What follows belongs to an exercise in optimizing a design on an open flow for small area and a short achievable clock period; a production flow would make more cautious choices. RTL that was checked went through simulation tests only; none was proved equivalent to the original. Not every run is shown, and edits may drop behaviour that the tests do not exercise. For runs 2 and 5 to 11, only the layout was checked, not whether the RTL still works.

[flow/run.sh]
#!/bin/bash
# synth_recipe.tcl (not shown) runs the flow's synth.tcl, then flattens the netlist and writes it again
# the make line also repeats each setting of config.mk as NAME=value (left out here)
make -C /OpenROAD-flow-scripts/flow DESIGN_CONFIG=/design/flow/config.mk WORK_HOME=/design/flow/orfs CLKGATE_MAP_FILE= SYNTH_SCRIPT=/design/flow/synth_recipe.tcl finish
[flow/config.mk]
export PLATFORM = sky130hd
export DESIGN_NAME = montgomery_kyber
export DESIGN_NICKNAME = montgomery_kyber
export VERILOG_FILES = /design/flow/design.v
export SDC_FILE = /design/flow/constraint.sdc
export NUM_CORES = 4
export LEC_CHECK = 0
export CAP_MARGIN = 20
export CORE_MARGIN = 2
export CORE_UTILIZATION = 40
export SLEW_MARGIN = 20
[flow/constraint.sdc]
create_clock -name core_clock -period 12.0 [get_ports {clk}]
set_input_delay 2.4000 -clock core_clock [delete_from_list [all_inputs] [get_ports {clk}]]
set_output_delay 2.4000 -clock core_clock [all_outputs]
set_load 0.01 [all_outputs]
[flow/design.v]
`timescale 1ns / 1ps
module montgomery_kyber(clk,a,b,out);
input clk;
input [11:0] a,b;
output [11:0] out;
wire [23:0] res;
reg [23:0] res_t;
wire [35:0] restd;
wire [11:0] m;
wire [23:0] inter_n;
wire [24:0] resk;
wire [12:0] resu;
wire [12:0] modprime;
wire [11:0] prime;
assign prime=12'd3329;
assign res=a*b;
always@(posedge clk) begin
    res_t<=res;
end
assign restd=res_t*12'd3327;
assign m=restd[11:0];
assign inter_n=m*prime;
assign resk=res_t+inter_n;
assign resu=resk>>12;
assign modprime=resu-prime;
assign out=modprime[12]?resu[11:0]:modprime[11:0];
endmodule
Figure 1. Placed standard cells (run 1).
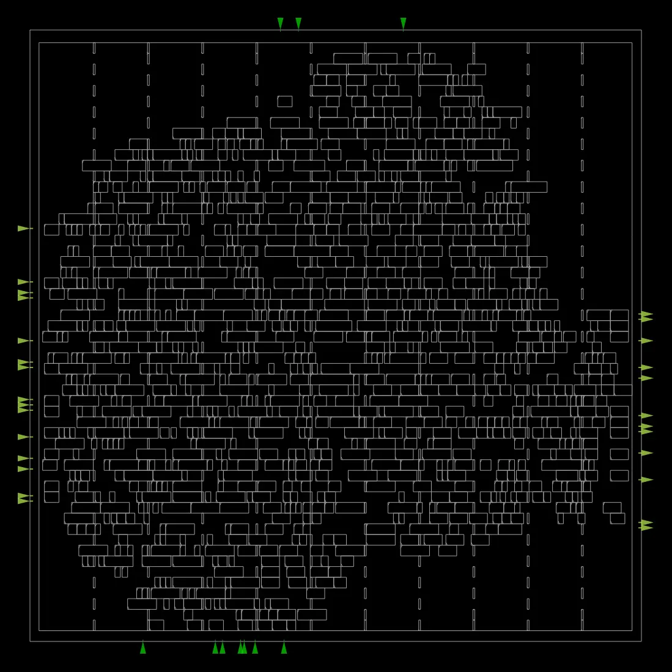
Final Util: 0.4486
Well-Tap Cells: 285
sequential cell area share: 0.04795
core area: 22570 sq um

Figure 2. Power grid (run 1).
Scale bar: 50 um. Pins as bars on the die edge. Tap cells in gray.
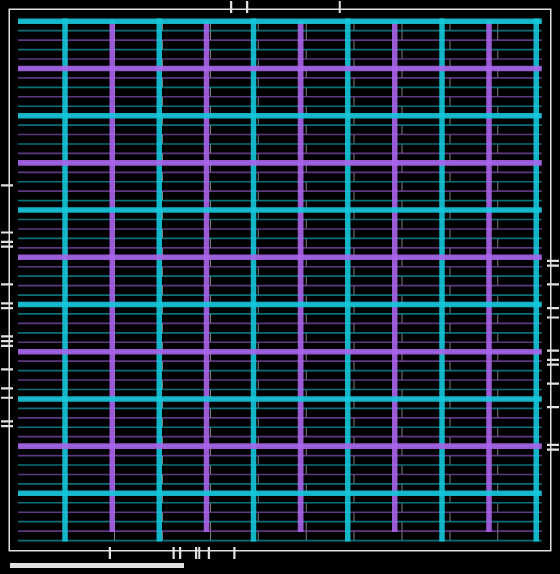
VDD: marked purple. VSS: marked cyan.
11 straps on met5. The core has 55 rows. 56 met1 rails follow the rows. 11 straps on met4.

==> flow_summary.toml, run 1 <==
[worst_setup_path]
crit_path_end = "out[3]"
crit_start = "res_t[3]$_DFF_P_"
cp-start-kind = "flip-flop"
worstSetupPathType = "flip-flop to output pin"
critical_path_arrival_ns = 9.09
cp_max_fo = 6
worstPathRequired_ns = 9.60

[clock_tree]
clk_pin_slew_ns = 0.06
clock-sinks = 24
clock_path_buffers = 2
cts_buffers = 3
htree_levels = 1
cts_tree = "done"

[drt]
vias = 6575
dr.pass1.iters = 4
drtIter0Drc = 197
top_layer_used = "met4"
wl_met3_um = 404
met2_length_um = 8764
drt.antenna.violating_nets = 0
via_per_inst = 4.903
wl_met1_um = 8984

[final_layout]
nNonClkBuffers = 53
diodes = 0
regArea_sq_um = 485.5
seq_cell_count = 24
multi_input_area_share = 0.7743
largestRegisters = "res_t: 24 flops"
multi_input_gates = 754
bufAreaShareNonClock = 0.05017
drive_gt1_frac = 0.04545
regMostFlops = "res_t"
fin_cells = 1341
largest_class = "multi-input gates"
fill_cells = 2223
clk_share = 0.01038
final_cell_mix = "inv_1, ha_1, fa_1"
syn_to_final_growth_pct = 10.20
clkbuf_count = 3
design_area_sq_um = 10120

[placement]
hpwl_um = 16210
io_buffer_count = 36
placed_cells = 1331
gp_congestion = 0.8374
place_area_sq_um = 9886

[global_routing]
grt.met3_usage = 0.006667
grt_pass1_wl_um = 31620
track_usage = 0.1584
busiest_layer = "met2"
use_met1 = 0.2183
grt_pass1_vias = 6727
grt_use_met2 = 0.2819
antenna_found_initial = 0

[timing]
setup-violations-final = 0
period_needed_ns = 11.49
max_slew.worst_pin.slew_ns = 0.6167
fmax_mhz = 87.07
slew_violations = 0
holdWs_ns = 3.077
hold_violations = 0
relSlewSlack = 0.5875
worst_slack_ns = 0.5144

[floorplan]
die_h_um = 155.6
initial_utilization = 0.4070
rows = 55
io_pins = 37
die_w_um = 155.6

[synthesis]
yosysSeqAreaShare = 0.05229
synthCells = 1026
synth_top_family_by_area = "adder cells"
yosysMostFrequentCell = "inv_1"
synth_compound_area_frac = 0.08144
synth.area.mux_share = 0.002179
synth_warnings = 1
synth.distinct_cells = 56
synth_xor_area_frac = 0.06169
synth_edf_count = 0
netlist_top_cells_count = "inv_1, ha_1, fa_1, nand2_1, and2_1"
synth.top_cell.area_share = 0.3225
synth_area_leaders = "fa_1, ha_1, inv_1, dfxtp_1, nand2_1"

[status]
status = "timing/DRC/antenna clean"

[flow_run]
drv_cap = 0

[hold_path]
hold_end = "res_t[0]$_DFF_P_"
Figure 3. Routed metal, one color a layer (run 1).
Scale bar: 50 um. Only two layers are drawn.
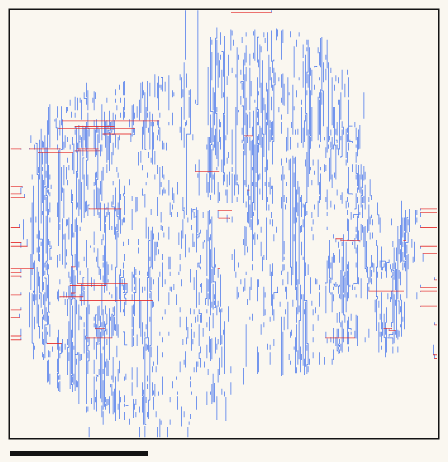
M2: marked blue, wire length 8760 um. M3: marked red, wire length 405 um.

Figure 4. Clock distribution (run 1).
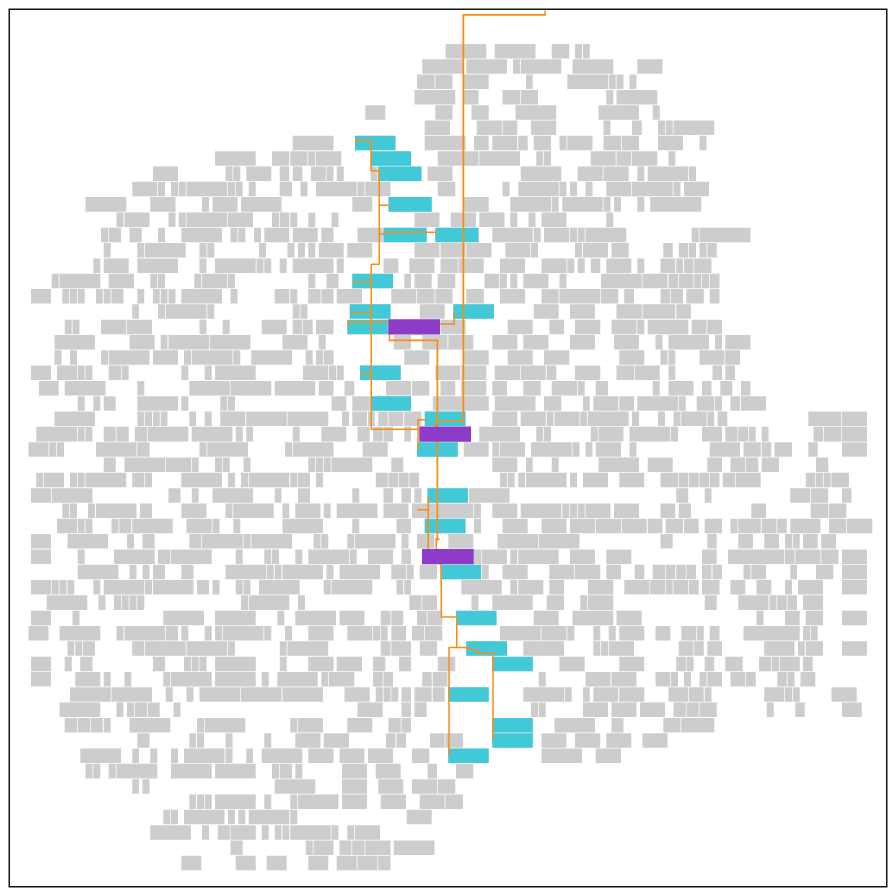
flip-flops: marked cyan, count 24. clock wires: marked orange, length 348 um. clock-net drivers: marked purple, count 3.
There are 4 routed clock nets.

## Run 2: files that changed since run 1, shown whole
==> flow/design.v <==
module montgomery_kyber(clk, a, b, out);
input clk;
input [11:0] a, b;
output [11:0] out;
wire s0 = (a[0] & b[2]) ^ (a[1] & b[1]);
wire c1 = (a[0] & b[2]) & (a[1] & b[1]);
wire s2 = (a[0] & b[3]) ^ (a[1] & b[2]) ^ (a[2] & b[1]);
wire c3 = ((a[0] & b[3]) & (a[1] & b[2])) | ((a[0] & b[3]) & (a[2] & b[1])) | ((a[1] & b[2]) & (a[2] & b[1]));
wire s4 = (a[3] & b[0]) ^ c1;
wire c5 = (a[3] & b[0]) & c1;
wire s6 = (a[0] & b[4]) ^ (a[1] & b[3]) ^ (a[2] & b[2]);
wire c7 = ((a[0] & b[4]) & (a[1] & b[3])) | ((a[0] & b[4]) & (a[2] & b[2])) | ((a[1] & b[3]) & (a[2] & b[2]));
wire s8 = (a[3] & b[1]) ^ (a[4] & b[0]) ^ c3;
wire c9 = ((a[3] & b[1]) & (a[4] & b[0])) | ((a[3] & b[1]) & c3) | ((a[4] & b[0]) & c3);
wire s10 = c5 ^ s6;
wire c11 = c5 & s6;
wire s12 = (a[0] & b[5]) ^ (a[1] & b[4]) ^ (a[2] & b[3]);
wire c13 = ((a[0] & b[5]) & (a[1] & b[4])) | ((a[0] & b[5]) & (a[2] & b[3])) | ((a[1] & b[4]) & (a[2] & b[3]));
wire s14 = (a[3] & b[2]) ^ (a[4] & b[1]) ^ (a[5] & b[0]);
wire c15 = ((a[3] & b[2]) & (a[4] & b[1])) | ((a[3] & b[2]) & (a[5] & b[0])) | ((a[4] & b[1]) & (a[5] & b[0]));
wire s16 = c7 ^ s12 ^ s14;
wire c17 = (c7 & s12) | (c7 & s14) | (s12 & s14);
wire s18 = c11 ^ c9;
wire c19 = c11 & c9;
wire s20 = (a[0] & b[6]) ^ (a[1] & b[5]) ^ (a[2] & b[4]);
wire c21 = ((a[0] & b[6]) & (a[1] & b[5])) | ((a[0] & b[6]) & (a[2] & b[4])) | ((a[1] & b[5]) & (a[2] & b[4]));
wire s22 = (a[3] & b[3]) ^ (a[4] & b[2]) ^ (a[5] & b[1]);
wire c23 = ((a[3] & b[3]) & (a[4] & b[2])) | ((a[3] & b[3]) & (a[5] & b[1])) | ((a[4] & b[2]) & (a[5] & b[1]));
wire s24 = (a[6] & b[0]) ^ c13 ^ c15;
wire c25 = ((a[6] & b[0]) & c13) | ((a[6] & b[0]) & c15) | (c13 & c15);
wire s26 = s20 ^ s22 ^ c17;
wire c27 = (s20 & s22) | (s20 & c17) | (s22 & c17);
wire s28 = s24 ^ c19;
wire c29 = s24 & c19;
wire s30 = (a[0] & b[7]) ^ (a[1] & b[6]) ^ (a[2] & b[5]);
wire c31 = ((a[0] & b[7]) & (a[1] & b[6])) | ((a[0] & b[7]) & (a[2] & b[5])) | ((a[1] & b[6]) & (a[2] & b[5]));
wire s32 = (a[3] & b[4]) ^ (a[4] & b[3]) ^ (a[5] & b[2]);
wire c33 = ((a[3] & b[4]) & (a[4] & b[3])) | ((a[3] & b[4]) & (a[5] & b[2])) | ((a[4] & b[3]) & (a[5] & b[2]));
wire s34 = (a[6] & b[1]) ^ (a[7] & b[0]) ^ c21;
wire c35 = ((a[6] & b[1]) & (a[7] & b[0])) | ((a[6] & b[1]) & c21) | ((a[7] & b[0]) & c21);
wire s36 = c23 ^ s30 ^ s32;
wire c37 = (c23 & s30) | (c23 & s32) | (s30 & s32);
wire s38 = c25 ^ s34 ^ s36;
wire c39 = (c25 & s34) | (c25 & s36) | (s34 & s36);
wire s40 = c29 ^ c27;
wire c41 = c29 & c27;
wire s42 = (a[0] & b[8]) ^ (a[1] & b[7]) ^ (a[2] & b[6]);
wire c43 = ((a[0] & b[8]) & (a[1] & b[7])) | ((a[0] & b[8]) & (a[2] & b[6])) | ((a[1] & b[7]) & (a[2] & b[6]));
wire s44 = (a[3] & b[5]) ^ (a[4] & b[4]) ^ (a[5] & b[3]);
wire c45 = ((a[3] & b[5]) & (a[4] & b[4])) | ((a[3] & b[5]) & (a[5] & b[3])) | ((a[4] & b[4]) & (a[5] & b[3]));
wire s46 = (a[6] & b[2]) ^ (a[7] & b[1]) ^ (a[8] & b[0]);
wire c47 = ((a[6] & b[2]) & (a[7] & b[1])) | ((a[6] & b[2]) & (a[8] & b[0])) | ((a[7] & b[1]) & (a[8] & b[0]));
wire s48 = c31 ^ c33 ^ s42;
wire c49 = (c31 & c33) | (c31 & s42) | (c33 & s42);
wire s50 = s44 ^ s46 ^ c35;
wire c51 = (s44 & s46) | (s44 & c35) | (s46 & c35);
wire s52 = c37 ^ s48 ^ s50;
wire c53 = (c37 & s48) | (c37 & s50) | (s48 & s50);
wire s54 = c39 ^ c41;
wire c55 = c39 & c41;
wire s56 = (a[0] & b[9]) ^ (a[1] & b[8]) ^ (a[2] & b[7]);
wire c57 = ((a[0] & b[9]) & (a[1] & b[8])) | ((a[0] & b[9]) & (a[2] & b[7])) | ((a[1] & b[8]) & (a[2] & b[7]));
wire s58 = (a[3] & b[6]) ^ (a[4] & b[5]) ^ (a[5] & b[4]);
wire c59 = ((a[3] & b[6]) & (a[4] & b[5])) | ((a[3] & b[6]) & (a[5] & b[4])) | ((a[4] & b[5]) & (a[5] & b[4]));
wire s60 = (a[6] & b[3]) ^ (a[7] & b[2]) ^ (a[8] & b[1]);
wire c61 = ((a[6] & b[3]) & (a[7] & b[2])) | ((a[6] & b[3]) & (a[8] & b[1])) | ((a[7] & b[2]) & (a[8] & b[1]));
wire s62 = (a[9] & b[0]) ^ c43 ^ c45;
wire c63 = ((a[9] & b[0]) & c43) | ((a[9] & b[0]) & c45) | (c43 & c45);
wire s64 = c47 ^ s56 ^ s58;
wire c65 = (c47 & s56) | (c47 & s58) | (s56 & s58);
wire s66 = s60 ^ c49 ^ s62;
wire c67 = (s60 & c49) | (s60 & s62) | (c49 & s62);
wire s68 = s64 ^ c51 ^ s66;
wire c69 = (s64 & c51) | (s64 & s66) | (c51 & s66);
wire s70 = c55 ^ c53;
wire c71 = c55 & c53;
wire s72 = (a[0] & b[10]) ^ (a[10] & b[0]) ^ (a[1] & b[9]);
wire c73 = ((a[0] & b[10]) & (a[10] & b[0])) | ((a[0] & b[10]) & (a[1] & b[9])) | ((a[10] & b[0]) & (a[1] & b[9]));
wire s74 = (a[2] & b[8]) ^ (a[3] & b[7]) ^ (a[4] & b[6]);
wire c75 = ((a[2] & b[8]) & (a[3] & b[7])) | ((a[2] & b[8]) & (a[4] & b[6])) | ((a[3] & b[7]) & (a[4] & b[6]));
wire s76 = (a[5] & b[5]) ^ (a[6] & b[4]) ^ (a[7] & b[3]);
wire c77 = ((a[5] & b[5]) & (a[6] & b[4])) | ((a[5] & b[5]) & (a[7] & b[3])) | ((a[6] & b[4]) & (a[7] & b[3]));
wire s78 = (a[8] & b[2]) ^ (a[9] & b[1]) ^ c57;
wire c79 = ((a[8] & b[2]) & (a[9] & b[1])) | ((a[8] & b[2]) & c57) | ((a[9] & b[1]) & c57);
wire s80 = c59 ^ c61 ^ s72;
wire c81 = (c59 & c61) | (c59 & s72) | (c61 & s72);
wire s82 = s74 ^ s76 ^ c63;
wire c83 = (s74 & s76) | (s74 & c63) | (s76 & c63);
wire s84 = c65 ^ s78 ^ s80;
wire c85 = (c65 & s78) | (c65 & s80) | (s78 & s80);
wire s86 = c67 ^ s82 ^ s84;
wire c87 = (c67 & s82) | (c67 & s84) | (s82 & s84);
wire s88 = c69 ^ s86;
wire c89 = c69 & s86;
wire s90 = (a[0] & b[11]) ^ (a[10] & b[1]) ^ (a[11] & b[0]);
wire c91 = ((a[0] & b[11]) & (a[10] & b[1])) | ((a[0] & b[11]) & (a[11] & b[0])) | ((a[10] & b[1]) & (a[11] & b[0]));
wire s92 = (a[1] & b[10]) ^ (a[2] & b[9]) ^ (a[3] & b[8]);
wire c93 = ((a[1] & b[10]) & (a[2] & b[9])) | ((a[1] & b[10]) & (a[3] & b[8])) | ((a[2] & b[9]) & (a[3] & b[8]));
wire s94 = (a[4] & b[7]) ^ (a[5] & b[6]) ^ (a[6] & b[5]);
wire c95 = ((a[4] & b[7]) & (a[5] & b[6])) | ((a[4] & b[7]) & (a[6] & b[5])) | ((a[5] & b[6]) & (a[6] & b[5]));
wire s96 = (a[7] & b[4]) ^ (a[8] & b[3]) ^ (a[9] & b[2]);
wire c97 = ((a[7] & b[4]) & (a[8] & b[3])) | ((a[7] & b[4]) & (a[9] & b[2])) | ((a[8] & b[3]) & (a[9] & b[2]));
wire s98 = c73 ^ c75 ^ c77;
wire c99 = (c73 & c75) | (c73 & c77) | (c75 & c77);
wire s100 = s90 ^ s92 ^ s94;
wire c101 = (s90 & s92) | (s90 & s94) | (s92 & s94);
wire s102 = s96 ^ c79 ^ c81;
wire c103 = (s96 & c79) | (s96 & c81) | (c79 & c81);
wire s104 = s98 ^ s100 ^ c83;
wire c105 = (s98 & s100) | (s98 & c83) | (s100 & c83);
wire s106 = s102 ^ c85 ^ s104;
wire c107 = (s102 & c85) | (s102 & s104) | (c85 & s104);
wire s108 = c87 ^ c89;
wire c109 = c87 & c89;
wire s110 = (a[10] & b[2]) ^ (a[11] & b[1]) ^ (a[1] & b[11]);
wire c111 = ((a[10] & b[2]) & (a[11] & b[1])) | ((a[10] & b[2]) & (a[1] & b[11])) | ((a[11] & b[1]) & (a[1] & b[11]));
wire s112 = (a[2] & b[10]) ^ (a[3] & b[9]) ^ (a[4] & b[8]);
wire c113 = ((a[2] & b[10]) & (a[3] & b[9])) | ((a[2] & b[10]) & (a[4] & b[8])) | ((a[3] & b[9]) & (a[4] & b[8]));
wire s114 = (a[5] & b[7]) ^ (a[6] & b[6]) ^ (a[7] & b[5]);
wire c115 = ((a[5] & b[7]) & (a[6] & b[6])) | ((a[5] & b[7]) & (a[7] & b[5])) | ((a[6] & b[6]) & (a[7] & b[5]));
wire s116 = (a[8] & b[4]) ^ (a[9] & b[3]) ^ c91;
wire c117 = ((a[8] & b[4]) & (a[9] & b[3])) | ((a[8] & b[4]) & c91) | ((a[9] & b[3]) & c91);
wire s118 = c93 ^ c95 ^ c97;
wire c119 = (c93 & c95) | (c93 & c97) | (c95 & c97);
wire s120 = s110 ^ s112 ^ s114;
wire c121 = (s110 & s112) | (s110 & s114) | (s112 & s114);
wire s122 = c99 ^ c101 ^ s116;
wire c123 = (c99 & c101) | (c99 & s116) | (c101 & s116);
wire s124 = s118 ^ s120 ^ c103;
wire c125 = (s118 & s120) | (s118 & c103) | (s120 & c103);
wire s126 = s122 ^ c105 ^ s124;
wire c127 = (s122 & c105) | (s122 & s124) | (c105 & s124);
wire s128 = c107 ^ s126;
wire c129 = c107 & s126;
wire s130 = (a[10] & b[3]) ^ (a[11] & b[2]) ^ (a[2] & b[11]);
wire c131 = ((a[10] & b[3]) & (a[11] & b[2])) | ((a[10] & b[3]) & (a[2] & b[11])) | ((a[11] & b[2]) & (a[2] & b[11]));
wire s132 = (a[3] & b[10]) ^ (a[4] & b[9]) ^ (a[5] & b[8]);
wire c133 = ((a[3] & b[10]) & (a[4] & b[9])) | ((a[3] & b[10]) & (a[5] & b[8])) | ((a[4] & b[9]) & (a[5] & b[8]));
wire s134 = (a[6] & b[7]) ^ (a[7] & b[6]) ^ (a[8] & b[5]);
wire c135 = ((a[6] & b[7]) & (a[7] & b[6])) | ((a[6] & b[7]) & (a[8] & b[5])) | ((a[7] & b[6]) & (a[8] & b[5]));
wire s136 = (a[9] & b[4]) ^ c111 ^ c113;
wire c137 = ((a[9] & b[4]) & c111) | ((a[9] & b[4]) & c113) | (c111 & c113);
wire s138 = c115 ^ s130 ^ s132;
wire c139 = (c115 & s130) | (c115 & s132) | (s130 & s132);
wire s140 = s134 ^ c117 ^ c119;
wire c141 = (s134 & c117) | (s134 & c119) | (c117 & c119);
wire s142 = c121 ^ s136 ^ s138;
wire c143 = (c121 & s136) | (c121 & s138) | (s136 & s138);
wire s144 = c123 ^ s140 ^ s142;
wire c145 = (c123 & s140) | (c123 & s142) | (s140 & s142);
wire s146 = c125 ^ s144 ^ c127;
wire c147 = (c125 & s144) | (c125 & c127) | (s144 & c127);
wire s148 = (a[10] & b[4]) ^ (a[11] & b[3]) ^ (a[3] & b[11]);
wire c149 = ((a[10] & b[4]) & (a[11] & b[3])) | ((a[10] & b[4]) & (a[3] & b[11])) | ((a[11] & b[3]) & (a[3] & b[11]));
wire s150 = (a[4] & b[10]) ^ (a[5] & b[9]) ^ (a[6] & b[8]);
wire c151 = ((a[4] & b[10]) & (a[5] & b[9])) | ((a[4] & b[10]) & (a[6] & b[8])) | ((a[5] & b[9]) & (a[6] & b[8]));
wire s152 = (a[7] & b[7]) ^ (a[8] & b[6]) ^ (a[9] & b[5]);
wire c153 = ((a[7] & b[7]) & (a[8] & b[6])) | ((a[7] & b[7]) & (a[9] & b[5])) | ((a[8] & b[6]) & (a[9] & b[5]));
wire s154 = c131 ^ c133 ^ c135;
wire c155 = (c131 & c133) | (c131 & c135) | (c133 & c135);
wire s156 = s148 ^ s150 ^ s152;
wire c157 = (s148 & s150) | (s148 & s152) | (s150 & s152);
wire s158 = c137 ^ c139 ^ s154;
wire c159 = (c137 & c139) | (c137 & s154) | (c139 & s154);
wire s160 = s156 ^ c141 ^ s158;
wire c161 = (s156 & c141) | (s156 & s158) | (c141 & s158);
wire s162 = c143 ^ c145 ^ s160;
wire c163 = (c143 & c145) | (c143 & s160) | (c145 & s160);
wire s164 = (a[10] & b[5]) ^ (a[11] & b[4]) ^ (a[4] & b[11]);
wire c165 = ((a[10] & b[5]) & (a[11] & b[4])) | ((a[10] & b[5]) & (a[4] & b[11])) | ((a[11] & b[4]) & (a[4] & b[11]));
wire s166 = (a[5] & b[10]) ^ (a[6] & b[9]) ^ (a[7] & b[8]);
wire c167 = ((a[5] & b[10]) & (a[6] & b[9])) | ((a[5] & b[10]) & (a[7] & b[8])) | ((a[6] & b[9]) & (a[7] & b[8]));
wire s168 = (a[8] & b[7]) ^ (a[9] & b[6]) ^ c149;
wire c169 = ((a[8] & b[7]) & (a[9] & b[6])) | ((a[8] & b[7]) & c149) | ((a[9] & b[6]) & c149);
wire s170 = c151 ^ c153 ^ s164;
wire c171 = (c151 & c153) | (c151 & s164) | (c153 & s164);
wire s172 = s166 ^ c155 ^ c157;
wire c173 = (s166 & c155) | (s166 & c157) | (c155 & c157);
wire s174 = s168 ^ s170 ^ c159;
wire c175 = (s168 & s170) | (s168 & c159) | (s170 & c159);
wire s176 = s172 ^ s174 ^ c161;
wire c177 = (s172 & s174) | (s172 & c161) | (s174 & c161);
wire s178 = (a[10] & b[6]) ^ (a[11] & b[5]) ^ (a[5] & b[11]);
wire c179 = ((a[10] & b[6]) & (a[11] & b[5])) | ((a[10] & b[6]) & (a[5] & b[11])) | ((a[11] & b[5]) & (a[5] & b[11]));
wire s180 = (a[6] & b[10]) ^ (a[7] & b[9]) ^ (a[8] & b[8]);
wire c181 = ((a[6] & b[10]) & (a[7] & b[9])) | ((a[6] & b[10]) & (a[8] & b[8])) | ((a[7] & b[9]) & (a[8] & b[8]));
wire s182 = (a[9] & b[7]) ^ c165 ^ c167;
wire c183 = ((a[9] & b[7]) & c165) | ((a[9] & b[7]) & c167) | (c165 & c167);
wire s184 = s178 ^ s180 ^ c169;
wire c185 = (s178 & s180) | (s178 & c169) | (s180 & c169);
wire s186 = c171 ^ s182 ^ c173;
wire c187 = (c171 & s182) | (c171 & c173) | (s182 & c173);
wire s188 = s184 ^ c175 ^ s186;
wire c189 = (s184 & c175) | (s184 & s186) | (c175 & s186);
wire s190 = (a[10] & b[7]) ^ (a[11] & b[6]) ^ (a[6] & b[11]);
wire c191 = ((a[10] & b[7]) & (a[11] & b[6])) | ((a[10] & b[7]) & (a[6] & b[11])) | ((a[11] & b[6]) & (a[6] & b[11]));
wire s192 = (a[7] & b[10]) ^ (a[8] & b[9]) ^ (a[9] & b[8]);
wire c193 = ((a[7] & b[10]) & (a[8] & b[9])) | ((a[7] & b[10]) & (a[9] & b[8])) | ((a[8] & b[9]) & (a[9] & b[8]));
wire s194 = c179 ^ c181 ^ s190;
wire c195 = (c179 & c181) | (c179 & s190) | (c181 & s190);
wire s196 = s192 ^ c183 ^ s194;
wire c197 = (s192 & c183) | (s192 & s194) | (c183 & s194);
wire s198 = c185 ^ s196 ^ c187;
wire c199 = (c185 & s196) | (c185 & c187) | (s196 & c187);
wire s200 = (a[10] & b[8]) ^ (a[11] & b[7]) ^ (a[7] & b[11]);
wire c201 = ((a[10] & b[8]) & (a[11] & b[7])) | ((a[10] & b[8]) & (a[7] & b[11])) | ((a[11] & b[7]) & (a[7] & b[11]));
wire s202 = (a[8] & b[10]) ^ (a[9] & b[9]) ^ c191;
wire c203 = ((a[8] & b[10]) & (a[9] & b[9])) | ((a[8] & b[10]) & c191) | ((a[9] & b[9]) & c191);
wire s204 = c193 ^ s200 ^ c195;
wire c205 = (c193 & s200) | (c193 & c195) | (s200 & c195);
wire s206 = s202 ^ s204 ^ c197;
wire c207 = (s202 & s204) | (s202 & c197) | (s204 & c197);
wire s208 = (a[10] & b[9]) ^ (a[11] & b[8]) ^ (a[8] & b[11]);
wire c209 = ((a[10] & b[9]) & (a[11] & b[8])) | ((a[10] & b[9]) & (a[8] & b[11])) | ((a[11] & b[8]) & (a[8] & b[11]));
wire s210 = (a[9] & b[10]) ^ c201 ^ s208;
wire c211 = ((a[9] & b[10]) & c201) | ((a[9] & b[10]) & s208) | (c201 & s208);
wire s212 = c203 ^ s210 ^ c205;
wire c213 = (c203 & s210) | (c203 & c205) | (s210 & c205);
wire s214 = (a[10] & b[10]) ^ (a[11] & b[9]) ^ (a[9] & b[11]);
wire c215 = ((a[10] & b[10]) & (a[11] & b[9])) | ((a[10] & b[10]) & (a[9] & b[11])) | ((a[11] & b[9]) & (a[9] & b[11]));
wire s216 = c209 ^ s214 ^ c211;
wire c217 = (c209 & s214) | (c209 & c211) | (s214 & c211);
wire s218 = (a[10] & b[11]) ^ (a[11] & b[10]) ^ c215;
wire c219 = ((a[10] & b[11]) & (a[11] & b[10])) | ((a[10] & b[11]) & c215) | ((a[11] & b[10]) & c215);
wire [23:0] p = {1'b0, (a[11] & b[11]), s218, s216, s212, s206, c189, c177, c163, s162, c129, c109, s106, c71, s68, s52, s38, s26, s16, s10, s2, (a[2] & b[0]), (a[0] & b[1]), (a[0] & b[0])} + {1'b0, c219, c217, c213, c207, c199, s198, s188, s176, c147, s146, s128, s108, s88, s70, s54, s40, s28, s18, s8, s4, s0, (a[1] & b[0]), 1'b0};
reg [23:0] r;
always @(posedge clk) r <= p;
wire [11:0] ph = r[23:12];
wire [11:0] pl = r[11:0];
wire [3:0] mh = pl[11:8] + pl[3:0] + {pl[2:0], 1'b0};
wire [11:0] m = {mh, pl[7:0]};
wire s220 = ~m[0] ^ ~m[10];
wire c221 = ~m[0] & ~m[10];
wire s222 = ~m[0] ^ ~m[11] ^ ~m[1];
wire c223 = (~m[0] & ~m[11]) | (~m[0] & ~m[1]) | (~m[11] & ~m[1]);
wire s224 = ~m[3] ^ c221;
wire c225 = ~m[3] & c221;
wire s226 = ph[0] ^ ~m[1] ^ ~m[2];
wire c227 = (ph[0] & ~m[1]) | (ph[0] & ~m[2]) | (~m[1] & ~m[2]);
wire s228 = ~m[4] ^ c223 ^ c225;
wire c229 = (~m[4] & c223) | (~m[4] & c225) | (c223 & c225);
wire s230 = ph[1] ^ ~m[2] ^ ~m[3];
wire c231 = (ph[1] & ~m[2]) | (ph[1] & ~m[3]) | (~m[2] & ~m[3]);
wire s232 = ~m[5] ^ c227 ^ s230;
wire c233 = (~m[5] & c227) | (~m[5] & s230) | (c227 & s230);
wire s234 = ph[2] ^ ~m[3] ^ ~m[4];
wire c235 = (ph[2] & ~m[3]) | (ph[2] & ~m[4]) | (~m[3] & ~m[4]);
wire s236 = ~m[6] ^ c231 ^ s234;
wire c237 = (~m[6] & c231) | (~m[6] & s234) | (c231 & s234);
wire s238 = ph[3] ^ ~m[4] ^ ~m[5];
wire c239 = (ph[3] & ~m[4]) | (ph[3] & ~m[5]) | (~m[4] & ~m[5]);
wire s240 = ~m[7] ^ c235 ^ s238;
wire c241 = (~m[7] & c235) | (~m[7] & s238) | (c235 & s238);
wire s242 = ph[4] ^ ~m[5] ^ ~m[6];
wire c243 = (ph[4] & ~m[5]) | (ph[4] & ~m[6]) | (~m[5] & ~m[6]);
wire s244 = ~m[8] ^ c239 ^ s242;
wire c245 = (~m[8] & c239) | (~m[8] & s242) | (c239 & s242);
wire s246 = ph[5] ^ ~m[6] ^ ~m[7];
wire c247 = (ph[5] & ~m[6]) | (ph[5] & ~m[7]) | (~m[6] & ~m[7]);
wire s248 = ~m[9] ^ c243 ^ s246;
wire c249 = (~m[9] & c243) | (~m[9] & s246) | (c243 & s246);
wire s250 = ph[6] ^ ~m[10] ^ ~m[7];
wire c251 = (ph[6] & ~m[10]) | (ph[6] & ~m[7]) | (~m[10] & ~m[7]);
wire s252 = ~m[8] ^ c247 ^ s250;
wire c253 = (~m[8] & c247) | (~m[8] & s250) | (c247 & s250);
wire s254 = ph[7] ^ ~m[11] ^ ~m[8];
wire c255 = (ph[7] & ~m[11]) | (ph[7] & ~m[8]) | (~m[11] & ~m[8]);
wire s256 = ~m[9] ^ c251 ^ s254;
wire c257 = (~m[9] & c251) | (~m[9] & s254) | (c251 & s254);
wire s258 = ph[8] ^ ~m[10] ^ ~m[9];
wire c259 = (ph[8] & ~m[10]) | (ph[8] & ~m[9]) | (~m[10] & ~m[9]);
wire s260 = c255 ^ s258;
wire c261 = c255 & s258;
wire s262 = ph[9] ^ ~m[10] ^ ~m[11];
wire c263 = (ph[9] & ~m[10]) | (ph[9] & ~m[11]) | (~m[10] & ~m[11]);
wire s264 = c259 ^ s262;
wire c265 = c259 & s262;
wire s266 = ph[10] ^ ~m[11] ^ c263;
wire c267 = (ph[10] & ~m[11]) | (ph[10] & c263) | (~m[11] & c263);
wire [25:0] sx = {1'b0, 1'b0, ph[11], c265, c261, s260, c253, c249, c245, c241, c237, c233, c229, s226, s222, ~m[2], ~m[1], ~m[0], ~m[7], ~m[6], ~m[5], ~m[4], ~m[3], ~m[2], ~m[1], ~m[0]};
wire [25:0] sy = {1'b0, 1'b0, c267, s266, s264, c257, s256, s252, s248, s244, s240, s236, s232, s228, s224, s220, ~m[9], ~m[8], 1'b0, 1'b0, 1'b0, 1'b0, 1'b0, 1'b0, 1'b0, 1'b0};
wire [25:0] n1 = sx + sy + 26'd53480704;
wire [25:0] n2 = sx + sy + 26'd7424;
assign out = n1[24] ? n2[23:12] : n1[23:12];
endmodule
Figure 5. Placement by cell class (run 2).
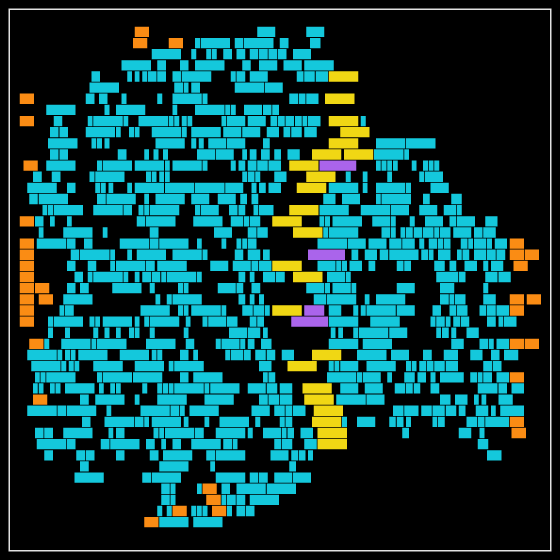
clock drivers and dummy loads: marked purple, cells 4, share of their area 1.3%. remaining logic cells: marked cyan, cells 689, share of their area 87%. remaining buffers and delay cells: marked orange, cells 36, share of their area 5.2%. registers: marked yellow, cells 24, share of their area 7.0%.

Figure 6. Power grid (run 2).
Scale bar: 50 um. Pins as bars on the die edge. Tap cells in gray.
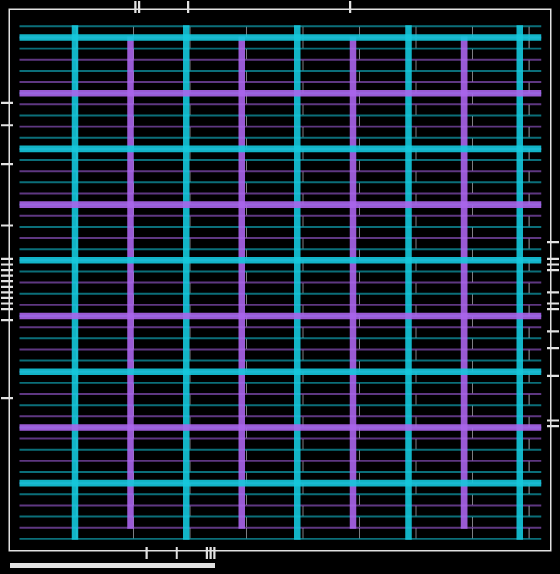
Die Width: 131.8 um

Figure 7. Routed metal, one color a layer (run 2).
Scale bar: 50 um. Only two layers are drawn.
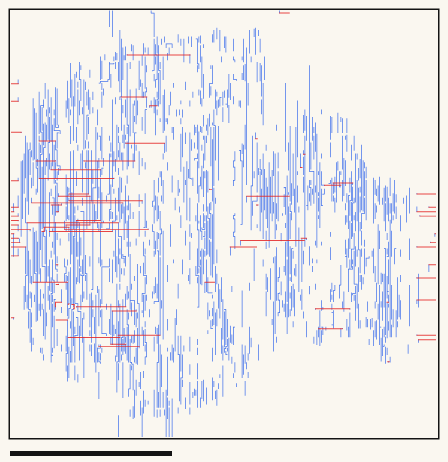
Vias: 4904
GR Util All Layers: 0.1742
total wire length: 14270 um

==> run 2 against run 1 <==
Against the previous run:
- non-clock buffer count fell by 17
- flip-flop and latch count unchanged
- fmax is 24% higher
- largest cell class unchanged
- setup slack better by 2.2 ns
- critical endpoint is now out[4]
==> flow_summary.toml, run 2 <==
[status]
status = "timing/DRC/antenna clean"

[clock_tree]
clock_path_buffers = 2
root_buffer = "clkbuf_16"
post_cts_buffers = 0
clk_pin_slew_ns = 0.05
cts_buffers = 3
cts_tree = "done"
clock-sinks = 24
cts-resized-gates = 0
cts_hold_buf = 0
htree_levels = 1

[floorplan]
initial_utilization = 0.4100
rows = 46
io_pins = 37
fp.coreArea_sq_um = 15940
num_tap_cells = 216
die_area_sq_um = 17380

[drt]
top_layer_used = "met4"
drtIter0Drc = 124
via_per_inst = 5.061
drc_errors = 0
wl_met3_um = 528
drt.antenna.violating_nets = 0
wl_met1_um = 6333
met2_length_um = 7156
dr.pass1.iters = 4
wire_per_inst_um = 14.72

[synthesis]
post_synth_fa_ha_maj_area_fraction = 0.4870
synth_ff_type = "dfxtp_1"
syn_avg_cell_area_sq_um = 8.869
synth_top_family_by_area = "adder cells"
ys_ff_latch = 24
synth_compound_area_frac = 0.09284
synth_area_leaders = "fa_1, ha_1, and2_1, inv_1, dfxtp_1"
yosys.area_share.simple = 0.1926
synth.top_cell.area_share = 0.3798
syn_area_sq_um = 6536
yosysSeqAreaShare = 0.07351
netlist_top_cells_count = "inv_1, fa_1, and2_1, nand2_1, ha_1"
synth_fp_nets = 942
synth_warnings = 1
yosysTopAreaCell = "fa_1"
async_reset_ff_frac = 0
synth.area.mux_share = 0.004594
synth_edf_count = 0
synthCells = 737
yosysMostFrequentCell = "inv_1"
synth_xor_area_frac = 0.05877
synth.distinct_cells = 51

[final_layout]
fin_util = 0.4495
fin_nets = 959
fin_cells = 969
fill_cells = 1570
inv_count = 134
nNonClkBuffers = 36
clk_share = 0.01240
bufAreaShareNonClock = 0.05029
regMostFlops = "r"
multi_input_area_share = 0.7624
final_cell_mix = "inv_1, fa_1, and2_1"
largest_reg_flops = 24
clkbuf_count = 4
seq_cell_count = 24
seq_share = 0.06705
regArea_sq_um = 480.5
largestRegisters = "r: 24 flops"
largest_class = "multi-input gates"
drive_gt1_frac = 0.02258
diodes = 0
multi_input_gates = 555
final_common_cell = "inv_1"
design_area_sq_um = 7166
syn_to_final_growth_pct = 9.629

[placement]
place_ws_ns = 2.971
hpwl_um = 11940
place_area_sq_um = 7077
placed_cells = 965
io_buffer_count = 36
gp_congestion = 0.8564

[worst_setup_path]
cp-start-kind = "flip-flop"
crit_path_end = "out[4]"
critical_path_arrival_ns = 6.88
crit_start = "r[1]$_DFF_P_"
cp_slowest_cell = "clkdlybuf4s50_1"
cp_num_cells = 24
cp_num_buf_inv = 5
cp_max_fo = 7
crit_path_max_incr_delay_ns = 0.55
worstSetupPathType = "flip-flop to output pin"
endpoint_kind = "output pin"
cp_top_family = "adder cells"
worstPathRequired_ns = 9.60

[timing]
max_slew.worst_pin.slew_ns = 0.7021
hold_violations = 0
setup-violations-final = 0
rsz0062_at_grt = "no"
relSlewSlack = 0.5284
slew_violations = 0
fmax_mhz = 107.8
tns_ns = 0
period_needed_ns = 9.275
worst_slack_ns = 2.725
holdWs_ns = 3.158

[global_routing]
grt_max_degree = 14
grt_pass1_wl_um = 25420
busiest_layer = "met2"
grt_pass1_vias = 5455
grt_use_met2 = 0.3185
antenna_found_initial = 0
grt.met3_usage = 0.01230
use_met1 = 0.2227
grt_overflow = 0

[hold_path]
hold_path_depth = 2
hp-start = "b[0]"
hold_end = "r[0]$_DFF_P_"
hold_path_class = "input port to flip-flop"

[flow_run]
drv_cap = 0
--- run 3 (diff from run 2) ---
--- a/flow/design.v
+++ b/flow/design.v
@@ -224,10 +224,9 @@
 wire c219 = ((a[10] & b[11]) & (a[11] & b[10])) | ((a[10] & b[11]) & c215) | ((a[11] & b[10]) & c215);
 wire [23:0] p = {1'b0, (a[11] & b[11]), s218, s216, s212, s206, c189, c177, c163, s162, c129, c109, s106, c71, s68, s52, s38, s26, s16, s10, s2, (a[2] & b[0]), (a[0] & b[1]), (a[0] & b[0])} + {1'b0, c219, c217, c213, c207, c199, s198, s188, s176, c147, s146, s128, s108, s88, s70, s54, s40, s28, s18, s8, s4, s0, (a[1] & b[0]), 1'b0};
+wire [3:0] mh1 = p[11:8] + p[3:0] + {p[2:0], 1'b0};
 reg [23:0] r;
-always @(posedge clk) r <= p;
+always @(posedge clk) r <= {p[23:12], mh1, p[7:0]};
 wire [11:0] ph = r[23:12];
-wire [11:0] pl = r[11:0];
-wire [3:0] mh = pl[11:8] + pl[3:0] + {pl[2:0], 1'b0};
-wire [11:0] m = {mh, pl[7:0]};
+wire [11:0] m = r[11:0];
 wire s220 = ~m[0] ^ ~m[10];
 wire c221 = ~m[0] & ~m[10];
--- a/flow/config.mk
+++ b/flow/config.mk
@@ -9,3 +9,4 @@
 export CORE_MARGIN = 2
 export CORE_UTILIZATION = 40
+export SETUP_SLACK_MARGIN = 5
 export SLEW_MARGIN = 20
Figure 8. Clock distribution (run 3).
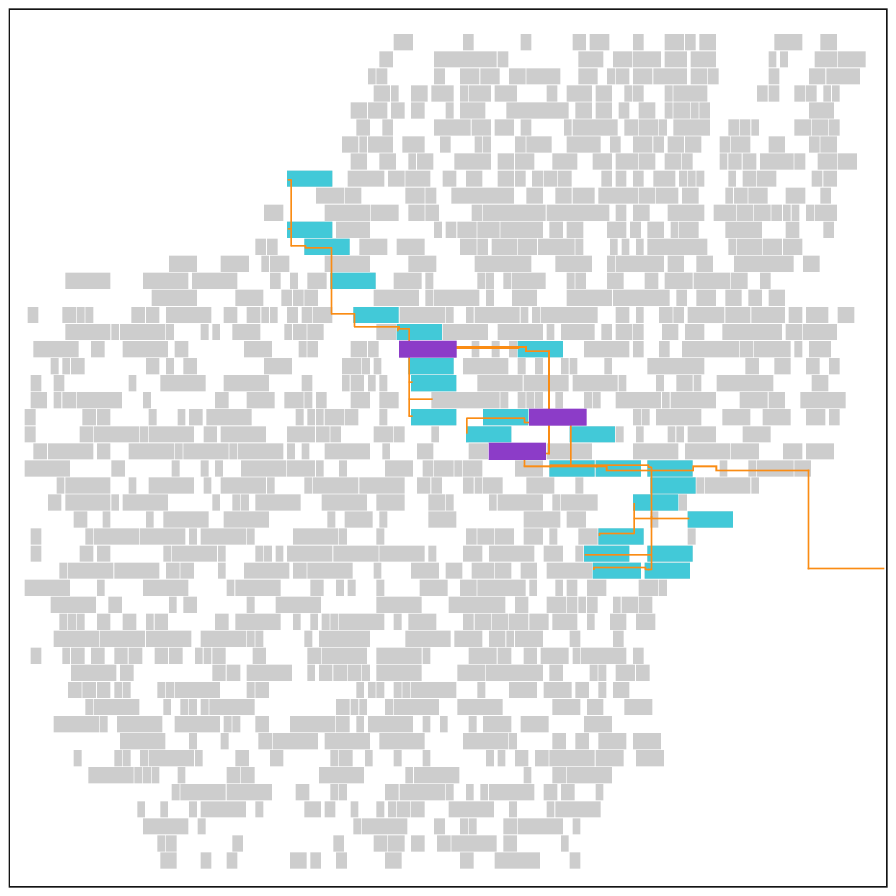

Figure 9. Routed metal, one color a layer (run 3).
Scale bar: 50 um. Only two layers are drawn.
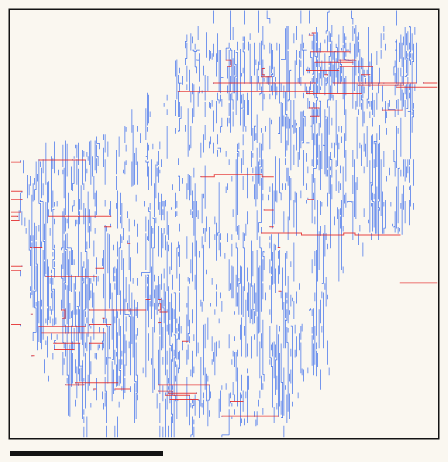
M3: marked red, wire length 606 um. M2: marked blue, wire length 8750 um.

Figure 10. Placed standard cells (run 3).
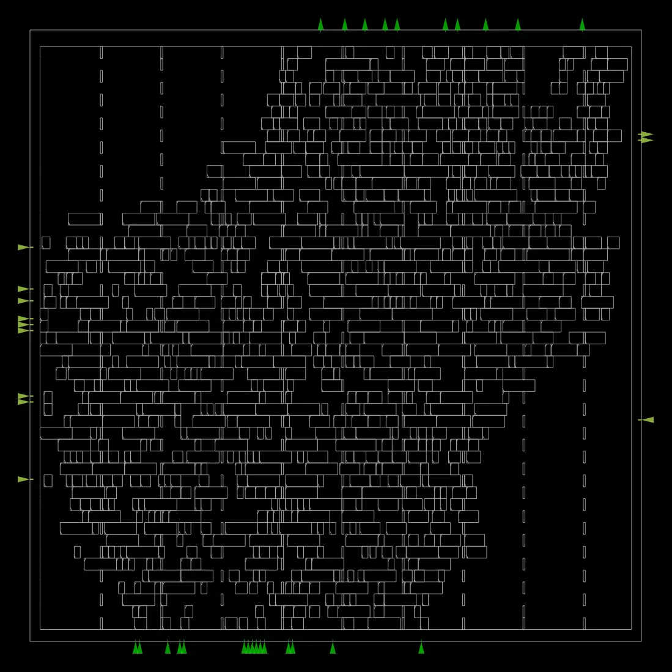
core area: 18020 sq um
Well-Tap Cells: 229

==> run 3 against run 2 <==
Against the previous run:
- utilization rose by 2.7 points
- first-iteration DRC count rose by 110%
- sequential share of layout area fell by 1.1 points
- final cell count rose by 16%
- global-route usage rose by 0.70 points
- critical endpoint is now out[7]
- largest cell class unchanged
- highest routed layer unchanged
==> flow_summary.toml, run 3 <==
[final_layout]
design_area_sq_um = 8579
final_cell_mix = "inv_1, fa_1, and2_1"
bufAreaShareNonClock = 0.06154
regMostFlops = "r"
multi_input_gates = 640
largestRegisters = "r: 24 flops"
clkbuf_count = 3
final_common_cell = "inv_1"
fin_cells = 1128
diodes = 0
fin_nets = 1104
nNonClkBuffers = 75
largest_reg_flops = 24
fin_util = 0.4760
largest_class = "multi-input gates"
fill_cells = 1774

[clock_tree]
clock-sinks = 24
clk_pin_slew_ns = 0.06
post_cts_buffers = 15
cts_buffers = 3
htree_levels = 1
cts-resized-gates = 140

[drt]
met2_length_um = 8745
totalWireLength_um = 17870
vias = 5964
drt.antenna.violating_nets = 0
drtIter0Drc = 258
wl_met3_um = 605

[worst_setup_path]
crit_path_max_incr_delay_ns = 0.50
cp-start-kind = "flip-flop"
cp_num_buf_inv = 8
cp_top_family = "compound AO/OA/AOI/OAI gates"
cp_slowest_cell = "fa_1"
crit_start = "r[2]$_DFF_P_"
critical_path_arrival_ns = 4.51
worstSetupPathType = "flip-flop to output pin"
endpoint_kind = "output pin"

[timing]
max_slew.worst_pin.slew_ns = 0.6726
slew_violations = 0
worst_slack_ns = 5.086
period_needed_ns = 6.914
tns_ns = 0

[global_routing]
grt_overflow = 0
grt.met3_usage = 0.01376
grt_use_met2 = 0.3212
use_met1 = 0.2469
busiest_layer = "met2"
grt_pass1_vias = 6127
antenna_found_initial = 0

[synthesis]
synth.area.mux_share = 0.002714
synth_area_leaders = "fa_1, ha_1, inv_1, and2_1, dfxtp_1"
yosysTopAreaCell = "fa_1"
synthCells = 860
netlist_top_cells_count = "inv_1, fa_1, and2_1, nand2_1, ha_1"
synth_warnings = 1
synth_top_family_by_area = "adder cells"
yosys.area_share.simple = 0.2017
yosysMostFrequentCell = "inv_1"
ys_ff_latch = 24
synth.top_cell.area_share = 0.3366
synth_xor_area_frac = 0.05462

[placement]
place_area_sq_um = 7875
gp_congestion = 0.8315
hpwl_um = 13400

[hold_path]
hold_path_depth = 2
hold_path_class = "input port to flip-flop"

[floorplan]
die_area_sq_um = 19540
io_pins = 37
die_w_um = 139.8

[flow_run]
drv_cap = 0

[status]
status = "timing/DRC/antenna clean"
--- run 4 (diff from run 3) ---
--- a/flow/config.mk
+++ b/flow/config.mk
@@ -9,4 +9,3 @@
 export CORE_MARGIN = 2
 export CORE_UTILIZATION = 40
-export SETUP_SLACK_MARGIN = 5
 export SLEW_MARGIN = 20
Figure 11. Placement by cell class (run 4).
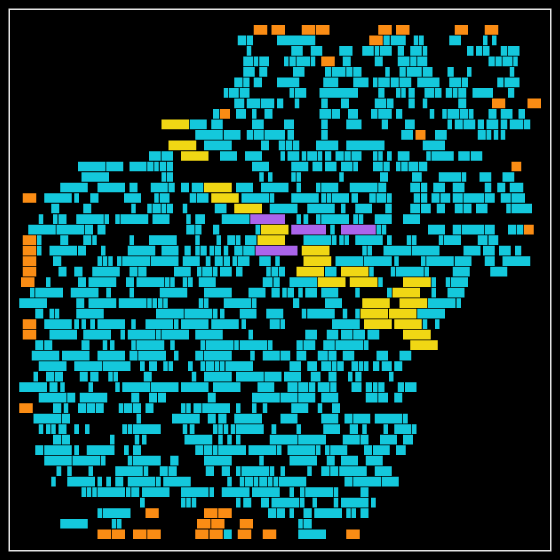
clock drivers and dummy loads: marked purple, cells 4, share of their area 1.4%. remaining buffers and delay cells: marked orange, cells 40, share of their area 5.1%. remaining logic cells: marked cyan, cells 795, share of their area 87%. registers: marked yellow, cells 24, share of their area 6.2%.

Figure 12. Placed standard cells (run 4).
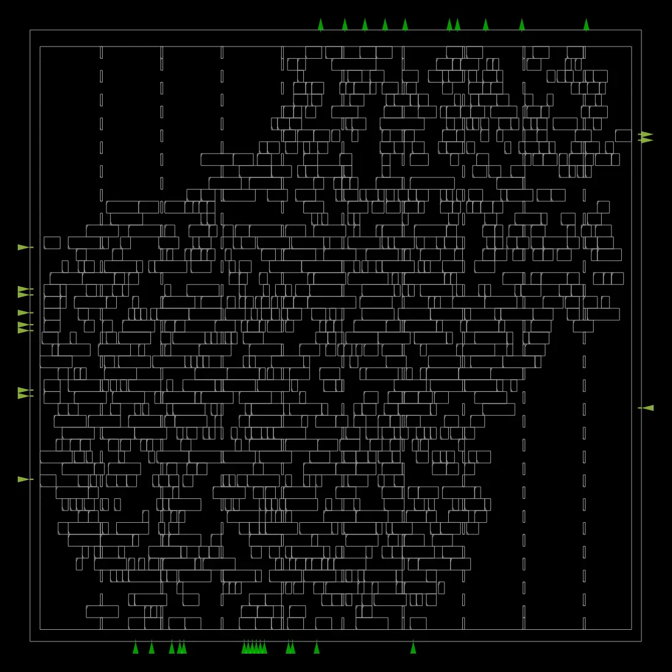
fill cell total of the finished layout: 1819
FF+latch count: 24

Figure 13. Routed metal, one color a layer (run 4).
Scale bar: 50 um. Only two layers are drawn.
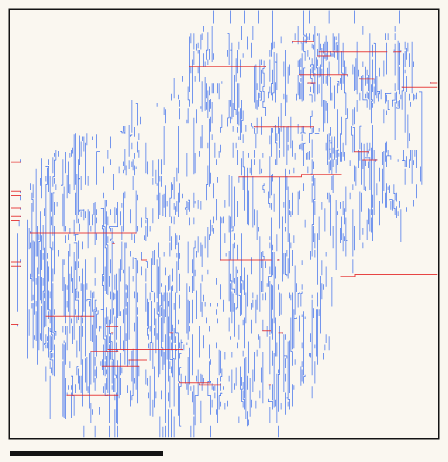
M3: marked red, wire length 378 um. M2: marked blue, wire length 7840 um.

==> run 4 against run 3 <==
Against the previous run:
- final cell count is 3.2% lower
- setup slack got worse by 0.89 ns
- via count shrank 4.9%
- largest cell class unchanged
- count of clock-buffer cells in the layout unchanged
- cell area decreased by 7.0%
- synthesized cell count stayed put
- still clean on timing, DRC and antenna
- critical endpoint unchanged
==> flow_summary.toml, run 4 <==
[placement]
place_area_sq_um = 7875
io_buffer_count = 36
placed_cells = 1088
hpwl_um = 13230
gp_congestion = 0.8127

[floorplan]
num_tap_cells = 229
initial_utilization = 0.4092
io_pins = 37
die_w_um = 139.8
die_area_sq_um = 19540
fp.coreArea_sq_um = 18020

[worst_setup_path]
cp_num_buf_inv = 4
cp_slowest_cell = "clkdlybuf4s50_1"
worstPathRequired_ns = 9.60
cp_top_family = "compound AO/OA/AOI/OAI gates"
endpoint_kind = "output pin"
cp_num_cells = 17
crit_path_max_incr_delay_ns = 0.61
worstSetupPathType = "flip-flop to output pin"
crit_start = "r[2]$_DFF_P_"
cp-start-kind = "flip-flop"
cp_max_fo = 19
critical_path_arrival_ns = 5.41
cp_common_cell = "inv_1"

[synthesis]
synth.distinct_cells = 75
netlist_top_cells_count = "inv_1, fa_1, and2_1, nand2_1, ha_1"
synth.area.mux_share = 0.002714
yosysSeqAreaShare = 0.06514
synth_xor_area_frac = 0.05462
synth_edf_count = 0
synth_fp_nets = 1064
yosys.area_share.simple = 0.2017
synthCells = 860
syn_area_sq_um = 7376
async_reset_ff_frac = 0
ys_ff_latch = 24
synth_ff_type = "dfxtp_1"
synth_warnings = 1
yosysMostFrequentCell = "inv_1"
yosysTopAreaCell = "fa_1"
synth_area_leaders = "fa_1, ha_1, inv_1, and2_1, dfxtp_1"
synth_compound_area_frac = 0.1410
synth.top_cell.area_share = 0.3366
post_synth_fa_ha_maj_area_fraction = 0.4314
syn_avg_cell_area_sq_um = 8.577
synth_top_family_by_area = "adder cells"

[final_layout]
final_common_cell = "inv_1"
fin_nets = 1068
diodes = 0
seq_share = 0.06021
inv_count = 156
multi_input_gates = 639
multi_input_area_sq_um = 6132
syn_to_final_growth_pct = 8.193
drive_gt1_frac = 0.03824
largest_reg_flops = 24
nNonClkBuffers = 40
clk_share = 0.01317
multi_input_area_share = 0.7684
design_area_sq_um = 7980
clkbuf_count = 3
largest_class = "multi-input gates"
bufAreaShareNonClock = 0.04892
fin_util = 0.4427
regMostFlops = "r"
final_cell_mix = "inv_1, fa_1, and2_1"
fin_cells = 1092
largestRegisters = "r: 24 flops"

[clock_tree]
cts-resized-gates = 0
post_cts_buffers = 0
cts_tree = "done"
root_buffer = "clkbuf_16"
cts_hold_buf = 0
clk_pin_slew_ns = 0.06
cts_buffers = 3
clock-sinks = 24
htree_levels = 1

[drt]
dr.pass1.iters = 4
drc_errors = 0
top_layer_used = "met4"
via_per_inst = 5.196
wire_per_inst_um = 14.76
wl_met3_um = 377
drt.antenna.violating_nets = 0
totalWireLength_um = 16120
drtIter0Drc = 295
wl_met1_um = 7769
met2_length_um = 7839
vias = 5674

[global_routing]
grt.met3_usage = 0.01686
antenna_found_initial = 0
busiest_layer = "met2"
use_met1 = 0.2497
grt_pass1_wl_um = 28820
grt_pass1_vias = 5913
grt_overflow = 0
track_usage = 0.1765
grt_use_met2 = 0.3032

[timing]
rsz0062_at_grt = "no"
hold_violations = 0
max_slew.worst_pin.slew_ns = 0.7063
min_period_over_period = 0.6508
slew_violations = 0
relSlewSlack = 0.5275
fmax_mhz = 128.1
tns_ns = 0
period_needed_ns = 7.809
worst_slack_ns = 4.191

[flow_run]
drv_cap = 0

[hold_path]
hold_path_depth = 2
hold_path_class = "input port to flip-flop"
hold_end = "r[0]$_DFF_P_"

[status]
status = "timing/DRC/antenna clean"
--- run 5: outline of the changes from run 4 ---
flow/design.v: 284 -> 1647 lines; modules unchanged: 0
  montgomery_kyber: edited, 284 -> 1565 lines
  kfa: new, 6 lines
  kha: new, 6 lines
  k_a21bo: new, 5 lines
  k_a21oi: new, 5 lines
  k_and2: new, 5 lines
  k_andn2: new, 5 lines
  k_inv: new, 5 lines
  k_mux2i: new, 5 lines
  k_nand2: new, 5 lines
  k_nor2: new, 5 lines
  k_o21ai: new, 5 lines
  k_o21bai: new, 5 lines
  k_or2: new, 5 lines
  k_orn2: new, 5 lines
  k_xnor2: new, 5 lines
  k_xor2: new, 5 lines
==> module k_o21ai as of run 5 <==
module k_o21ai(a, b, c, y);
input a, b, c;
output y;
assign y = ~((a | b) & c);
endmodule
==> module k_mux2i as of run 5 <==
module k_mux2i(s, a, b, y);
input s, a, b;
output y;
assign y = ~(s ? b : a);
endmodule
==> module k_o21bai as of run 5 <==
module k_o21bai(a, b, c, y);
input a, b, c;
output y;
assign y = ~((a | b) & ~c);
endmodule
==> module kha as of run 5 <==
module kha(a, b, s, co);
input a, b;
output s, co;
assign s = a ^ b;
assign co = a & b;
endmodule
==> module k_nor2 as of run 5 <==
module k_nor2(a, b, y);
input a, b;
output y;
assign y = ~(a | b);
endmodule
==> module k_xor2 as of run 5 <==
module k_xor2(a, b, y);
input a, b;
output y;
assign y = a ^ b;
endmodule
==> module k_or2 as of run 5 <==
module k_or2(a, b, y);
input a, b;
output y;
assign y = a | b;
endmodule
==> module k_inv as of run 5 <==
module k_inv(a, y);
input a;
output y;
assign y = ~a;
endmodule
==> module k_orn2 as of run 5 <==
module k_orn2(a, b, y);
input a, b;
output y;
assign y = a | ~b;
endmodule
==> module k_a21bo as of run 5 <==
module k_a21bo(a, b, c, y);
input a, b, c;
output y;
assign y = (a & b) | ~c;
endmodule
==> module k_and2 as of run 5 <==
module k_and2(a, b, y);
input a, b;
output y;
assign y = a & b;
endmodule
==> module k_a21oi as of run 5 <==
module k_a21oi(a, b, c, y);
input a, b, c;
output y;
assign y = ~((a & b) | c);
endmodule
==> module kfa as of run 5 <==
module kfa(a, b, c, s, co);
input a, b, c;
output s, co;
assign s = a ^ b ^ c;
assign co = (a & b) | (a & c) | (b & c);
endmodule
==> module k_xnor2 as of run 5 <==
module k_xnor2(a, b, y);
input a, b;
output y;
assign y = ~(a ^ b);
endmodule
==> module k_nand2 as of run 5 <==
module k_nand2(a, b, y);
input a, b;
output y;
assign y = ~(a & b);
endmodule
==> module k_andn2 as of run 5 <==
module k_andn2(a, b, y);
input a, b;
output y;
assign y = a & ~b;
endmodule
--- a/flow/config.mk
+++ b/flow/config.mk
@@ -10,2 +10,4 @@
 export CORE_UTILIZATION = 40
 export SLEW_MARGIN = 20
+export SYNTH_HIERARCHICAL = 1
+export SYNTH_MINIMUM_KEEP_SIZE = 0
Figure 14. Placed standard cells (run 5).
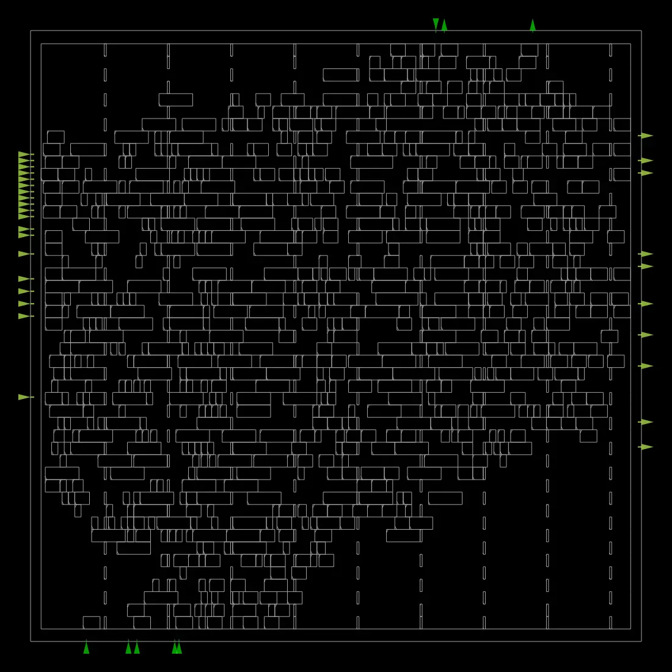
core area: 16470 sq um
fin cells: 997
fill cell total of the finished layout: 1630

Figure 15. Power grid (run 5).
Scale bar: 50 um. Pins as bars on the die edge. Tap cells in gray.
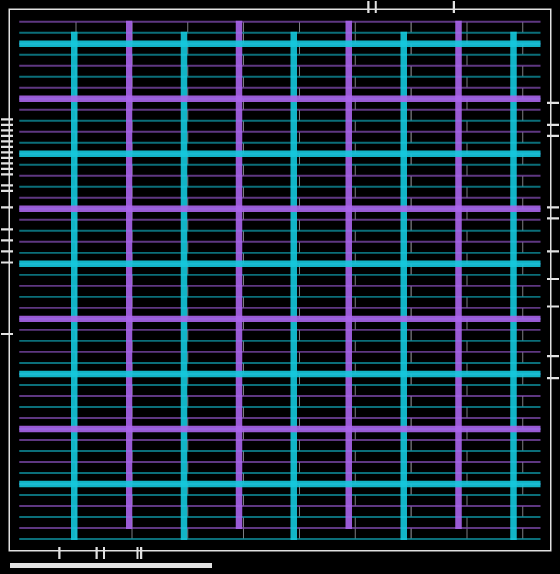
die height: 133.5 um
Die Width: 133.5 um

Figure 16. Placement by cell class (run 5).
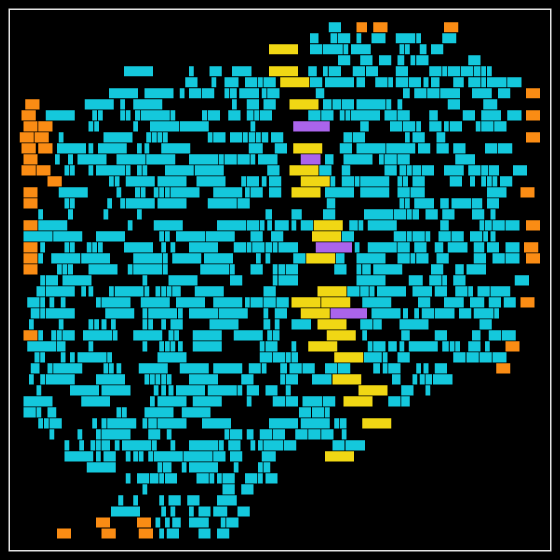
Final Util: 0.4516
row cnt: 47
post-route cell area: 7436 sq um
sequential cell area share: 0.06461

==> run 5 against run 4 <==
Against the previous run:
- utilization rose by 0.89 points
- critical path type is now input port to flip-flop
- first-iteration DRC count shrank 33%
- global-route usage down 1.6 points
- via count shrank 17%
- sequential share of layout area rose by 0.44 points
==> flow_summary.toml, run 5 <==
[synthesis]
synth_top_family_by_area = "adder cells"
synth.distinct_cells = 17
yosys.area_share.simple = 0.2228
synthCells = 736
synth_compound_area_frac = 0.1077
synth_fp_nets = 883
syn_avg_cell_area_sq_um = 9.109
synth_xor_area_frac = 0.1842
yosysTopAreaCell = "fa_1"
synth_warnings = 7
syn_area_sq_um = 6704
synth.area.mux_share = 0.01792
async_reset_ff_frac = 0
yosysMostFrequentCell = "nand2_1"
synth_area_leaders = "fa_1, xor2_1, nand2_1, dfxtp_1, a21oi_2"
synth_ff_type = "dfxtp_1"
synth.top_cell.area_share = 0.3613
ys_ff_latch = 24
post_synth_fa_ha_maj_area_fraction = 0.3632
netlist_top_cells_count = "nand2_1, fa_1, xor2_1, inv_1, a21oi_2"
yosysSeqAreaShare = 0.07167
synth_edf_count = 0

[final_layout]
multi_input_area_sq_um = 6006
diodes = 0
largest_class = "multi-input gates"
drive_gt1_frac = 0.1158
multi_input_gates = 654
inv_count = 58
clk_share = 0.01195
clkbuf_count = 4
bufAreaShareNonClock = 0.04947
regMostFlops = "r"
multi_input_area_share = 0.8077
nNonClkBuffers = 37
largestRegisters = "r: 24 flops"
fin_nets = 925
final_cell_mix = "nand2_1, fa_1, xor2_1"
regArea_sq_um = 480.5
final_common_cell = "nand2_1"
syn_to_final_growth_pct = 10.92
seq_cell_count = 24
largest_reg_flops = 24

[drt]
drt.antenna.violating_nets = 0
wire_per_inst_um = 13.34
wl_met1_um = 6331
wl_met3_um = 618
drtIter0Drc = 198
drc_errors = 0
top_layer_used = "met4"
met2_length_um = 6266
dr.pass1.iters = 4
via_per_inst = 4.723
totalWireLength_um = 13300
vias = 4709

[status]
status = "timing/DRC/antenna clean"

[worst_setup_path]
cp_num_buf_inv = 2
worstPathRequired_ns = 12.13
crit_path_end = "r[18]$_DFF_P_"
cp_cell_sequence = "clkdlybuf4s50_1, nand2_1, fa_1, fa_1, fa_1, fa_1, fa_1, xor2_1, nand2_1, nor2_1, nand2_1, o21ai_1, inv_1, o21ai_1, xnor2_1"
critical_path_arrival_ns = 7.59
cp-start-kind = "input port"
cp_num_cells = 15
cp_max_fo = 12
crit_path_max_incr_delay_ns = 0.79
cp_top_family = "adder cells"
endpoint_kind = "flip-flop"
crit_start = "b[11]"
cp_common_cell = "fa_1"
cp_slowest_cell = "clkdlybuf4s50_1"
worstSetupPathType = "input port to flip-flop"

[global_routing]
grt_overflow = 0
grt.met3_usage = 0.008371
use_met1 = 0.2344
grt_max_degree = 14
antenna_found_initial = 0
busiest_layer = "met2"
grt_use_met2 = 0.2686
grt_pass1_vias = 4843
track_usage = 0.1605
grt_pass1_wl_um = 23560

[timing]
setup-violations-final = 0
rsz0062_at_grt = "no"
min_period_over_period = 0.6215
relSlewSlack = 0.5566
holdWs_ns = 3.276
slew_violations = 0
max_slew.worst_pin.slew_ns = 0.6606
worst_slack_ns = 4.542
period_needed_ns = 7.458
hold_violations = 0
tns_ns = 0
fmax_mhz = 134.1

[clock_tree]
clock_path_buffers = 2
root_buffer = "clkbuf_16"
post_cts_buffers = 0
clk_pin_slew_ns = 0.06
cts_buffers = 3
cts_hold_buf = 0
cts_tree = "done"
cts-resized-gates = 0
htree_levels = 1
clock-sinks = 24

[hold_path]
hp-start = "a[0]"
hold_path_class = "input port to flip-flop"
hold_end = "r[1]$_DFF_P_"
hold_path_depth = 3

[placement]
place_ws_ns = 4.230
place_area_sq_um = 7347
placed_cells = 993
io_buffer_count = 36
gp_congestion = 0.8406
hpwl_um = 11430

[floorplan]
die_area_sq_um = 17810
num_tap_cells = 220
io_pins = 37
initial_utilization = 0.4071

[flow_run]
drv_cap = 0
--- run 6: outline of the changes from run 5 ---
flow/design.v: 1647 -> 1664 lines; modules unchanged: 15
  montgomery_kyber: edited, 1565 -> 1587 lines
  removed: k_andn2
--- a/flow/config.mk
+++ b/flow/config.mk
@@ -9,4 +9,5 @@
 export CORE_MARGIN = 2
 export CORE_UTILIZATION = 40
+export SETUP_SLACK_MARGIN = 5
 export SLEW_MARGIN = 20
 export SYNTH_HIERARCHICAL = 1
Figure 17. Clock distribution (run 6).
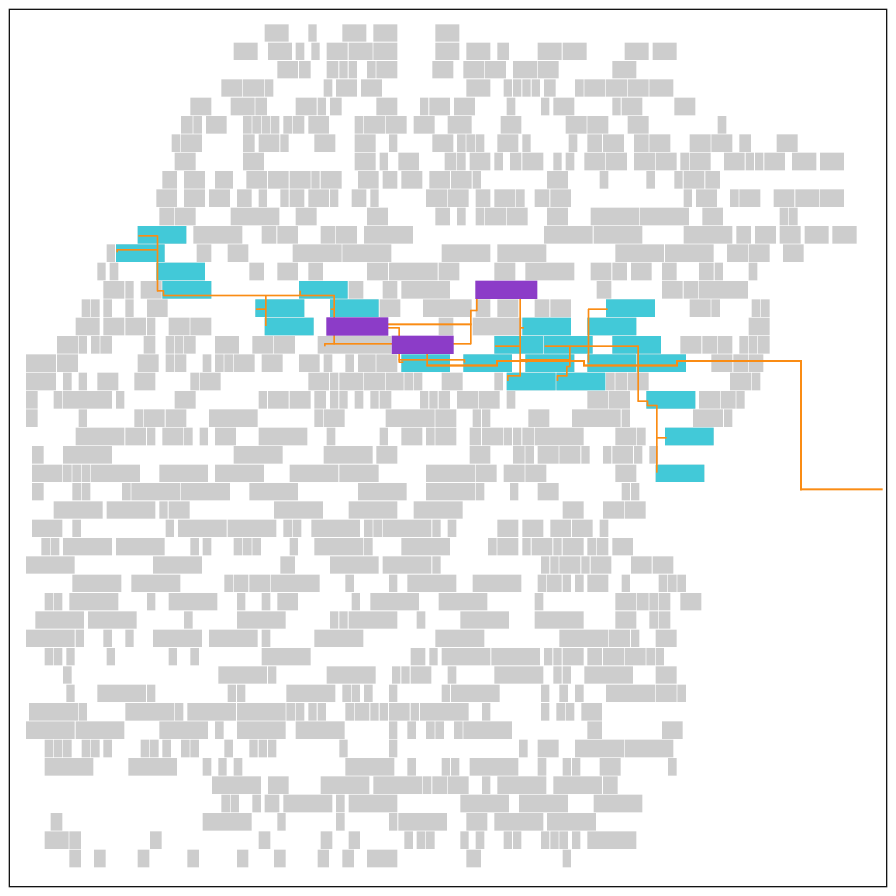
clock-net drivers: marked purple, count 3. clock wires: marked orange, length 297 um. flip-flops: marked cyan, count 24.
There are 4 routed clock nets.

Figure 18. Routed metal, one color a layer (run 6).
Scale bar: 50 um. Only two layers are drawn.
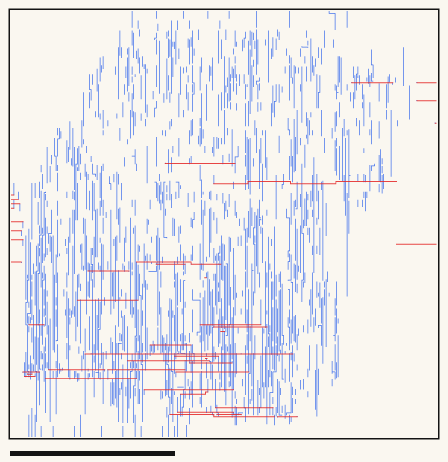
M3: marked red, wire length 583 um. M2: marked blue, wire length 6960 um.

Figure 19. Placement by cell class (run 6).
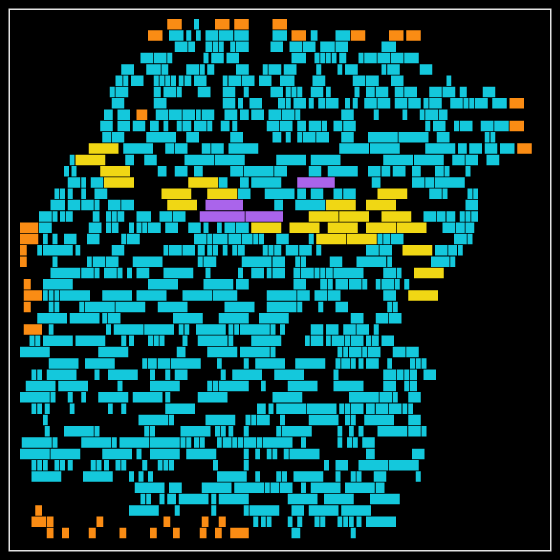
post-route cell area: 7020 sq um
core area: 15710 sq um

==> run 6 against run 5 <==
Against the previous run:
- highest routed layer unchanged
- routed wire length decreased by 1.3%
- global-route usage increased by 0.94 points
- sequential share of layout area increased by 0.38 points
- final cell count decreased by 1.4%
- utilization decreased by 0.48 points
- synthesized area decreased by 5.4%
- fmax increased by 11%
- cell area decreased by 5.6%
==> flow_summary.toml, run 6 <==
[worst_setup_path]
cp_cell_sequence = "clkdlybuf4s15_1, nand2_1, fa_1, fa_1, fa_1, fa_1, fa_1, xor2_1, nand2_1, nor2_1, nand2_1, o21ai_2, inv_1, o21ai_1, xnor2_1"
endpoint_kind = "flip-flop"
crit_path_end = "r[18]$_DFF_P_"
crit_path_max_incr_delay_ns = 0.52
crit_start = "a[6]"
cp_num_cells = 15
worstPathRequired_ns = 12.13
critical_path_arrival_ns = 6.85
cp-start-kind = "input port"
cp_slowest_cell = "fa_1"
cp_max_fo = 12
cp_common_cell = "fa_1"

[timing]
slew_violations = 0
period_needed_ns = 6.714
fmax_mhz = 148.9
setup-violations-final = 0
rsz0062_at_grt = "yes"
tns_ns = 0
hold_violations = 0
max_slew.worst_pin.slew_ns = 0.5582
relSlewSlack = 0.6272

[final_layout]
multi_input_gates = 654
fill_cells = 1524
bufAreaShareNonClock = 0.04135
largestRegisters = "r: 24 flops"
nNonClkBuffers = 37
regArea_sq_um = 480.5
fin_util = 0.4468
diodes = 0
largest_class = "multi-input gates"
clkbuf_count = 3
inv_count = 48
multi_input_area_sq_um = 5694
final_cell_mix = "nand2_1, fa_1, xor2_1"
fin_nets = 915
syn_to_final_growth_pct = 10.74
final_common_cell = "nand2_1"

[placement]
hpwl_um = 11100
place_ws_ns = 4.369
placed_cells = 979
io_buffer_count = 36

[synthesis]
synthCells = 726
synth.area.mux_share = 0.01895
netlist_top_cells_count = "nand2_1, fa_1, xor2_1, nor2_1, xnor2_1"
syn_avg_cell_area_sq_um = 8.733
synth.top_cell.area_share = 0.3821
synth_top_family_by_area = "adder cells"
synth_ff_type = "dfxtp_1"
yosysMostFrequentCell = "nand2_1"
syn_area_sq_um = 6340
ys_ff_latch = 24
yosysSeqAreaShare = 0.07578
synth_area_leaders = "fa_1, xor2_1, nand2_1, xnor2_1, a21oi_2"

[status]
status = "timing/DRC/antenna clean"

[global_routing]
antenna_found_initial = 0
grt_use_met2 = 0.3274
use_met1 = 0.2138
grt_pass1_wl_um = 23230
grt_pass1_vias = 5040
grt_max_degree = 15
grt_overflow = 0

[drt]
totalWireLength_um = 13130
wl_met3_um = 582
top_layer_used = "met4"
drtIter0Drc = 172
via_per_inst = 4.803
drt.antenna.violating_nets = 0

[clock_tree]
cts-resized-gates = 20
cts_hold_buf = 0
clock_path_buffers = 2
cts_tree = "done"
clk_pin_slew_ns = 0.06

[floorplan]
die_area_sq_um = 16870
die_h_um = 129.9
io_pins = 37
initial_utilization = 0.4035

[flow_run]
drv_cap = 0
--- run 7 (diff from run 6) ---
==> flow/flow/run.sh (new file) <==
#!/bin/bash
set -euo pipefail
MARGIN=${MARGIN:-6.5}
bash standard.sh "SETUP_SLACK_MARGIN=$MARGIN" \
  "BUFFER_PORTS_ARGS=-buffer_cell sky130_fd_sc_hd__buf_1" finish > flow_make.log 2>&1
==> flow/standard.sh (new file) <==
#!/bin/bash
# synth_recipe.tcl (not shown) runs the flow's synth.tcl, then flattens the netlist and writes it again
# the make line also repeats each setting of config.mk as NAME=value (left out here)
make -C /OpenROAD-flow-scripts/flow DESIGN_CONFIG=/design/flow/config.mk WORK_HOME=/design/flow/orfs CLKGATE_MAP_FILE= SYNTH_SCRIPT=/design/flow/synth_recipe.tcl "${@:-finish}"
removed: flow/run.sh
Figure 20. Routed metal, one color a layer (run 7).
Scale bar: 50 um. Only two layers are drawn.
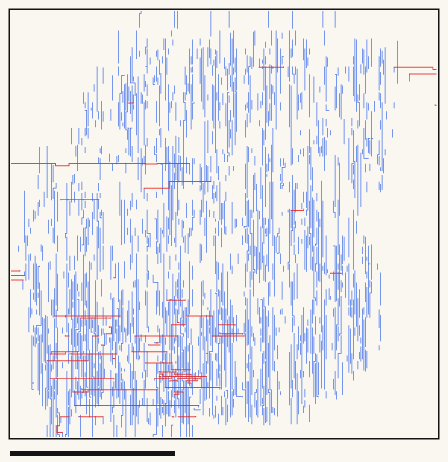
GR Util All Layers: 0.1946
wire length per cell: 14.37 um
Vias: 5311
total wire length: 15610 um

Figure 21. Placement by cell class (run 7).
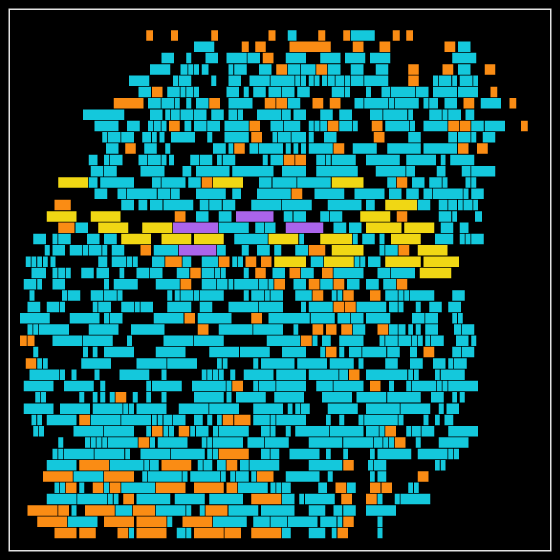
row cnt: 46
post-route cell area: 8846 sq um
Final Util: 0.5630
sequential cell area share: 0.05644

Figure 22. Power grid (run 7).
Scale bar: 50 um. Pins as bars on the die edge. Tap cells in gray.
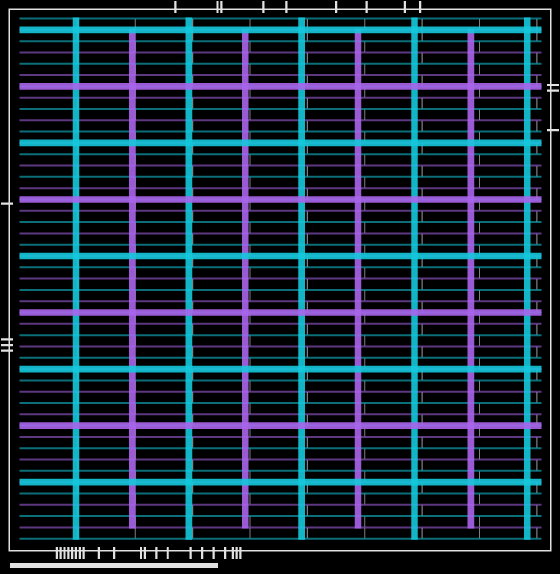
VSS: marked cyan. VDD: marked purple.
The core has 46 rows. 47 met1 rails follow the rows. 9 straps on met4. 216 tap cells.

==> run 7 against run 6 <==
Against the previous run:
- final cell count increased by 10%
- synthesized area unchanged
- setup slack improved by 0.57 ns
- critical path type unchanged
- highest routed layer unchanged
==> flow_summary.toml, run 7 <==
[synthesis]
synth_ff_type = "dfxtp_1"
synth_xor_area_frac = 0.1948
netlist_top_cells_count = "nand2_1, fa_1, xor2_1, nor2_1, xnor2_1"
synth_top_family_by_area = "adder cells"
synth_area_leaders = "fa_1, xor2_1, nand2_1, xnor2_1, a21oi_2"
synth_edf_count = 0
synth.top_cell.area_share = 0.3821
synth_fp_nets = 873
yosysSeqAreaShare = 0.07578
synthCells = 726
yosysTopAreaCell = "fa_1"
ys_ff_latch = 24
syn_avg_cell_area_sq_um = 8.733
synth.area.mux_share = 0.01895
yosysMostFrequentCell = "nand2_1"
syn_area_sq_um = 6340
synth.distinct_cells = 16

[global_routing]
grt_overflow = 0
grt_max_degree = 15
antenna_found_initial = 0
use_met1 = 0.2458
grt_pass1_vias = 5719
grt_pass1_wl_um = 26510
grt_use_met2 = 0.3714

[worst_setup_path]
cp_cell_sequence = "buf_12, buf_8, nand2_4, fa_2, fa_2, fa_1, fa_1, fa_2, xor2_2, buf_4, a21oi_2, o21ai_2, a21oi_2, o21ai_4, buf_4, buf_6, xnor2_2"
critical_path_arrival_ns = 6.28
cp_max_fo = 7
cp-start-kind = "input port"
endpoint_kind = "flip-flop"
worstPathRequired_ns = 12.13
cp_slowest_cell = "fa_1"
cp_common_cell = "fa_2"
crit_path_end = "r[16]$_DFF_P_"
cp_num_cells = 17
crit_path_max_incr_delay_ns = 0.56
crit_start = "a[5]"
cp_top_family = "adder cells"

[placement]
place_ws_ns = 4.903
hpwl_um = 10980
place_area_sq_um = 7041
io_buffer_count = 36
placed_cells = 978

[hold_path]
hp-start = "b[0]"
hold_end = "r[0]$_DFF_P_"

[drt]
wl_met1_um = 6564
drt.antenna.violating_nets = 0
wl_met3_um = 460
via_per_inst = 4.890
top_layer_used = "met4"
drtIter0Drc = 194
drc_errors = 0

[clock_tree]
clk_pin_slew_ns = 0.06
cts_hold_buf = 0
post_cts_buffers = 77
cts-resized-gates = 201
clock_path_buffers = 2
htree_levels = 1
clock-sinks = 24
cts_buffers = 3
cts_tree = "done"
root_buffer = "clkbuf_16"

[timing]
period_needed_ns = 6.145
max_slew.worst_pin.slew_ns = 0.4706
slew_violations = 0
relSlewSlack = 0.6841
fmax_mhz = 162.7
worst_slack_ns = 5.855
tns_ns = 0
hold_violations = 0
setup-violations-final = 0
rsz0062_at_grt = "yes"

[final_layout]
multi_input_area_share = 0.7322
drive_gt1_frac = 0.4034
syn_to_final_growth_pct = 39.53
multi_input_area_sq_um = 6477
fill_cells = 1349
final_cell_mix = "nand2_1, buf_4, fa_1"
diodes = 0
largest_reg_flops = 24
clkbuf_count = 3
largestRegisters = "r: 24 flops"
multi_input_gates = 654
nNonClkBuffers = 140
largest_class = "multi-input gates"
final_common_cell = "nand2_1"
regArea_sq_um = 499.2
bufAreaShareNonClock = 0.1485
fin_nets = 1018
inv_count = 48

[floorplan]
fp.coreArea_sq_um = 15710
initial_utilization = 0.4035
die_w_um = 129.9
die_h_um = 129.9
num_tap_cells = 216
die_area_sq_um = 16870
io_pins = 37

[status]
status = "timing/DRC/antenna clean"

[flow_run]
drv_cap = 0
--- run 8 (diff from run 7) ---
==> flow/flow/run.sh (replaced) <==
#!/bin/bash
set -euo pipefail
MARGIN=${MARGIN:-5}
bash standard.sh "SETUP_SLACK_MARGIN=$MARGIN" \
  "BUFFER_PORTS_ARGS=-buffer_cell sky130_fd_sc_hd__buf_1" finish > flow_make.log 2>&1
Figure 23. Placement by cell class (run 8).
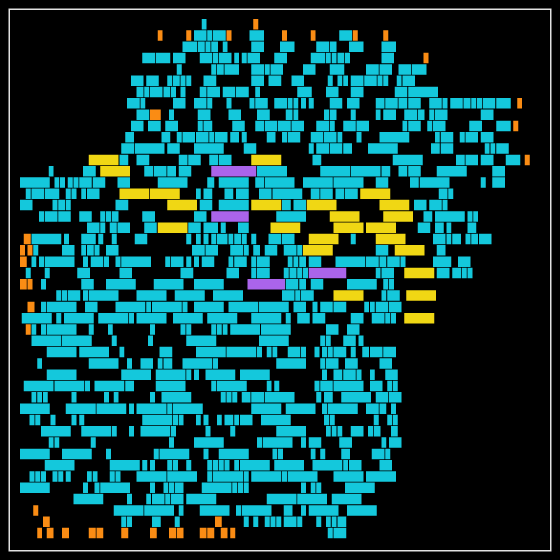
sequential cell area share: 0.06981
Final Util: 0.4380
post-route cell area: 6883 sq um

Figure 24. Placed standard cells (run 8).
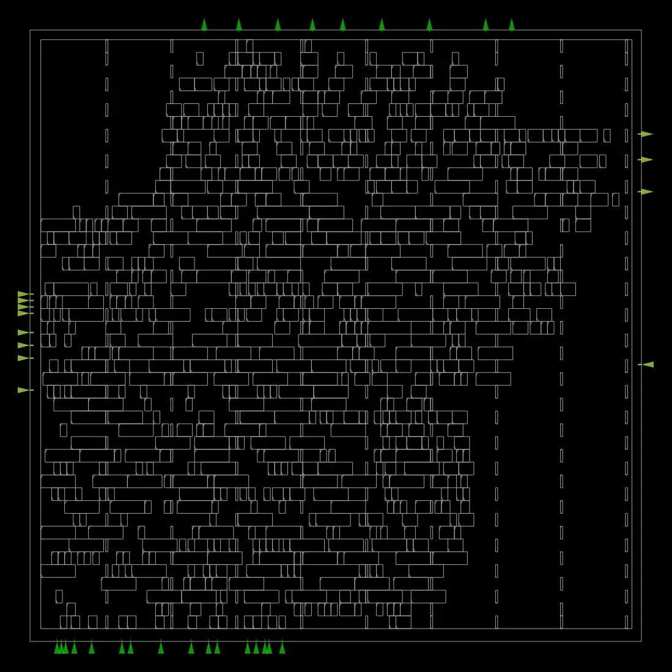
Well-Tap Cells: 216
fill cell total of the finished layout: 1534
fin cells: 983

Figure 25. Clock distribution (run 8).
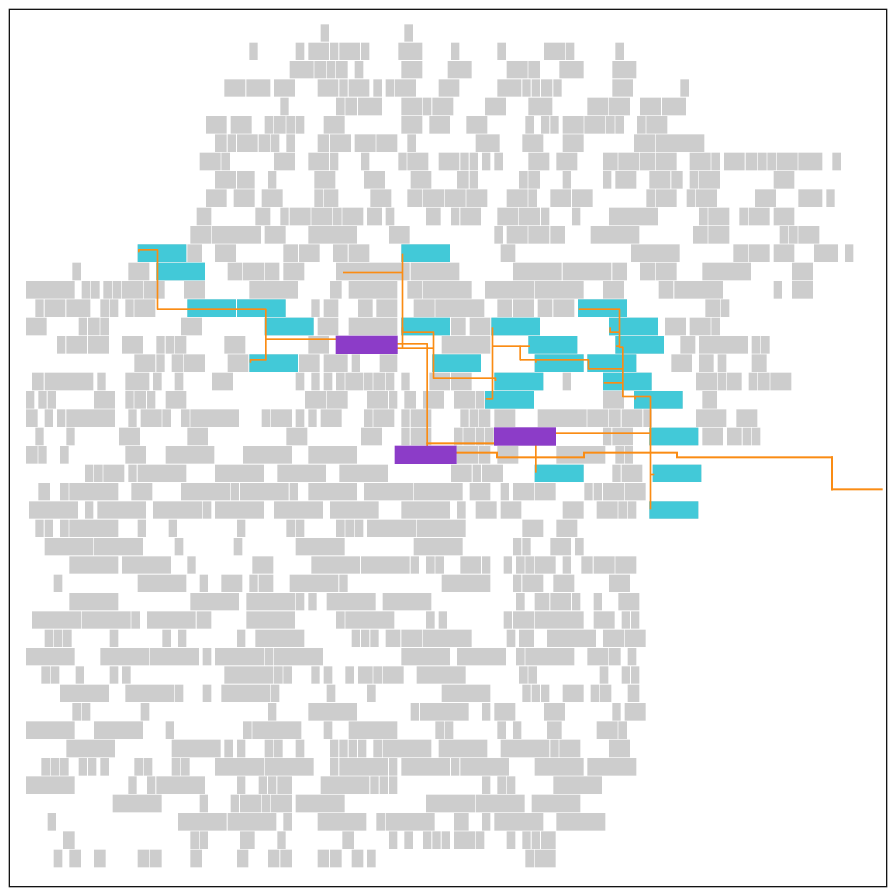
clock wires: marked orange, length 329 um. clock-net drivers: marked purple, count 3. flip-flops: marked cyan, count 24.
There are 4 routed clock nets.

==> run 8 against run 7 <==
Against the previous run:
- flip-flop and latch count is the same
- via count shrank 9.5%
- setup slack got worse by 0.62 ns
- non-clock buffer count shrank 103
- global-route usage fell by 2.2 points
==> flow_summary.toml, run 8 <==
[status]
status = "timing/DRC/antenna clean"

[synthesis]
yosys.area_share.simple = 0.1867
yosysSeqAreaShare = 0.07578
synthCells = 726
synth_ff_type = "dfxtp_1"
synth_top_family_by_area = "adder cells"
yosysTopAreaCell = "fa_1"
syn_area_sq_um = 6340
synth.area.mux_share = 0.01895
netlist_top_cells_count = "nand2_1, fa_1, xor2_1, nor2_1, xnor2_1"
synth_fp_nets = 873
synth.distinct_cells = 16
yosysMostFrequentCell = "nand2_1"
synth_area_leaders = "fa_1, xor2_1, nand2_1, xnor2_1, a21oi_2"
synth_edf_count = 0
synth.top_cell.area_share = 0.3821
syn_avg_cell_area_sq_um = 8.733
synth_xor_area_frac = 0.1948
ys_ff_latch = 24

[floorplan]
io_pins = 37
die_area_sq_um = 16870
fp.coreArea_sq_um = 15710
die_w_um = 129.9
die_h_um = 129.9
initial_utilization = 0.4035
rows = 46

[final_layout]
final_cell_mix = "nand2_1, fa_1, xor2_1"
fin_nets = 915
largest_reg_flops = 24
nNonClkBuffers = 37
drive_gt1_frac = 0.1030
largest_class = "multi-input gates"
final_common_cell = "nand2_1"
bufAreaShareNonClock = 0.02381
inv_count = 48
multi_input_area_share = 0.8257
regArea_sq_um = 480.5
diodes = 0
largestRegisters = "r: 24 flops"
multi_input_area_sq_um = 5683
syn_to_final_growth_pct = 8.565
multi_input_gates = 654
clkbuf_count = 3

[global_routing]
use_met1 = 0.2133
grt_pass1_wl_um = 23600
track_usage = 0.1724
grt_max_degree = 15
antenna_found_initial = 0
grt.met3_usage = 0.02132
grt_overflow = 0
grt_pass1_vias = 5172
grt_use_met2 = 0.3237

[hold_path]
hp-start = "a[0]"
hold_end = "r[0]$_DFF_P_"

[worst_setup_path]
cp_max_fo = 12
cp_num_cells = 15
crit_path_end = "r[18]$_DFF_P_"
worstPathRequired_ns = 12.14
cp_common_cell = "fa_1"
critical_path_arrival_ns = 6.90
cp_cell_sequence = "buf_1, nand2_1, fa_1, fa_1, fa_1, fa_1, fa_1, xor2_1, nand2_1, nor2_1, nand2_1, o21ai_2, inv_1, o21ai_1, xnor2_1"
cp-start-kind = "input port"
cp_slowest_cell = "fa_1"
crit_path_max_incr_delay_ns = 0.53
endpoint_kind = "flip-flop"
cp_top_family = "adder cells"
crit_start = "a[7]"

[timing]
period_needed_ns = 6.766
worst_slack_ns = 5.234
fmax_mhz = 147.8
relSlewSlack = 0.5265
max_slew.worst_pin.slew_ns = 0.7102
setup-violations-final = 0
hold_violations = 0
rsz0062_at_grt = "no"
slew_violations = 0
tns_ns = 0

[drt]
met2_length_um = 6884
wl_met1_um = 5629
via_per_inst = 4.891
totalWireLength_um = 13210
drt.antenna.violating_nets = 0
wl_met3_um = 460
drtIter0Drc = 167
wire_per_inst_um = 13.44
vias = 4808
top_layer_used = "met4"
drc_errors = 0

[placement]
place_ws_ns = 4.669
placed_cells = 979
place_area_sq_um = 6753
hpwl_um = 11100
io_buffer_count = 36

[clock_tree]
clock_path_buffers = 2
cts-resized-gates = 1
clk_pin_slew_ns = 0.06
clock-sinks = 24
htree_levels = 1
cts_tree = "done"
cts_buffers = 3
root_buffer = "clkbuf_16"
post_cts_buffers = 0
cts_hold_buf = 0

[flow_run]
drv_cap = 0
--- run 9 (diff from run 8) ---
==> flow/flow/run.sh (replaced) <==
#!/bin/bash
set -euo pipefail
MARGIN=${MARGIN:-5.5}
bash standard.sh "SETUP_SLACK_MARGIN=$MARGIN" \
  "BUFFER_PORTS_ARGS=-buffer_cell sky130_fd_sc_hd__buf_1" finish > flow_make.log 2>&1
Figure 26. Routed metal, one color a layer (run 9).
Scale bar: 50 um. Only two layers are drawn.
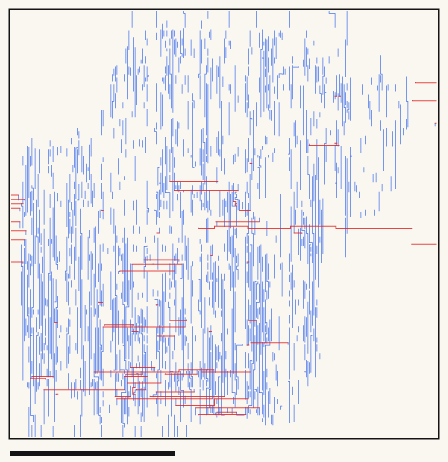
M3: marked red, wire length 548 um. M2: marked blue, wire length 7060 um.

Figure 27. Placed standard cells (run 9).
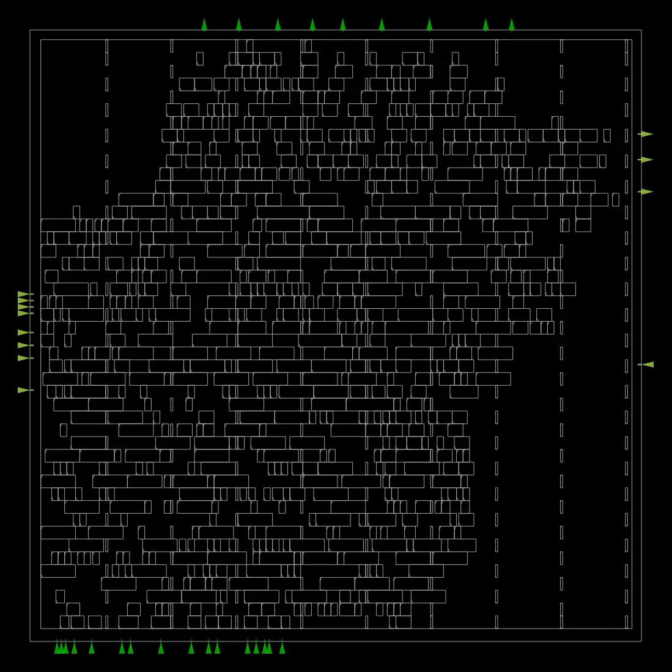
fin cells: 990
fill cell total of the finished layout: 1502
Final Util: 0.4560

Figure 28. Clock distribution (run 9).
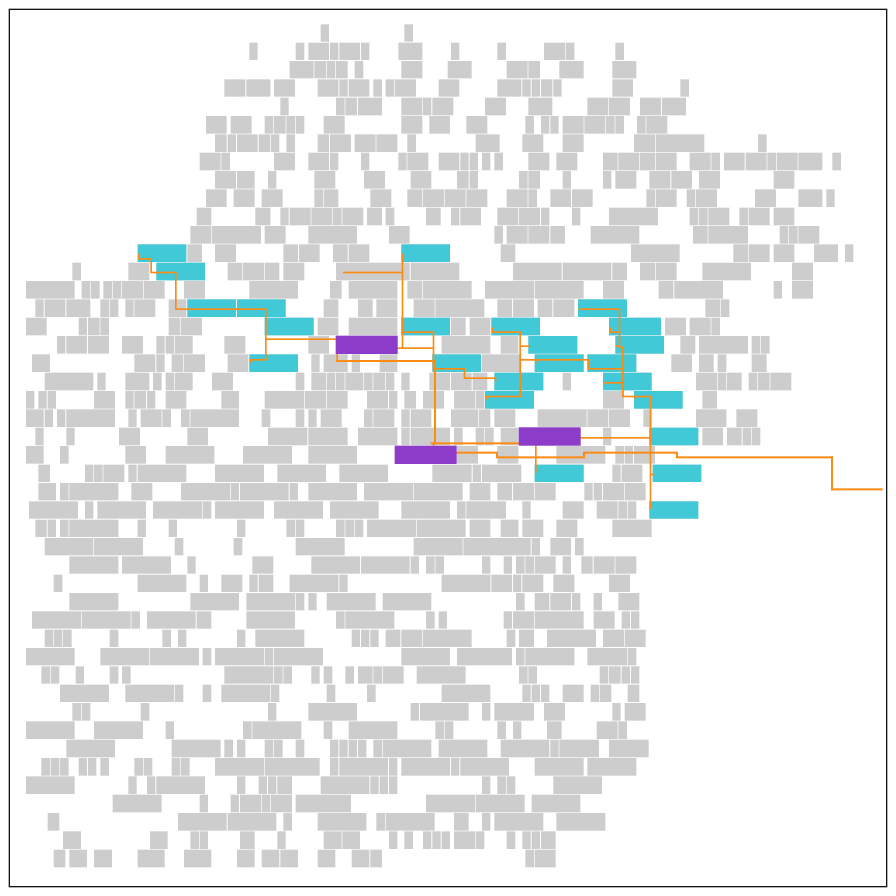
flip-flops: marked cyan, count 24. clock-net drivers: marked purple, count 3. clock wires: marked orange, length 332 um.
There are 4 routed clock nets.

==> run 9 against run 8 <==
Against the previous run:
- final cell count is 0.71% higher
- non-clock buffer count is 7 higher
- fmax is 6.0% higher
- highest routed layer unchanged
==> flow_summary.toml, run 9 <==
[status]
status = "timing/DRC/antenna clean"

[final_layout]
bufAreaShareNonClock = 0.03807
fin_nets = 922
design_area_sq_um = 7166
clkbuf_count = 3
regArea_sq_um = 481.7
diodes = 0
largest_reg_flops = 24
inv_count = 48
largest_class = "multi-input gates"
nNonClkBuffers = 44
multi_input_area_share = 0.8172
multi_input_area_sq_um = 5856
syn_to_final_growth_pct = 13.03
seq_cell_count = 24
multi_input_gates = 654
drive_gt1_frac = 0.1499
final_common_cell = "nand2_1"
final_cell_mix = "nand2_1, fa_1, xor2_1"
seq_share = 0.06723
largestRegisters = "r: 24 flops"

[floorplan]
rows = 46
fp.coreArea_sq_um = 15710
io_pins = 37
initial_utilization = 0.4035
die_w_um = 129.9
die_area_sq_um = 16870
die_h_um = 129.9
num_tap_cells = 216

[placement]
placed_cells = 979
gp_congestion = 0.8287
hpwl_um = 11100
place_area_sq_um = 6753
place_ws_ns = 4.669
io_buffer_count = 36

[synthesis]
ys_ff_latch = 24
synth_top_family_by_area = "adder cells"
yosys.area_share.simple = 0.1867
syn_area_sq_um = 6340
synth.distinct_cells = 16
synthCells = 726
netlist_top_cells_count = "nand2_1, fa_1, xor2_1, nor2_1, xnor2_1"
synth_edf_count = 0
synth_ff_type = "dfxtp_1"
synth_fp_nets = 873
yosysMostFrequentCell = "nand2_1"
synth_xor_area_frac = 0.1948
synth_area_leaders = "fa_1, xor2_1, nand2_1, xnor2_1, a21oi_2"
syn_avg_cell_area_sq_um = 8.733
synth.area.mux_share = 0.01895
yosysTopAreaCell = "fa_1"
synth.top_cell.area_share = 0.3821
yosysSeqAreaShare = 0.07578

[clock_tree]
clock_path_buffers = 2
cts_buffers = 3
cts_hold_buf = 0
post_cts_buffers = 0
cts_tree = "done"
htree_levels = 1
clk_pin_slew_ns = 0.06
cts-resized-gates = 26
clock-sinks = 24
root_buffer = "clkbuf_16"

[global_routing]
grt_overflow = 0
track_usage = 0.1730
grt_use_met2 = 0.3252
grt_max_degree = 15
grt_pass1_wl_um = 23670
busiest_layer = "met2"
grt_pass1_vias = 5183
grt.met3_usage = 0.02132
antenna_found_initial = 0
use_met1 = 0.2137

[drt]
wl_met3_um = 548
via_per_inst = 4.890
drtIter0Drc = 173
vias = 4841
wl_met1_um = 5651
wire_per_inst_um = 13.63
drc_errors = 0
drt.antenna.violating_nets = 0
top_layer_used = "met4"
met2_length_um = 7064
totalWireLength_um = 13490

[timing]
rsz0062_at_grt = "no"
tns_ns = 0
max_slew.worst_pin.slew_ns = 0.6042
setup-violations-final = 0
fmax_mhz = 156.6
slew_violations = 0
min_period_over_period = 0.5320
worst_slack_ns = 5.616
period_needed_ns = 6.384
relSlewSlack = 0.5972
hold_violations = 0

[worst_setup_path]
cp_num_cells = 15
cp_num_buf_inv = 2
cp_top_family = "adder cells"
critical_path_arrival_ns = 6.56
worstPathRequired_ns = 12.18
crit_start = "a[0]"
cp_slowest_cell = "fa_2"
cp-start-kind = "input port"
cp_cell_sequence = "buf_4, nand2_1, fa_2, fa_1, fa_2, fa_2, xor2_4, nand2_2, o21ai_2, xor2_1, fa_1, xor2_2, inv_1, o21ai_2, xor2_1"
worstSetupPathType = "input port to flip-flop"
cp_max_fo = 12
crit_path_end = "r[11]$_DFF_P_"
endpoint_kind = "flip-flop"
cp_common_cell = "fa_2"
crit_path_max_incr_delay_ns = 0.66

[flow_run]
drv_cap = 0

[hold_path]
hold_path_depth = 2
hp-start = "a[0]"
hold_end = "r[0]$_DFF_P_"
## Run 10: large edit since run 9, in outline
flow/design.v: 1664 -> 1536 lines; modules unchanged: 14
  montgomery_kyber: edited, 1587 -> 1465 lines
  removed: kha
==> flow/run.sh (new file) <==
#!/bin/bash
# synth_recipe.tcl (not shown) runs the flow's synth.tcl, then flattens the netlist and writes it again
# the make line also repeats each setting of config.mk as NAME=value (left out here)
make -C /OpenROAD-flow-scripts/flow DESIGN_CONFIG=/design/flow/config.mk WORK_HOME=/design/flow/orfs CLKGATE_MAP_FILE= SYNTH_SCRIPT=/design/flow/synth_recipe.tcl finish
--- a/flow/config.mk
+++ b/flow/config.mk
@@ -8,5 +8,5 @@
 export CAP_MARGIN = 20
 export CORE_MARGIN = 2
-export CORE_UTILIZATION = 40
+export CORE_UTILIZATION = 65
 export SETUP_SLACK_MARGIN = 5
 export SLEW_MARGIN = 20
removed: flow/flow/run.sh
removed: flow/standard.sh
Figure 29. Clock distribution (run 10).
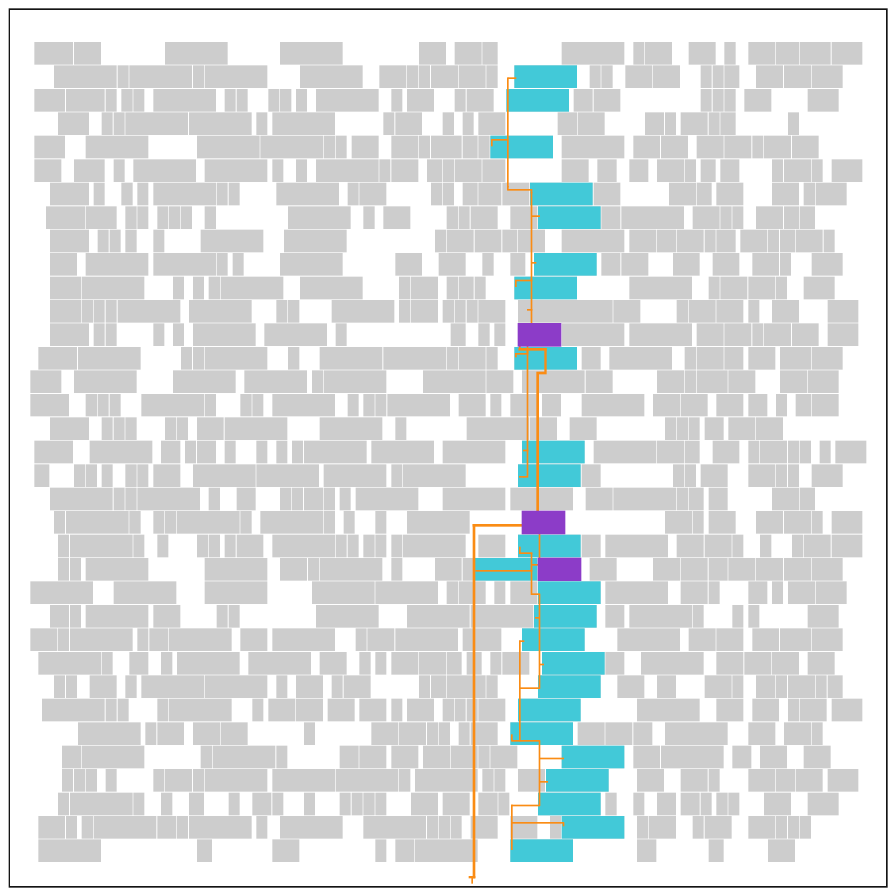
clock wires: marked orange, length 220 um. flip-flops: marked cyan, count 24. clock-net drivers: marked purple, count 3.
There are 4 routed clock nets.

Figure 30. Power grid (run 10).
Scale bar: 20 um. Pins as bars on the die edge. Tap cells in gray.
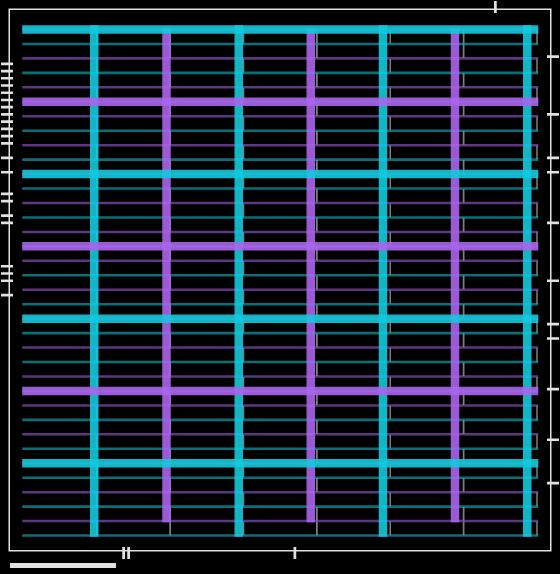
die height: 101.6 um
Die Width: 101.6 um

Figure 31. Placed standard cells (run 10).
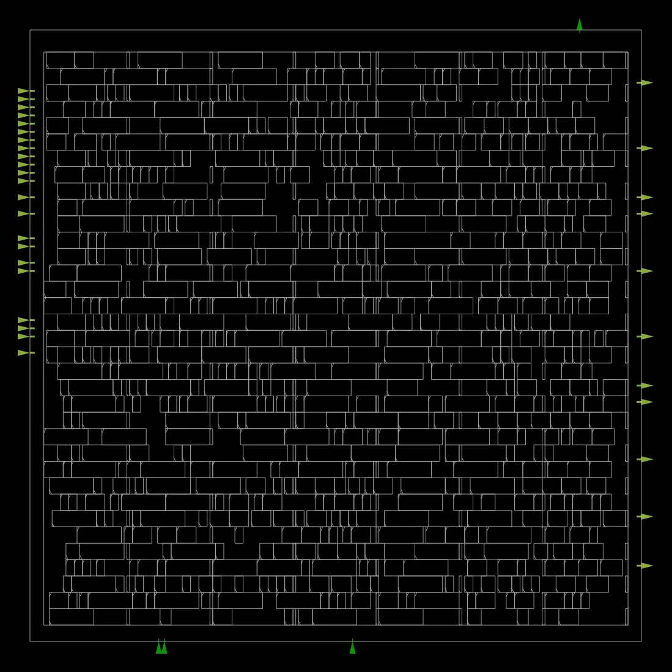
Final Util: 0.7364
row cnt: 35
fin cells: 865
sequential cell area share: 0.07061
fill cell total of the finished layout: 732

==> run 10 against run 9 <==
Against the previous run:
- non-clock buffer count fell by 7
- utilization rose by 28 points
- critical endpoint is now r[22]$_DFF_P_
==> flow_summary.toml, run 10 <==
[placement]
place_area_sq_um = 6719
placed_cells = 861
io_buffer_count = 36
gp_congestion = 0.8775
hpwl_um = 10830

[synthesis]
synth_xor_area_frac = 0.1882
yosysSeqAreaShare = 0.07762
synth.distinct_cells = 15
synth_area_leaders = "fa_1, nand2_1, xor2_1, xnor2_1, dfxtp_1"
synth_fp_nets = 845
synth_edf_count = 0
syn_area_sq_um = 6190
synth_top_family_by_area = "adder cells"
synthCells = 695
yosysMostFrequentCell = "nand2_1"
synth.top_cell.area_share = 0.4043
netlist_top_cells_count = "nand2_1, fa_1, xor2_1, xnor2_1, nor2_1"
synth.area.mux_share = 0.01941
syn_avg_cell_area_sq_um = 8.906
synth_ff_type = "dfxtp_1"
ys_ff_latch = 24

[final_layout]
nNonClkBuffers = 37
largestRegisters = "r: 24 flops"
bufAreaShareNonClock = 0.05498
multi_input_gates = 626
multi_input_area_share = 0.8154
multi_input_area_sq_um = 5548
largest_class = "multi-input gates"
drive_gt1_frac = 0.08152
diodes = 0
final_common_cell = "nand2_1"
fin_nets = 887
regArea_sq_um = 480.5
design_area_sq_um = 6804
clkbuf_count = 3
largest_reg_flops = 24
syn_to_final_growth_pct = 9.925

[timing]
slew_violations = 0
period_needed_ns = 6.823
rsz0062_at_grt = "yes"
fmax_mhz = 146.6
max_slew.worst_pin.slew_ns = 0.6271
hold_violations = 0
relSlewSlack = 0.5812
min_period_over_period = 0.5686
worst_slack_ns = 5.177

[clock_tree]
cts_tree = "done"
htree_levels = 1
cts-resized-gates = 12
root_buffer = "clkbuf_8"
cts_hold_buf = 0
clock-sinks = 24
post_cts_buffers = 0
clock_path_buffers = 2

[hold_path]
hp-start = "a[0]"

[status]
status = "timing/DRC/antenna clean"

[drt]
wire_per_inst_um = 14.86
wl_met3_um = 956
via_per_inst = 5.442
met2_length_um = 6546
drt.antenna.violating_nets = 0
totalWireLength_um = 12860
drc_errors = 0
top_layer_used = "met4"

[worst_setup_path]
critical_path_arrival_ns = 6.96
cp_cell_sequence = "dlygate4sd2_1, nand2_1, fa_1, fa_1, fa_1, fa_1, fa_1, xor2_1, nand2_1, nor2_1, nand2_1, o21ai_1, a21oi_2, xor2_1"
endpoint_kind = "flip-flop"
worstPathRequired_ns = 12.14
cp_common_cell = "fa_1"
cp_num_buf_inv = 1
crit_path_max_incr_delay_ns = 0.59
cp-start-kind = "input port"
crit_start = "a[5]"
cp_num_cells = 14

[global_routing]
grt_pass1_vias = 5017
antenna_found_initial = 0
use_met1 = 0.3358
grt_max_degree = 15
grt_use_met2 = 0.4909
busiest_layer = "met2"
track_usage = 0.2661
grt_pass1_wl_um = 21900
grt.met3_usage = 0.02001

[floorplan]
initial_utilization = 0.6699
fp.coreArea_sq_um = 9240
num_tap_cells = 129

[flow_run]
drv_cap = 0
--- run 11 (diff from run 10) ---
--- a/flow/config.mk
+++ b/flow/config.mk
@@ -8,5 +8,5 @@
 export CAP_MARGIN = 20
 export CORE_MARGIN = 2
-export CORE_UTILIZATION = 65
+export CORE_UTILIZATION = 40
 export SETUP_SLACK_MARGIN = 5
 export SLEW_MARGIN = 20
Figure 32. Routed metal, one color a layer (run 11).
Scale bar: 50 um. Only two layers are drawn.
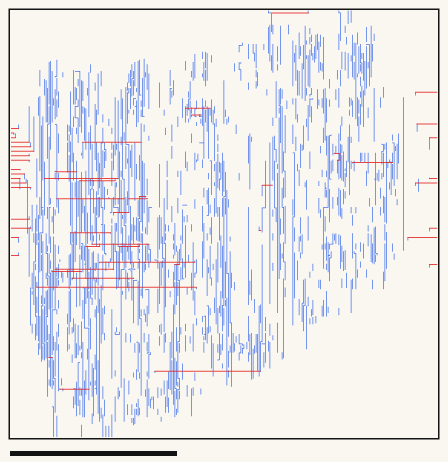
GR Util All Layers: 0.1753
Vias: 4535
total wire length: 13380 um
wire length per cell: 14.48 um

Figure 33. Clock distribution (run 11).
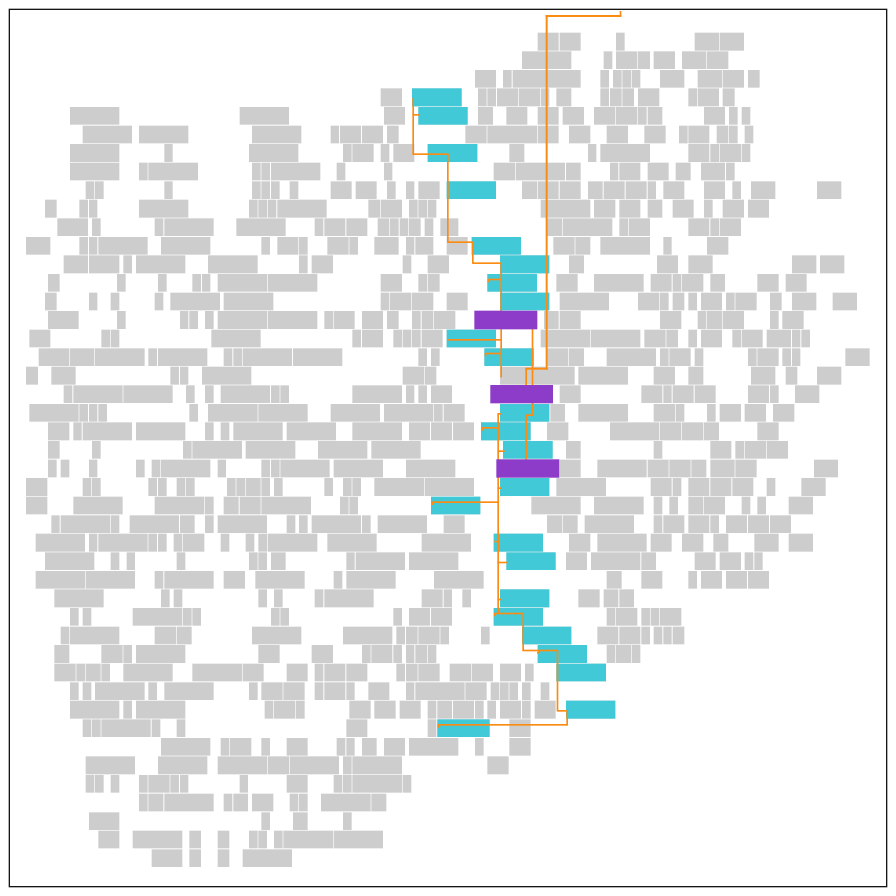
clock-net drivers: marked purple, count 3. flip-flops: marked cyan, count 24. clock wires: marked orange, length 280 um.
There are 4 routed clock nets.

Figure 34. Placed standard cells (run 11).
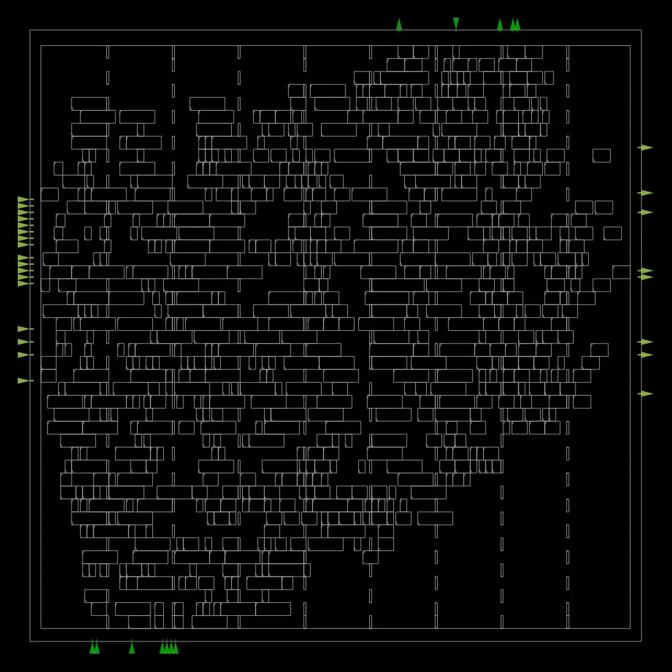
Well-Tap Cells: 188
Final Util: 0.4562
fin cells: 924

==> run 11 against run 10 <==
Against the previous run:
- utilization decreased by 28 points
- critical path depth increased by 2
- critical path type unchanged
- critical endpoint is now r[11]$_DFF_P_
==> flow_summary.toml, run 11 <==
[drt]
wl_met3_um = 434
top_layer_used = "met4"
drc_errors = 0

[synthesis]
synth.area.mux_share = 0.01941
ys_ff_latch = 24
synth_area_leaders = "fa_1, nand2_1, xor2_1, xnor2_1, dfxtp_1"
synth_fp_nets = 845
yosysMostFrequentCell = "nand2_1"
synth_top_family_by_area = "adder cells"
syn_area_sq_um = 6190
synth_edf_count = 0
syn_avg_cell_area_sq_um = 8.906
synth_xor_area_frac = 0.1882
yosysSeqAreaShare = 0.07762

[global_routing]
grt_pass1_vias = 4969
use_met1 = 0.2305
grt_max_degree = 15
antenna_found_initial = 0
grt_pass1_wl_um = 23450

[final_layout]
syn_to_final_growth_pct = 11.62
final_common_cell = "nand2_1"
clkbuf_count = 3
nNonClkBuffers = 37
multi_input_area_share = 0.8068
regArea_sq_um = 481.7
largest_reg_flops = 24
diodes = 0
bufAreaShareNonClock = 0.04980
design_area_sq_um = 6909
largestRegisters = "r: 24 flops"
fin_nets = 887

[timing]
min_period_over_period = 0.5639
worst_slack_ns = 5.233
max_slew.worst_pin.slew_ns = 0.5939
relSlewSlack = 0.6034
period_needed_ns = 6.767
fmax_mhz = 147.8

[worst_setup_path]
cp_num_cells = 16
worstPathRequired_ns = 12.14
crit_path_max_incr_delay_ns = 0.53
critical_path_arrival_ns = 6.91
cp_cell_sequence = "clkdlybuf4s15_1, nand2_1, fa_1, fa_1, fa_1, fa_1, xor2_1, nand2_1, o21ai_2, a21oi_2, xnor2_1, inv_1, fa_1, xor2_1, a21oi_2, xnor2_1"
cp_num_buf_inv = 2
endpoint_kind = "flip-flop"

[clock_tree]
clock_path_buffers = 2
cts_hold_buf = 0
cts-resized-gates = 17
post_cts_buffers = 0
htree_levels = 1
clock-sinks = 24
root_buffer = "clkbuf_16"

[floorplan]
die_h_um = 128.4
die_w_um = 128.4
rows = 45

[hold_path]
hp-start = "a[0]"

[status]
status = "timing/DRC/antenna clean"

[placement]
gp_congestion = 0.8423

[flow_run]
drv_cap = 0
==> run 12: too many edits to list; what changed since run 11 <==
flow/design.v: 1536 -> 1549 lines; modules unchanged: 13
  montgomery_kyber: edited, 1465 -> 1483 lines
  removed: k_orn2
Figure 35. Clock distribution (run 12).
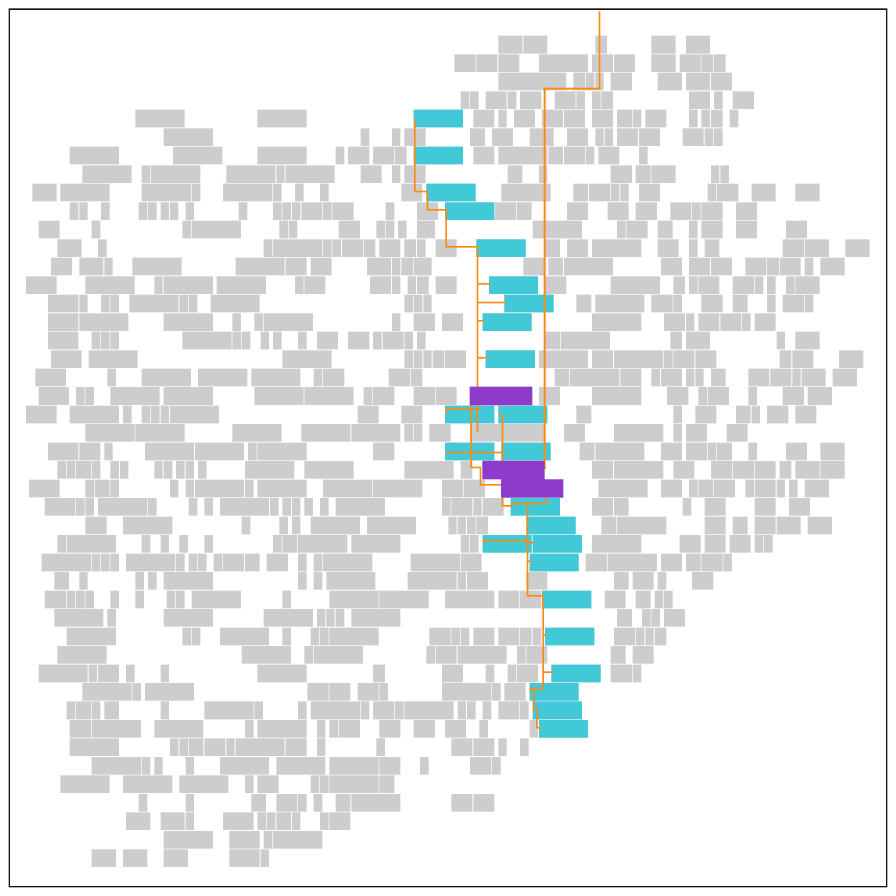
flip-flops: marked cyan, count 24. clock wires: marked orange, length 262 um. clock-net drivers: marked purple, count 3.
There are 4 routed clock nets.

Figure 36. Placement by cell class (run 12).
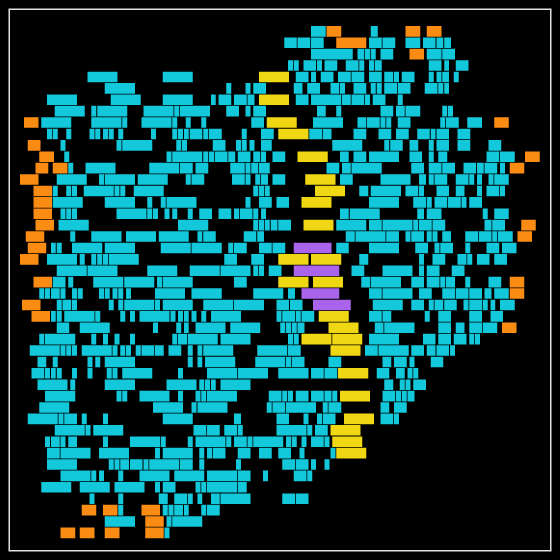
remaining logic cells: marked cyan, cells 674, share of their area 85%. remaining buffers and delay cells: marked orange, cells 37, share of their area 6.1%. clock drivers and dummy loads: marked purple, cells 4, share of their area 1.5%. registers: marked yellow, cells 24, share of their area 7.1%.

Figure 37. Power grid (run 12).
Scale bar: 50 um. Pins as bars on the die edge. Tap cells in gray.
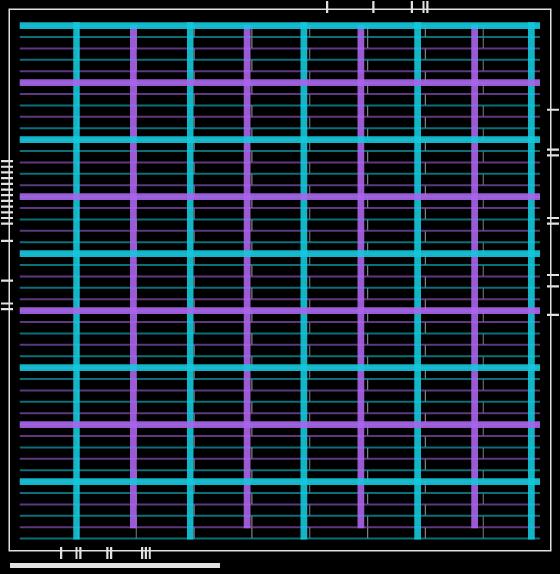
VSS: marked cyan. VDD: marked purple.
37 signal pins sit on the boundary. 188 tap cells. The core has 45 rows. 9 straps on met5. 46 met1 rails follow the rows.

==> run 12 against run 11 <==
Against the previous run:
- still clean
- fmax shrank 0.70%
- worst hold slack gained 0.10 ns
- global-route usage shrank 0.19 points
- final cell count grew 0.32%
- synthesized area grew 0.75%
- count of clock-buffer cells in the layout is the same
- synthesized cell count grew 0.43%
- cell area grew 1.6%
==> flow_summary.toml, run 12 <==
[drt]
vias = 4638
top_layer_used = "met4"
totalWireLength_um = 13460
drc_errors = 0
wl_met3_um = 603
wl_met1_um = 5939
drt.antenna.violating_nets = 0
wire_per_inst_um = 14.52

[clock_tree]
cts_hold_buf = 0
clock-sinks = 24
cts_tree = "done"
clock_path_buffers = 2
cts-resized-gates = 5
post_cts_buffers = 0
htree_levels = 1
root_buffer = "clkbuf_16"

[worst_setup_path]
cp_cell_sequence = "dlygate4sd2_1, nand2_1, fa_1, fa_1, fa_1, fa_1, fa_1, xor2_1, nand2_1, nor2_1, nand2_1, o21ai_1, a21oi_2, xor2_1"
cp_num_buf_inv = 1
cp_common_cell = "fa_1"
crit_start = "b[11]"
endpoint_kind = "flip-flop"
critical_path_arrival_ns = 6.94
worstPathRequired_ns = 12.13
cp-start-kind = "input port"
crit_path_max_incr_delay_ns = 0.54
cp_num_cells = 14

[synthesis]
synth_area_leaders = "fa_1, xor2_1, nand2_1, xnor2_1, dfxtp_1"
synth.area.mux_share = 0.01926
synth_ff_type = "dfxtp_1"
synthCells = 698
yosysTopAreaCell = "fa_1"
syn_area_sq_um = 6236
netlist_top_cells_count = "nand2_1, fa_1, xor2_1, nor2_1, xnor2_1"
synth_top_family_by_area = "adder cells"
synth_fp_nets = 850
synth_edf_count = 0
synth_xor_area_frac = 0.1882
ys_ff_latch = 24
syn_avg_cell_area_sq_um = 8.934
synth.top_cell.area_share = 0.4077
yosysMostFrequentCell = "nand2_1"
yosysSeqAreaShare = 0.07705
yosys.area_share.simple = 0.1836

[timing]
worst_slack_ns = 5.185
min_period_over_period = 0.5679
slew_violations = 0
max_slew.worst_pin.slew_ns = 0.5886
period_needed_ns = 6.815
fmax_mhz = 146.7
relSlewSlack = 0.6070
holdWs_ns = 2.811

[final_layout]
inv_count = 43
multi_input_area_share = 0.8012
nNonClkBuffers = 37
fin_nets = 892
largestRegisters = "r: 24 flops"
largest_reg_flops = 24
design_area_sq_um = 7019
syn_to_final_growth_pct = 12.56
final_common_cell = "nand2_1"
regArea_sq_um = 480.5
clk_share = 0.01497
bufAreaShareNonClock = 0.05882
diodes = 0
fin_util = 0.4617
seq_cell_count = 24
fin_cells = 927
regMostFlops = "r"
multi_input_gates = 631
clkbuf_count = 3

[status]
status = "timing/DRC/antenna clean"

[hold_path]
hp-start = "a[0]"
hold_end = "r[0]$_DFF_P_"
hold_path_class = "input port to flip-flop"

[global_routing]
grt_overflow = 0
grt.met3_usage = 0.01040
grt_pass1_vias = 5050
grt_max_degree = 15
antenna_found_initial = 0
busiest_layer = "met2"
track_usage = 0.1735
use_met1 = 0.2258
grt_pass1_wl_um = 23320

[placement]
place_ws_ns = 4.681
hpwl_um = 11520
place_area_sq_um = 6839
gp_congestion = 0.8869

[flow_run]
drv_cap = 0

[floorplan]
initial_utilization = 0.4102
fp.coreArea_sq_um = 15200
num_tap_cells = 188
die_w_um = 128.9
die_h_um = 128.9
die_area_sq_um = 16600
rows = 45

==> gallery <==
Placed standard cells.
(a)
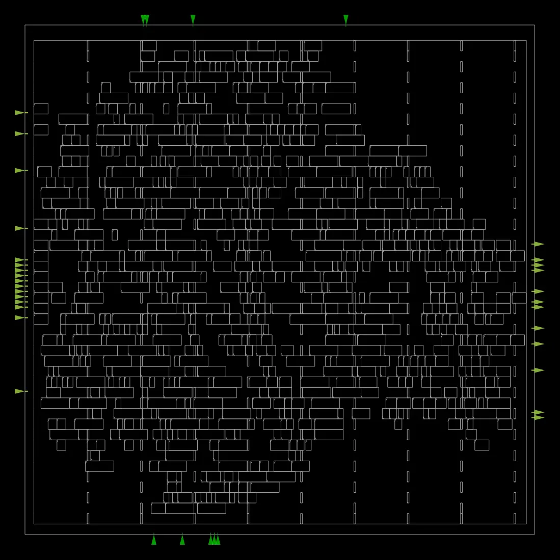
(b)
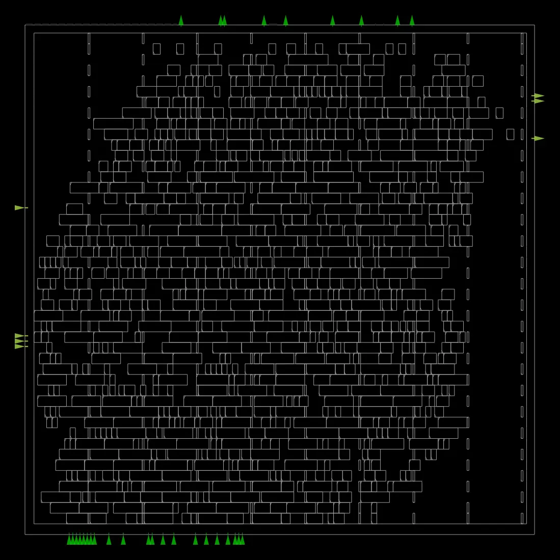
(c)
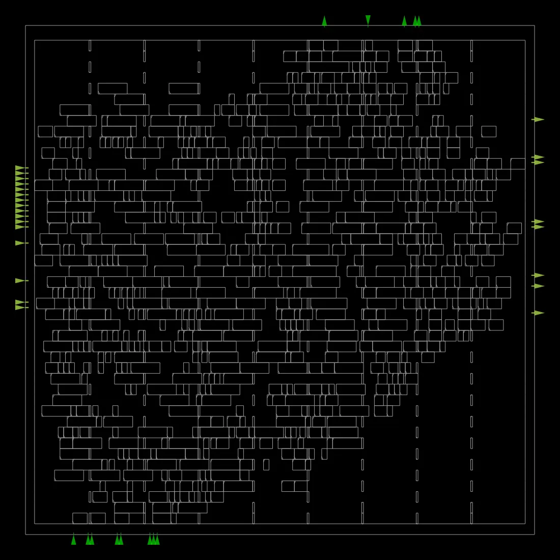
(d)
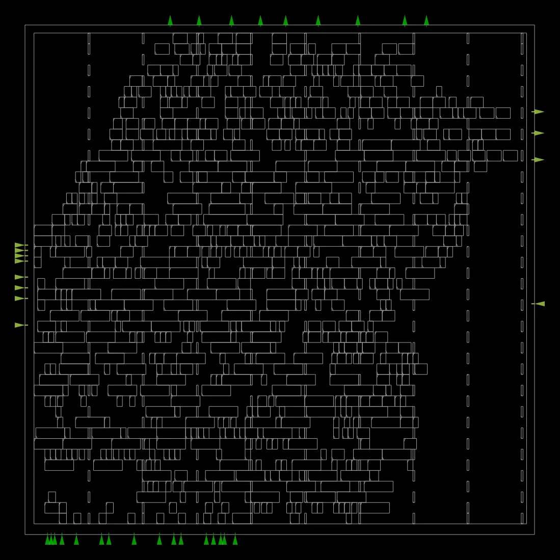
Of these, highest utilization: (b)
(b): run 7
(d): run 6
(c): run 12
(a): run 2

port drivers added, routing unchanged:
How much do the figures lean on ideal ports? The routed layouts below were timed once more, with nothing changed but the port constraints.
Step 1, drivers: a clkbuf_16 drives clk and a buf_2 each remaining input, both assumed.
Step 2 also shifts input and output timing later by t, the mid clock arrival at the registers, as if the neighbouring blocks saw the same clock.
a / b / c = ideal / step 1 / step 2; a / b = the first two.
| run | t (ns) | slack for setup (ns) | worst setup path at the end | worst register clock-pin slew, ns |
|---|---|---|---|---|
| run 1 | 0.293 | 0.514 / 0.478 / 0.771 | register to output | 0.06 / 0.06 |
| run 2 | 0.287 | 2.725 / 2.690 / 2.977 | register to output | 0.05 / 0.05 |
| run 3 | 0.289 | 5.086 / 5.052 / 4.873 | input to register | 0.06 / 0.06 |
| run 4 | 0.288 | 4.191 / 4.153 / 4.083 | input to register | 0.06 / 0.06 |
| run 5 | 0.287 | 4.542 / 4.551 / 4.264 | input to register | 0.06 / 0.06 |
| run 6 | 0.287 | 5.286 / 5.297 / 5.012 | input to register | 0.06 / 0.06 |
| run 7 | 0.283 | 5.855 / 5.814 / 5.531 | input to register | 0.06 / 0.06 |
| run 8 | 0.288 | 5.234 / 5.244 / 4.956 | input to register | 0.06 / 0.06 |
| run 9 | 0.290 | 5.616 / 5.623 / 5.333 | input to register | 0.06 / 0.06 |
| run 10 | 0.284 | 5.177 / 5.182 / 4.898 | input to register | 0.08 / 0.08 |
| run 11 | 0.285 | 5.233 / 5.242 / 4.957 | input to register | 0.06 / 0.06 |
| run 12 | 0.284 | 5.185 / 5.199 / 4.915 | input to register | 0.06 / 0.06 |
After both steps every run listed still meets setup and hold. For run 7, which loses most, drivers alone change the setup slack by -0.041 ns; drivers and shift together by -0.324 ns.
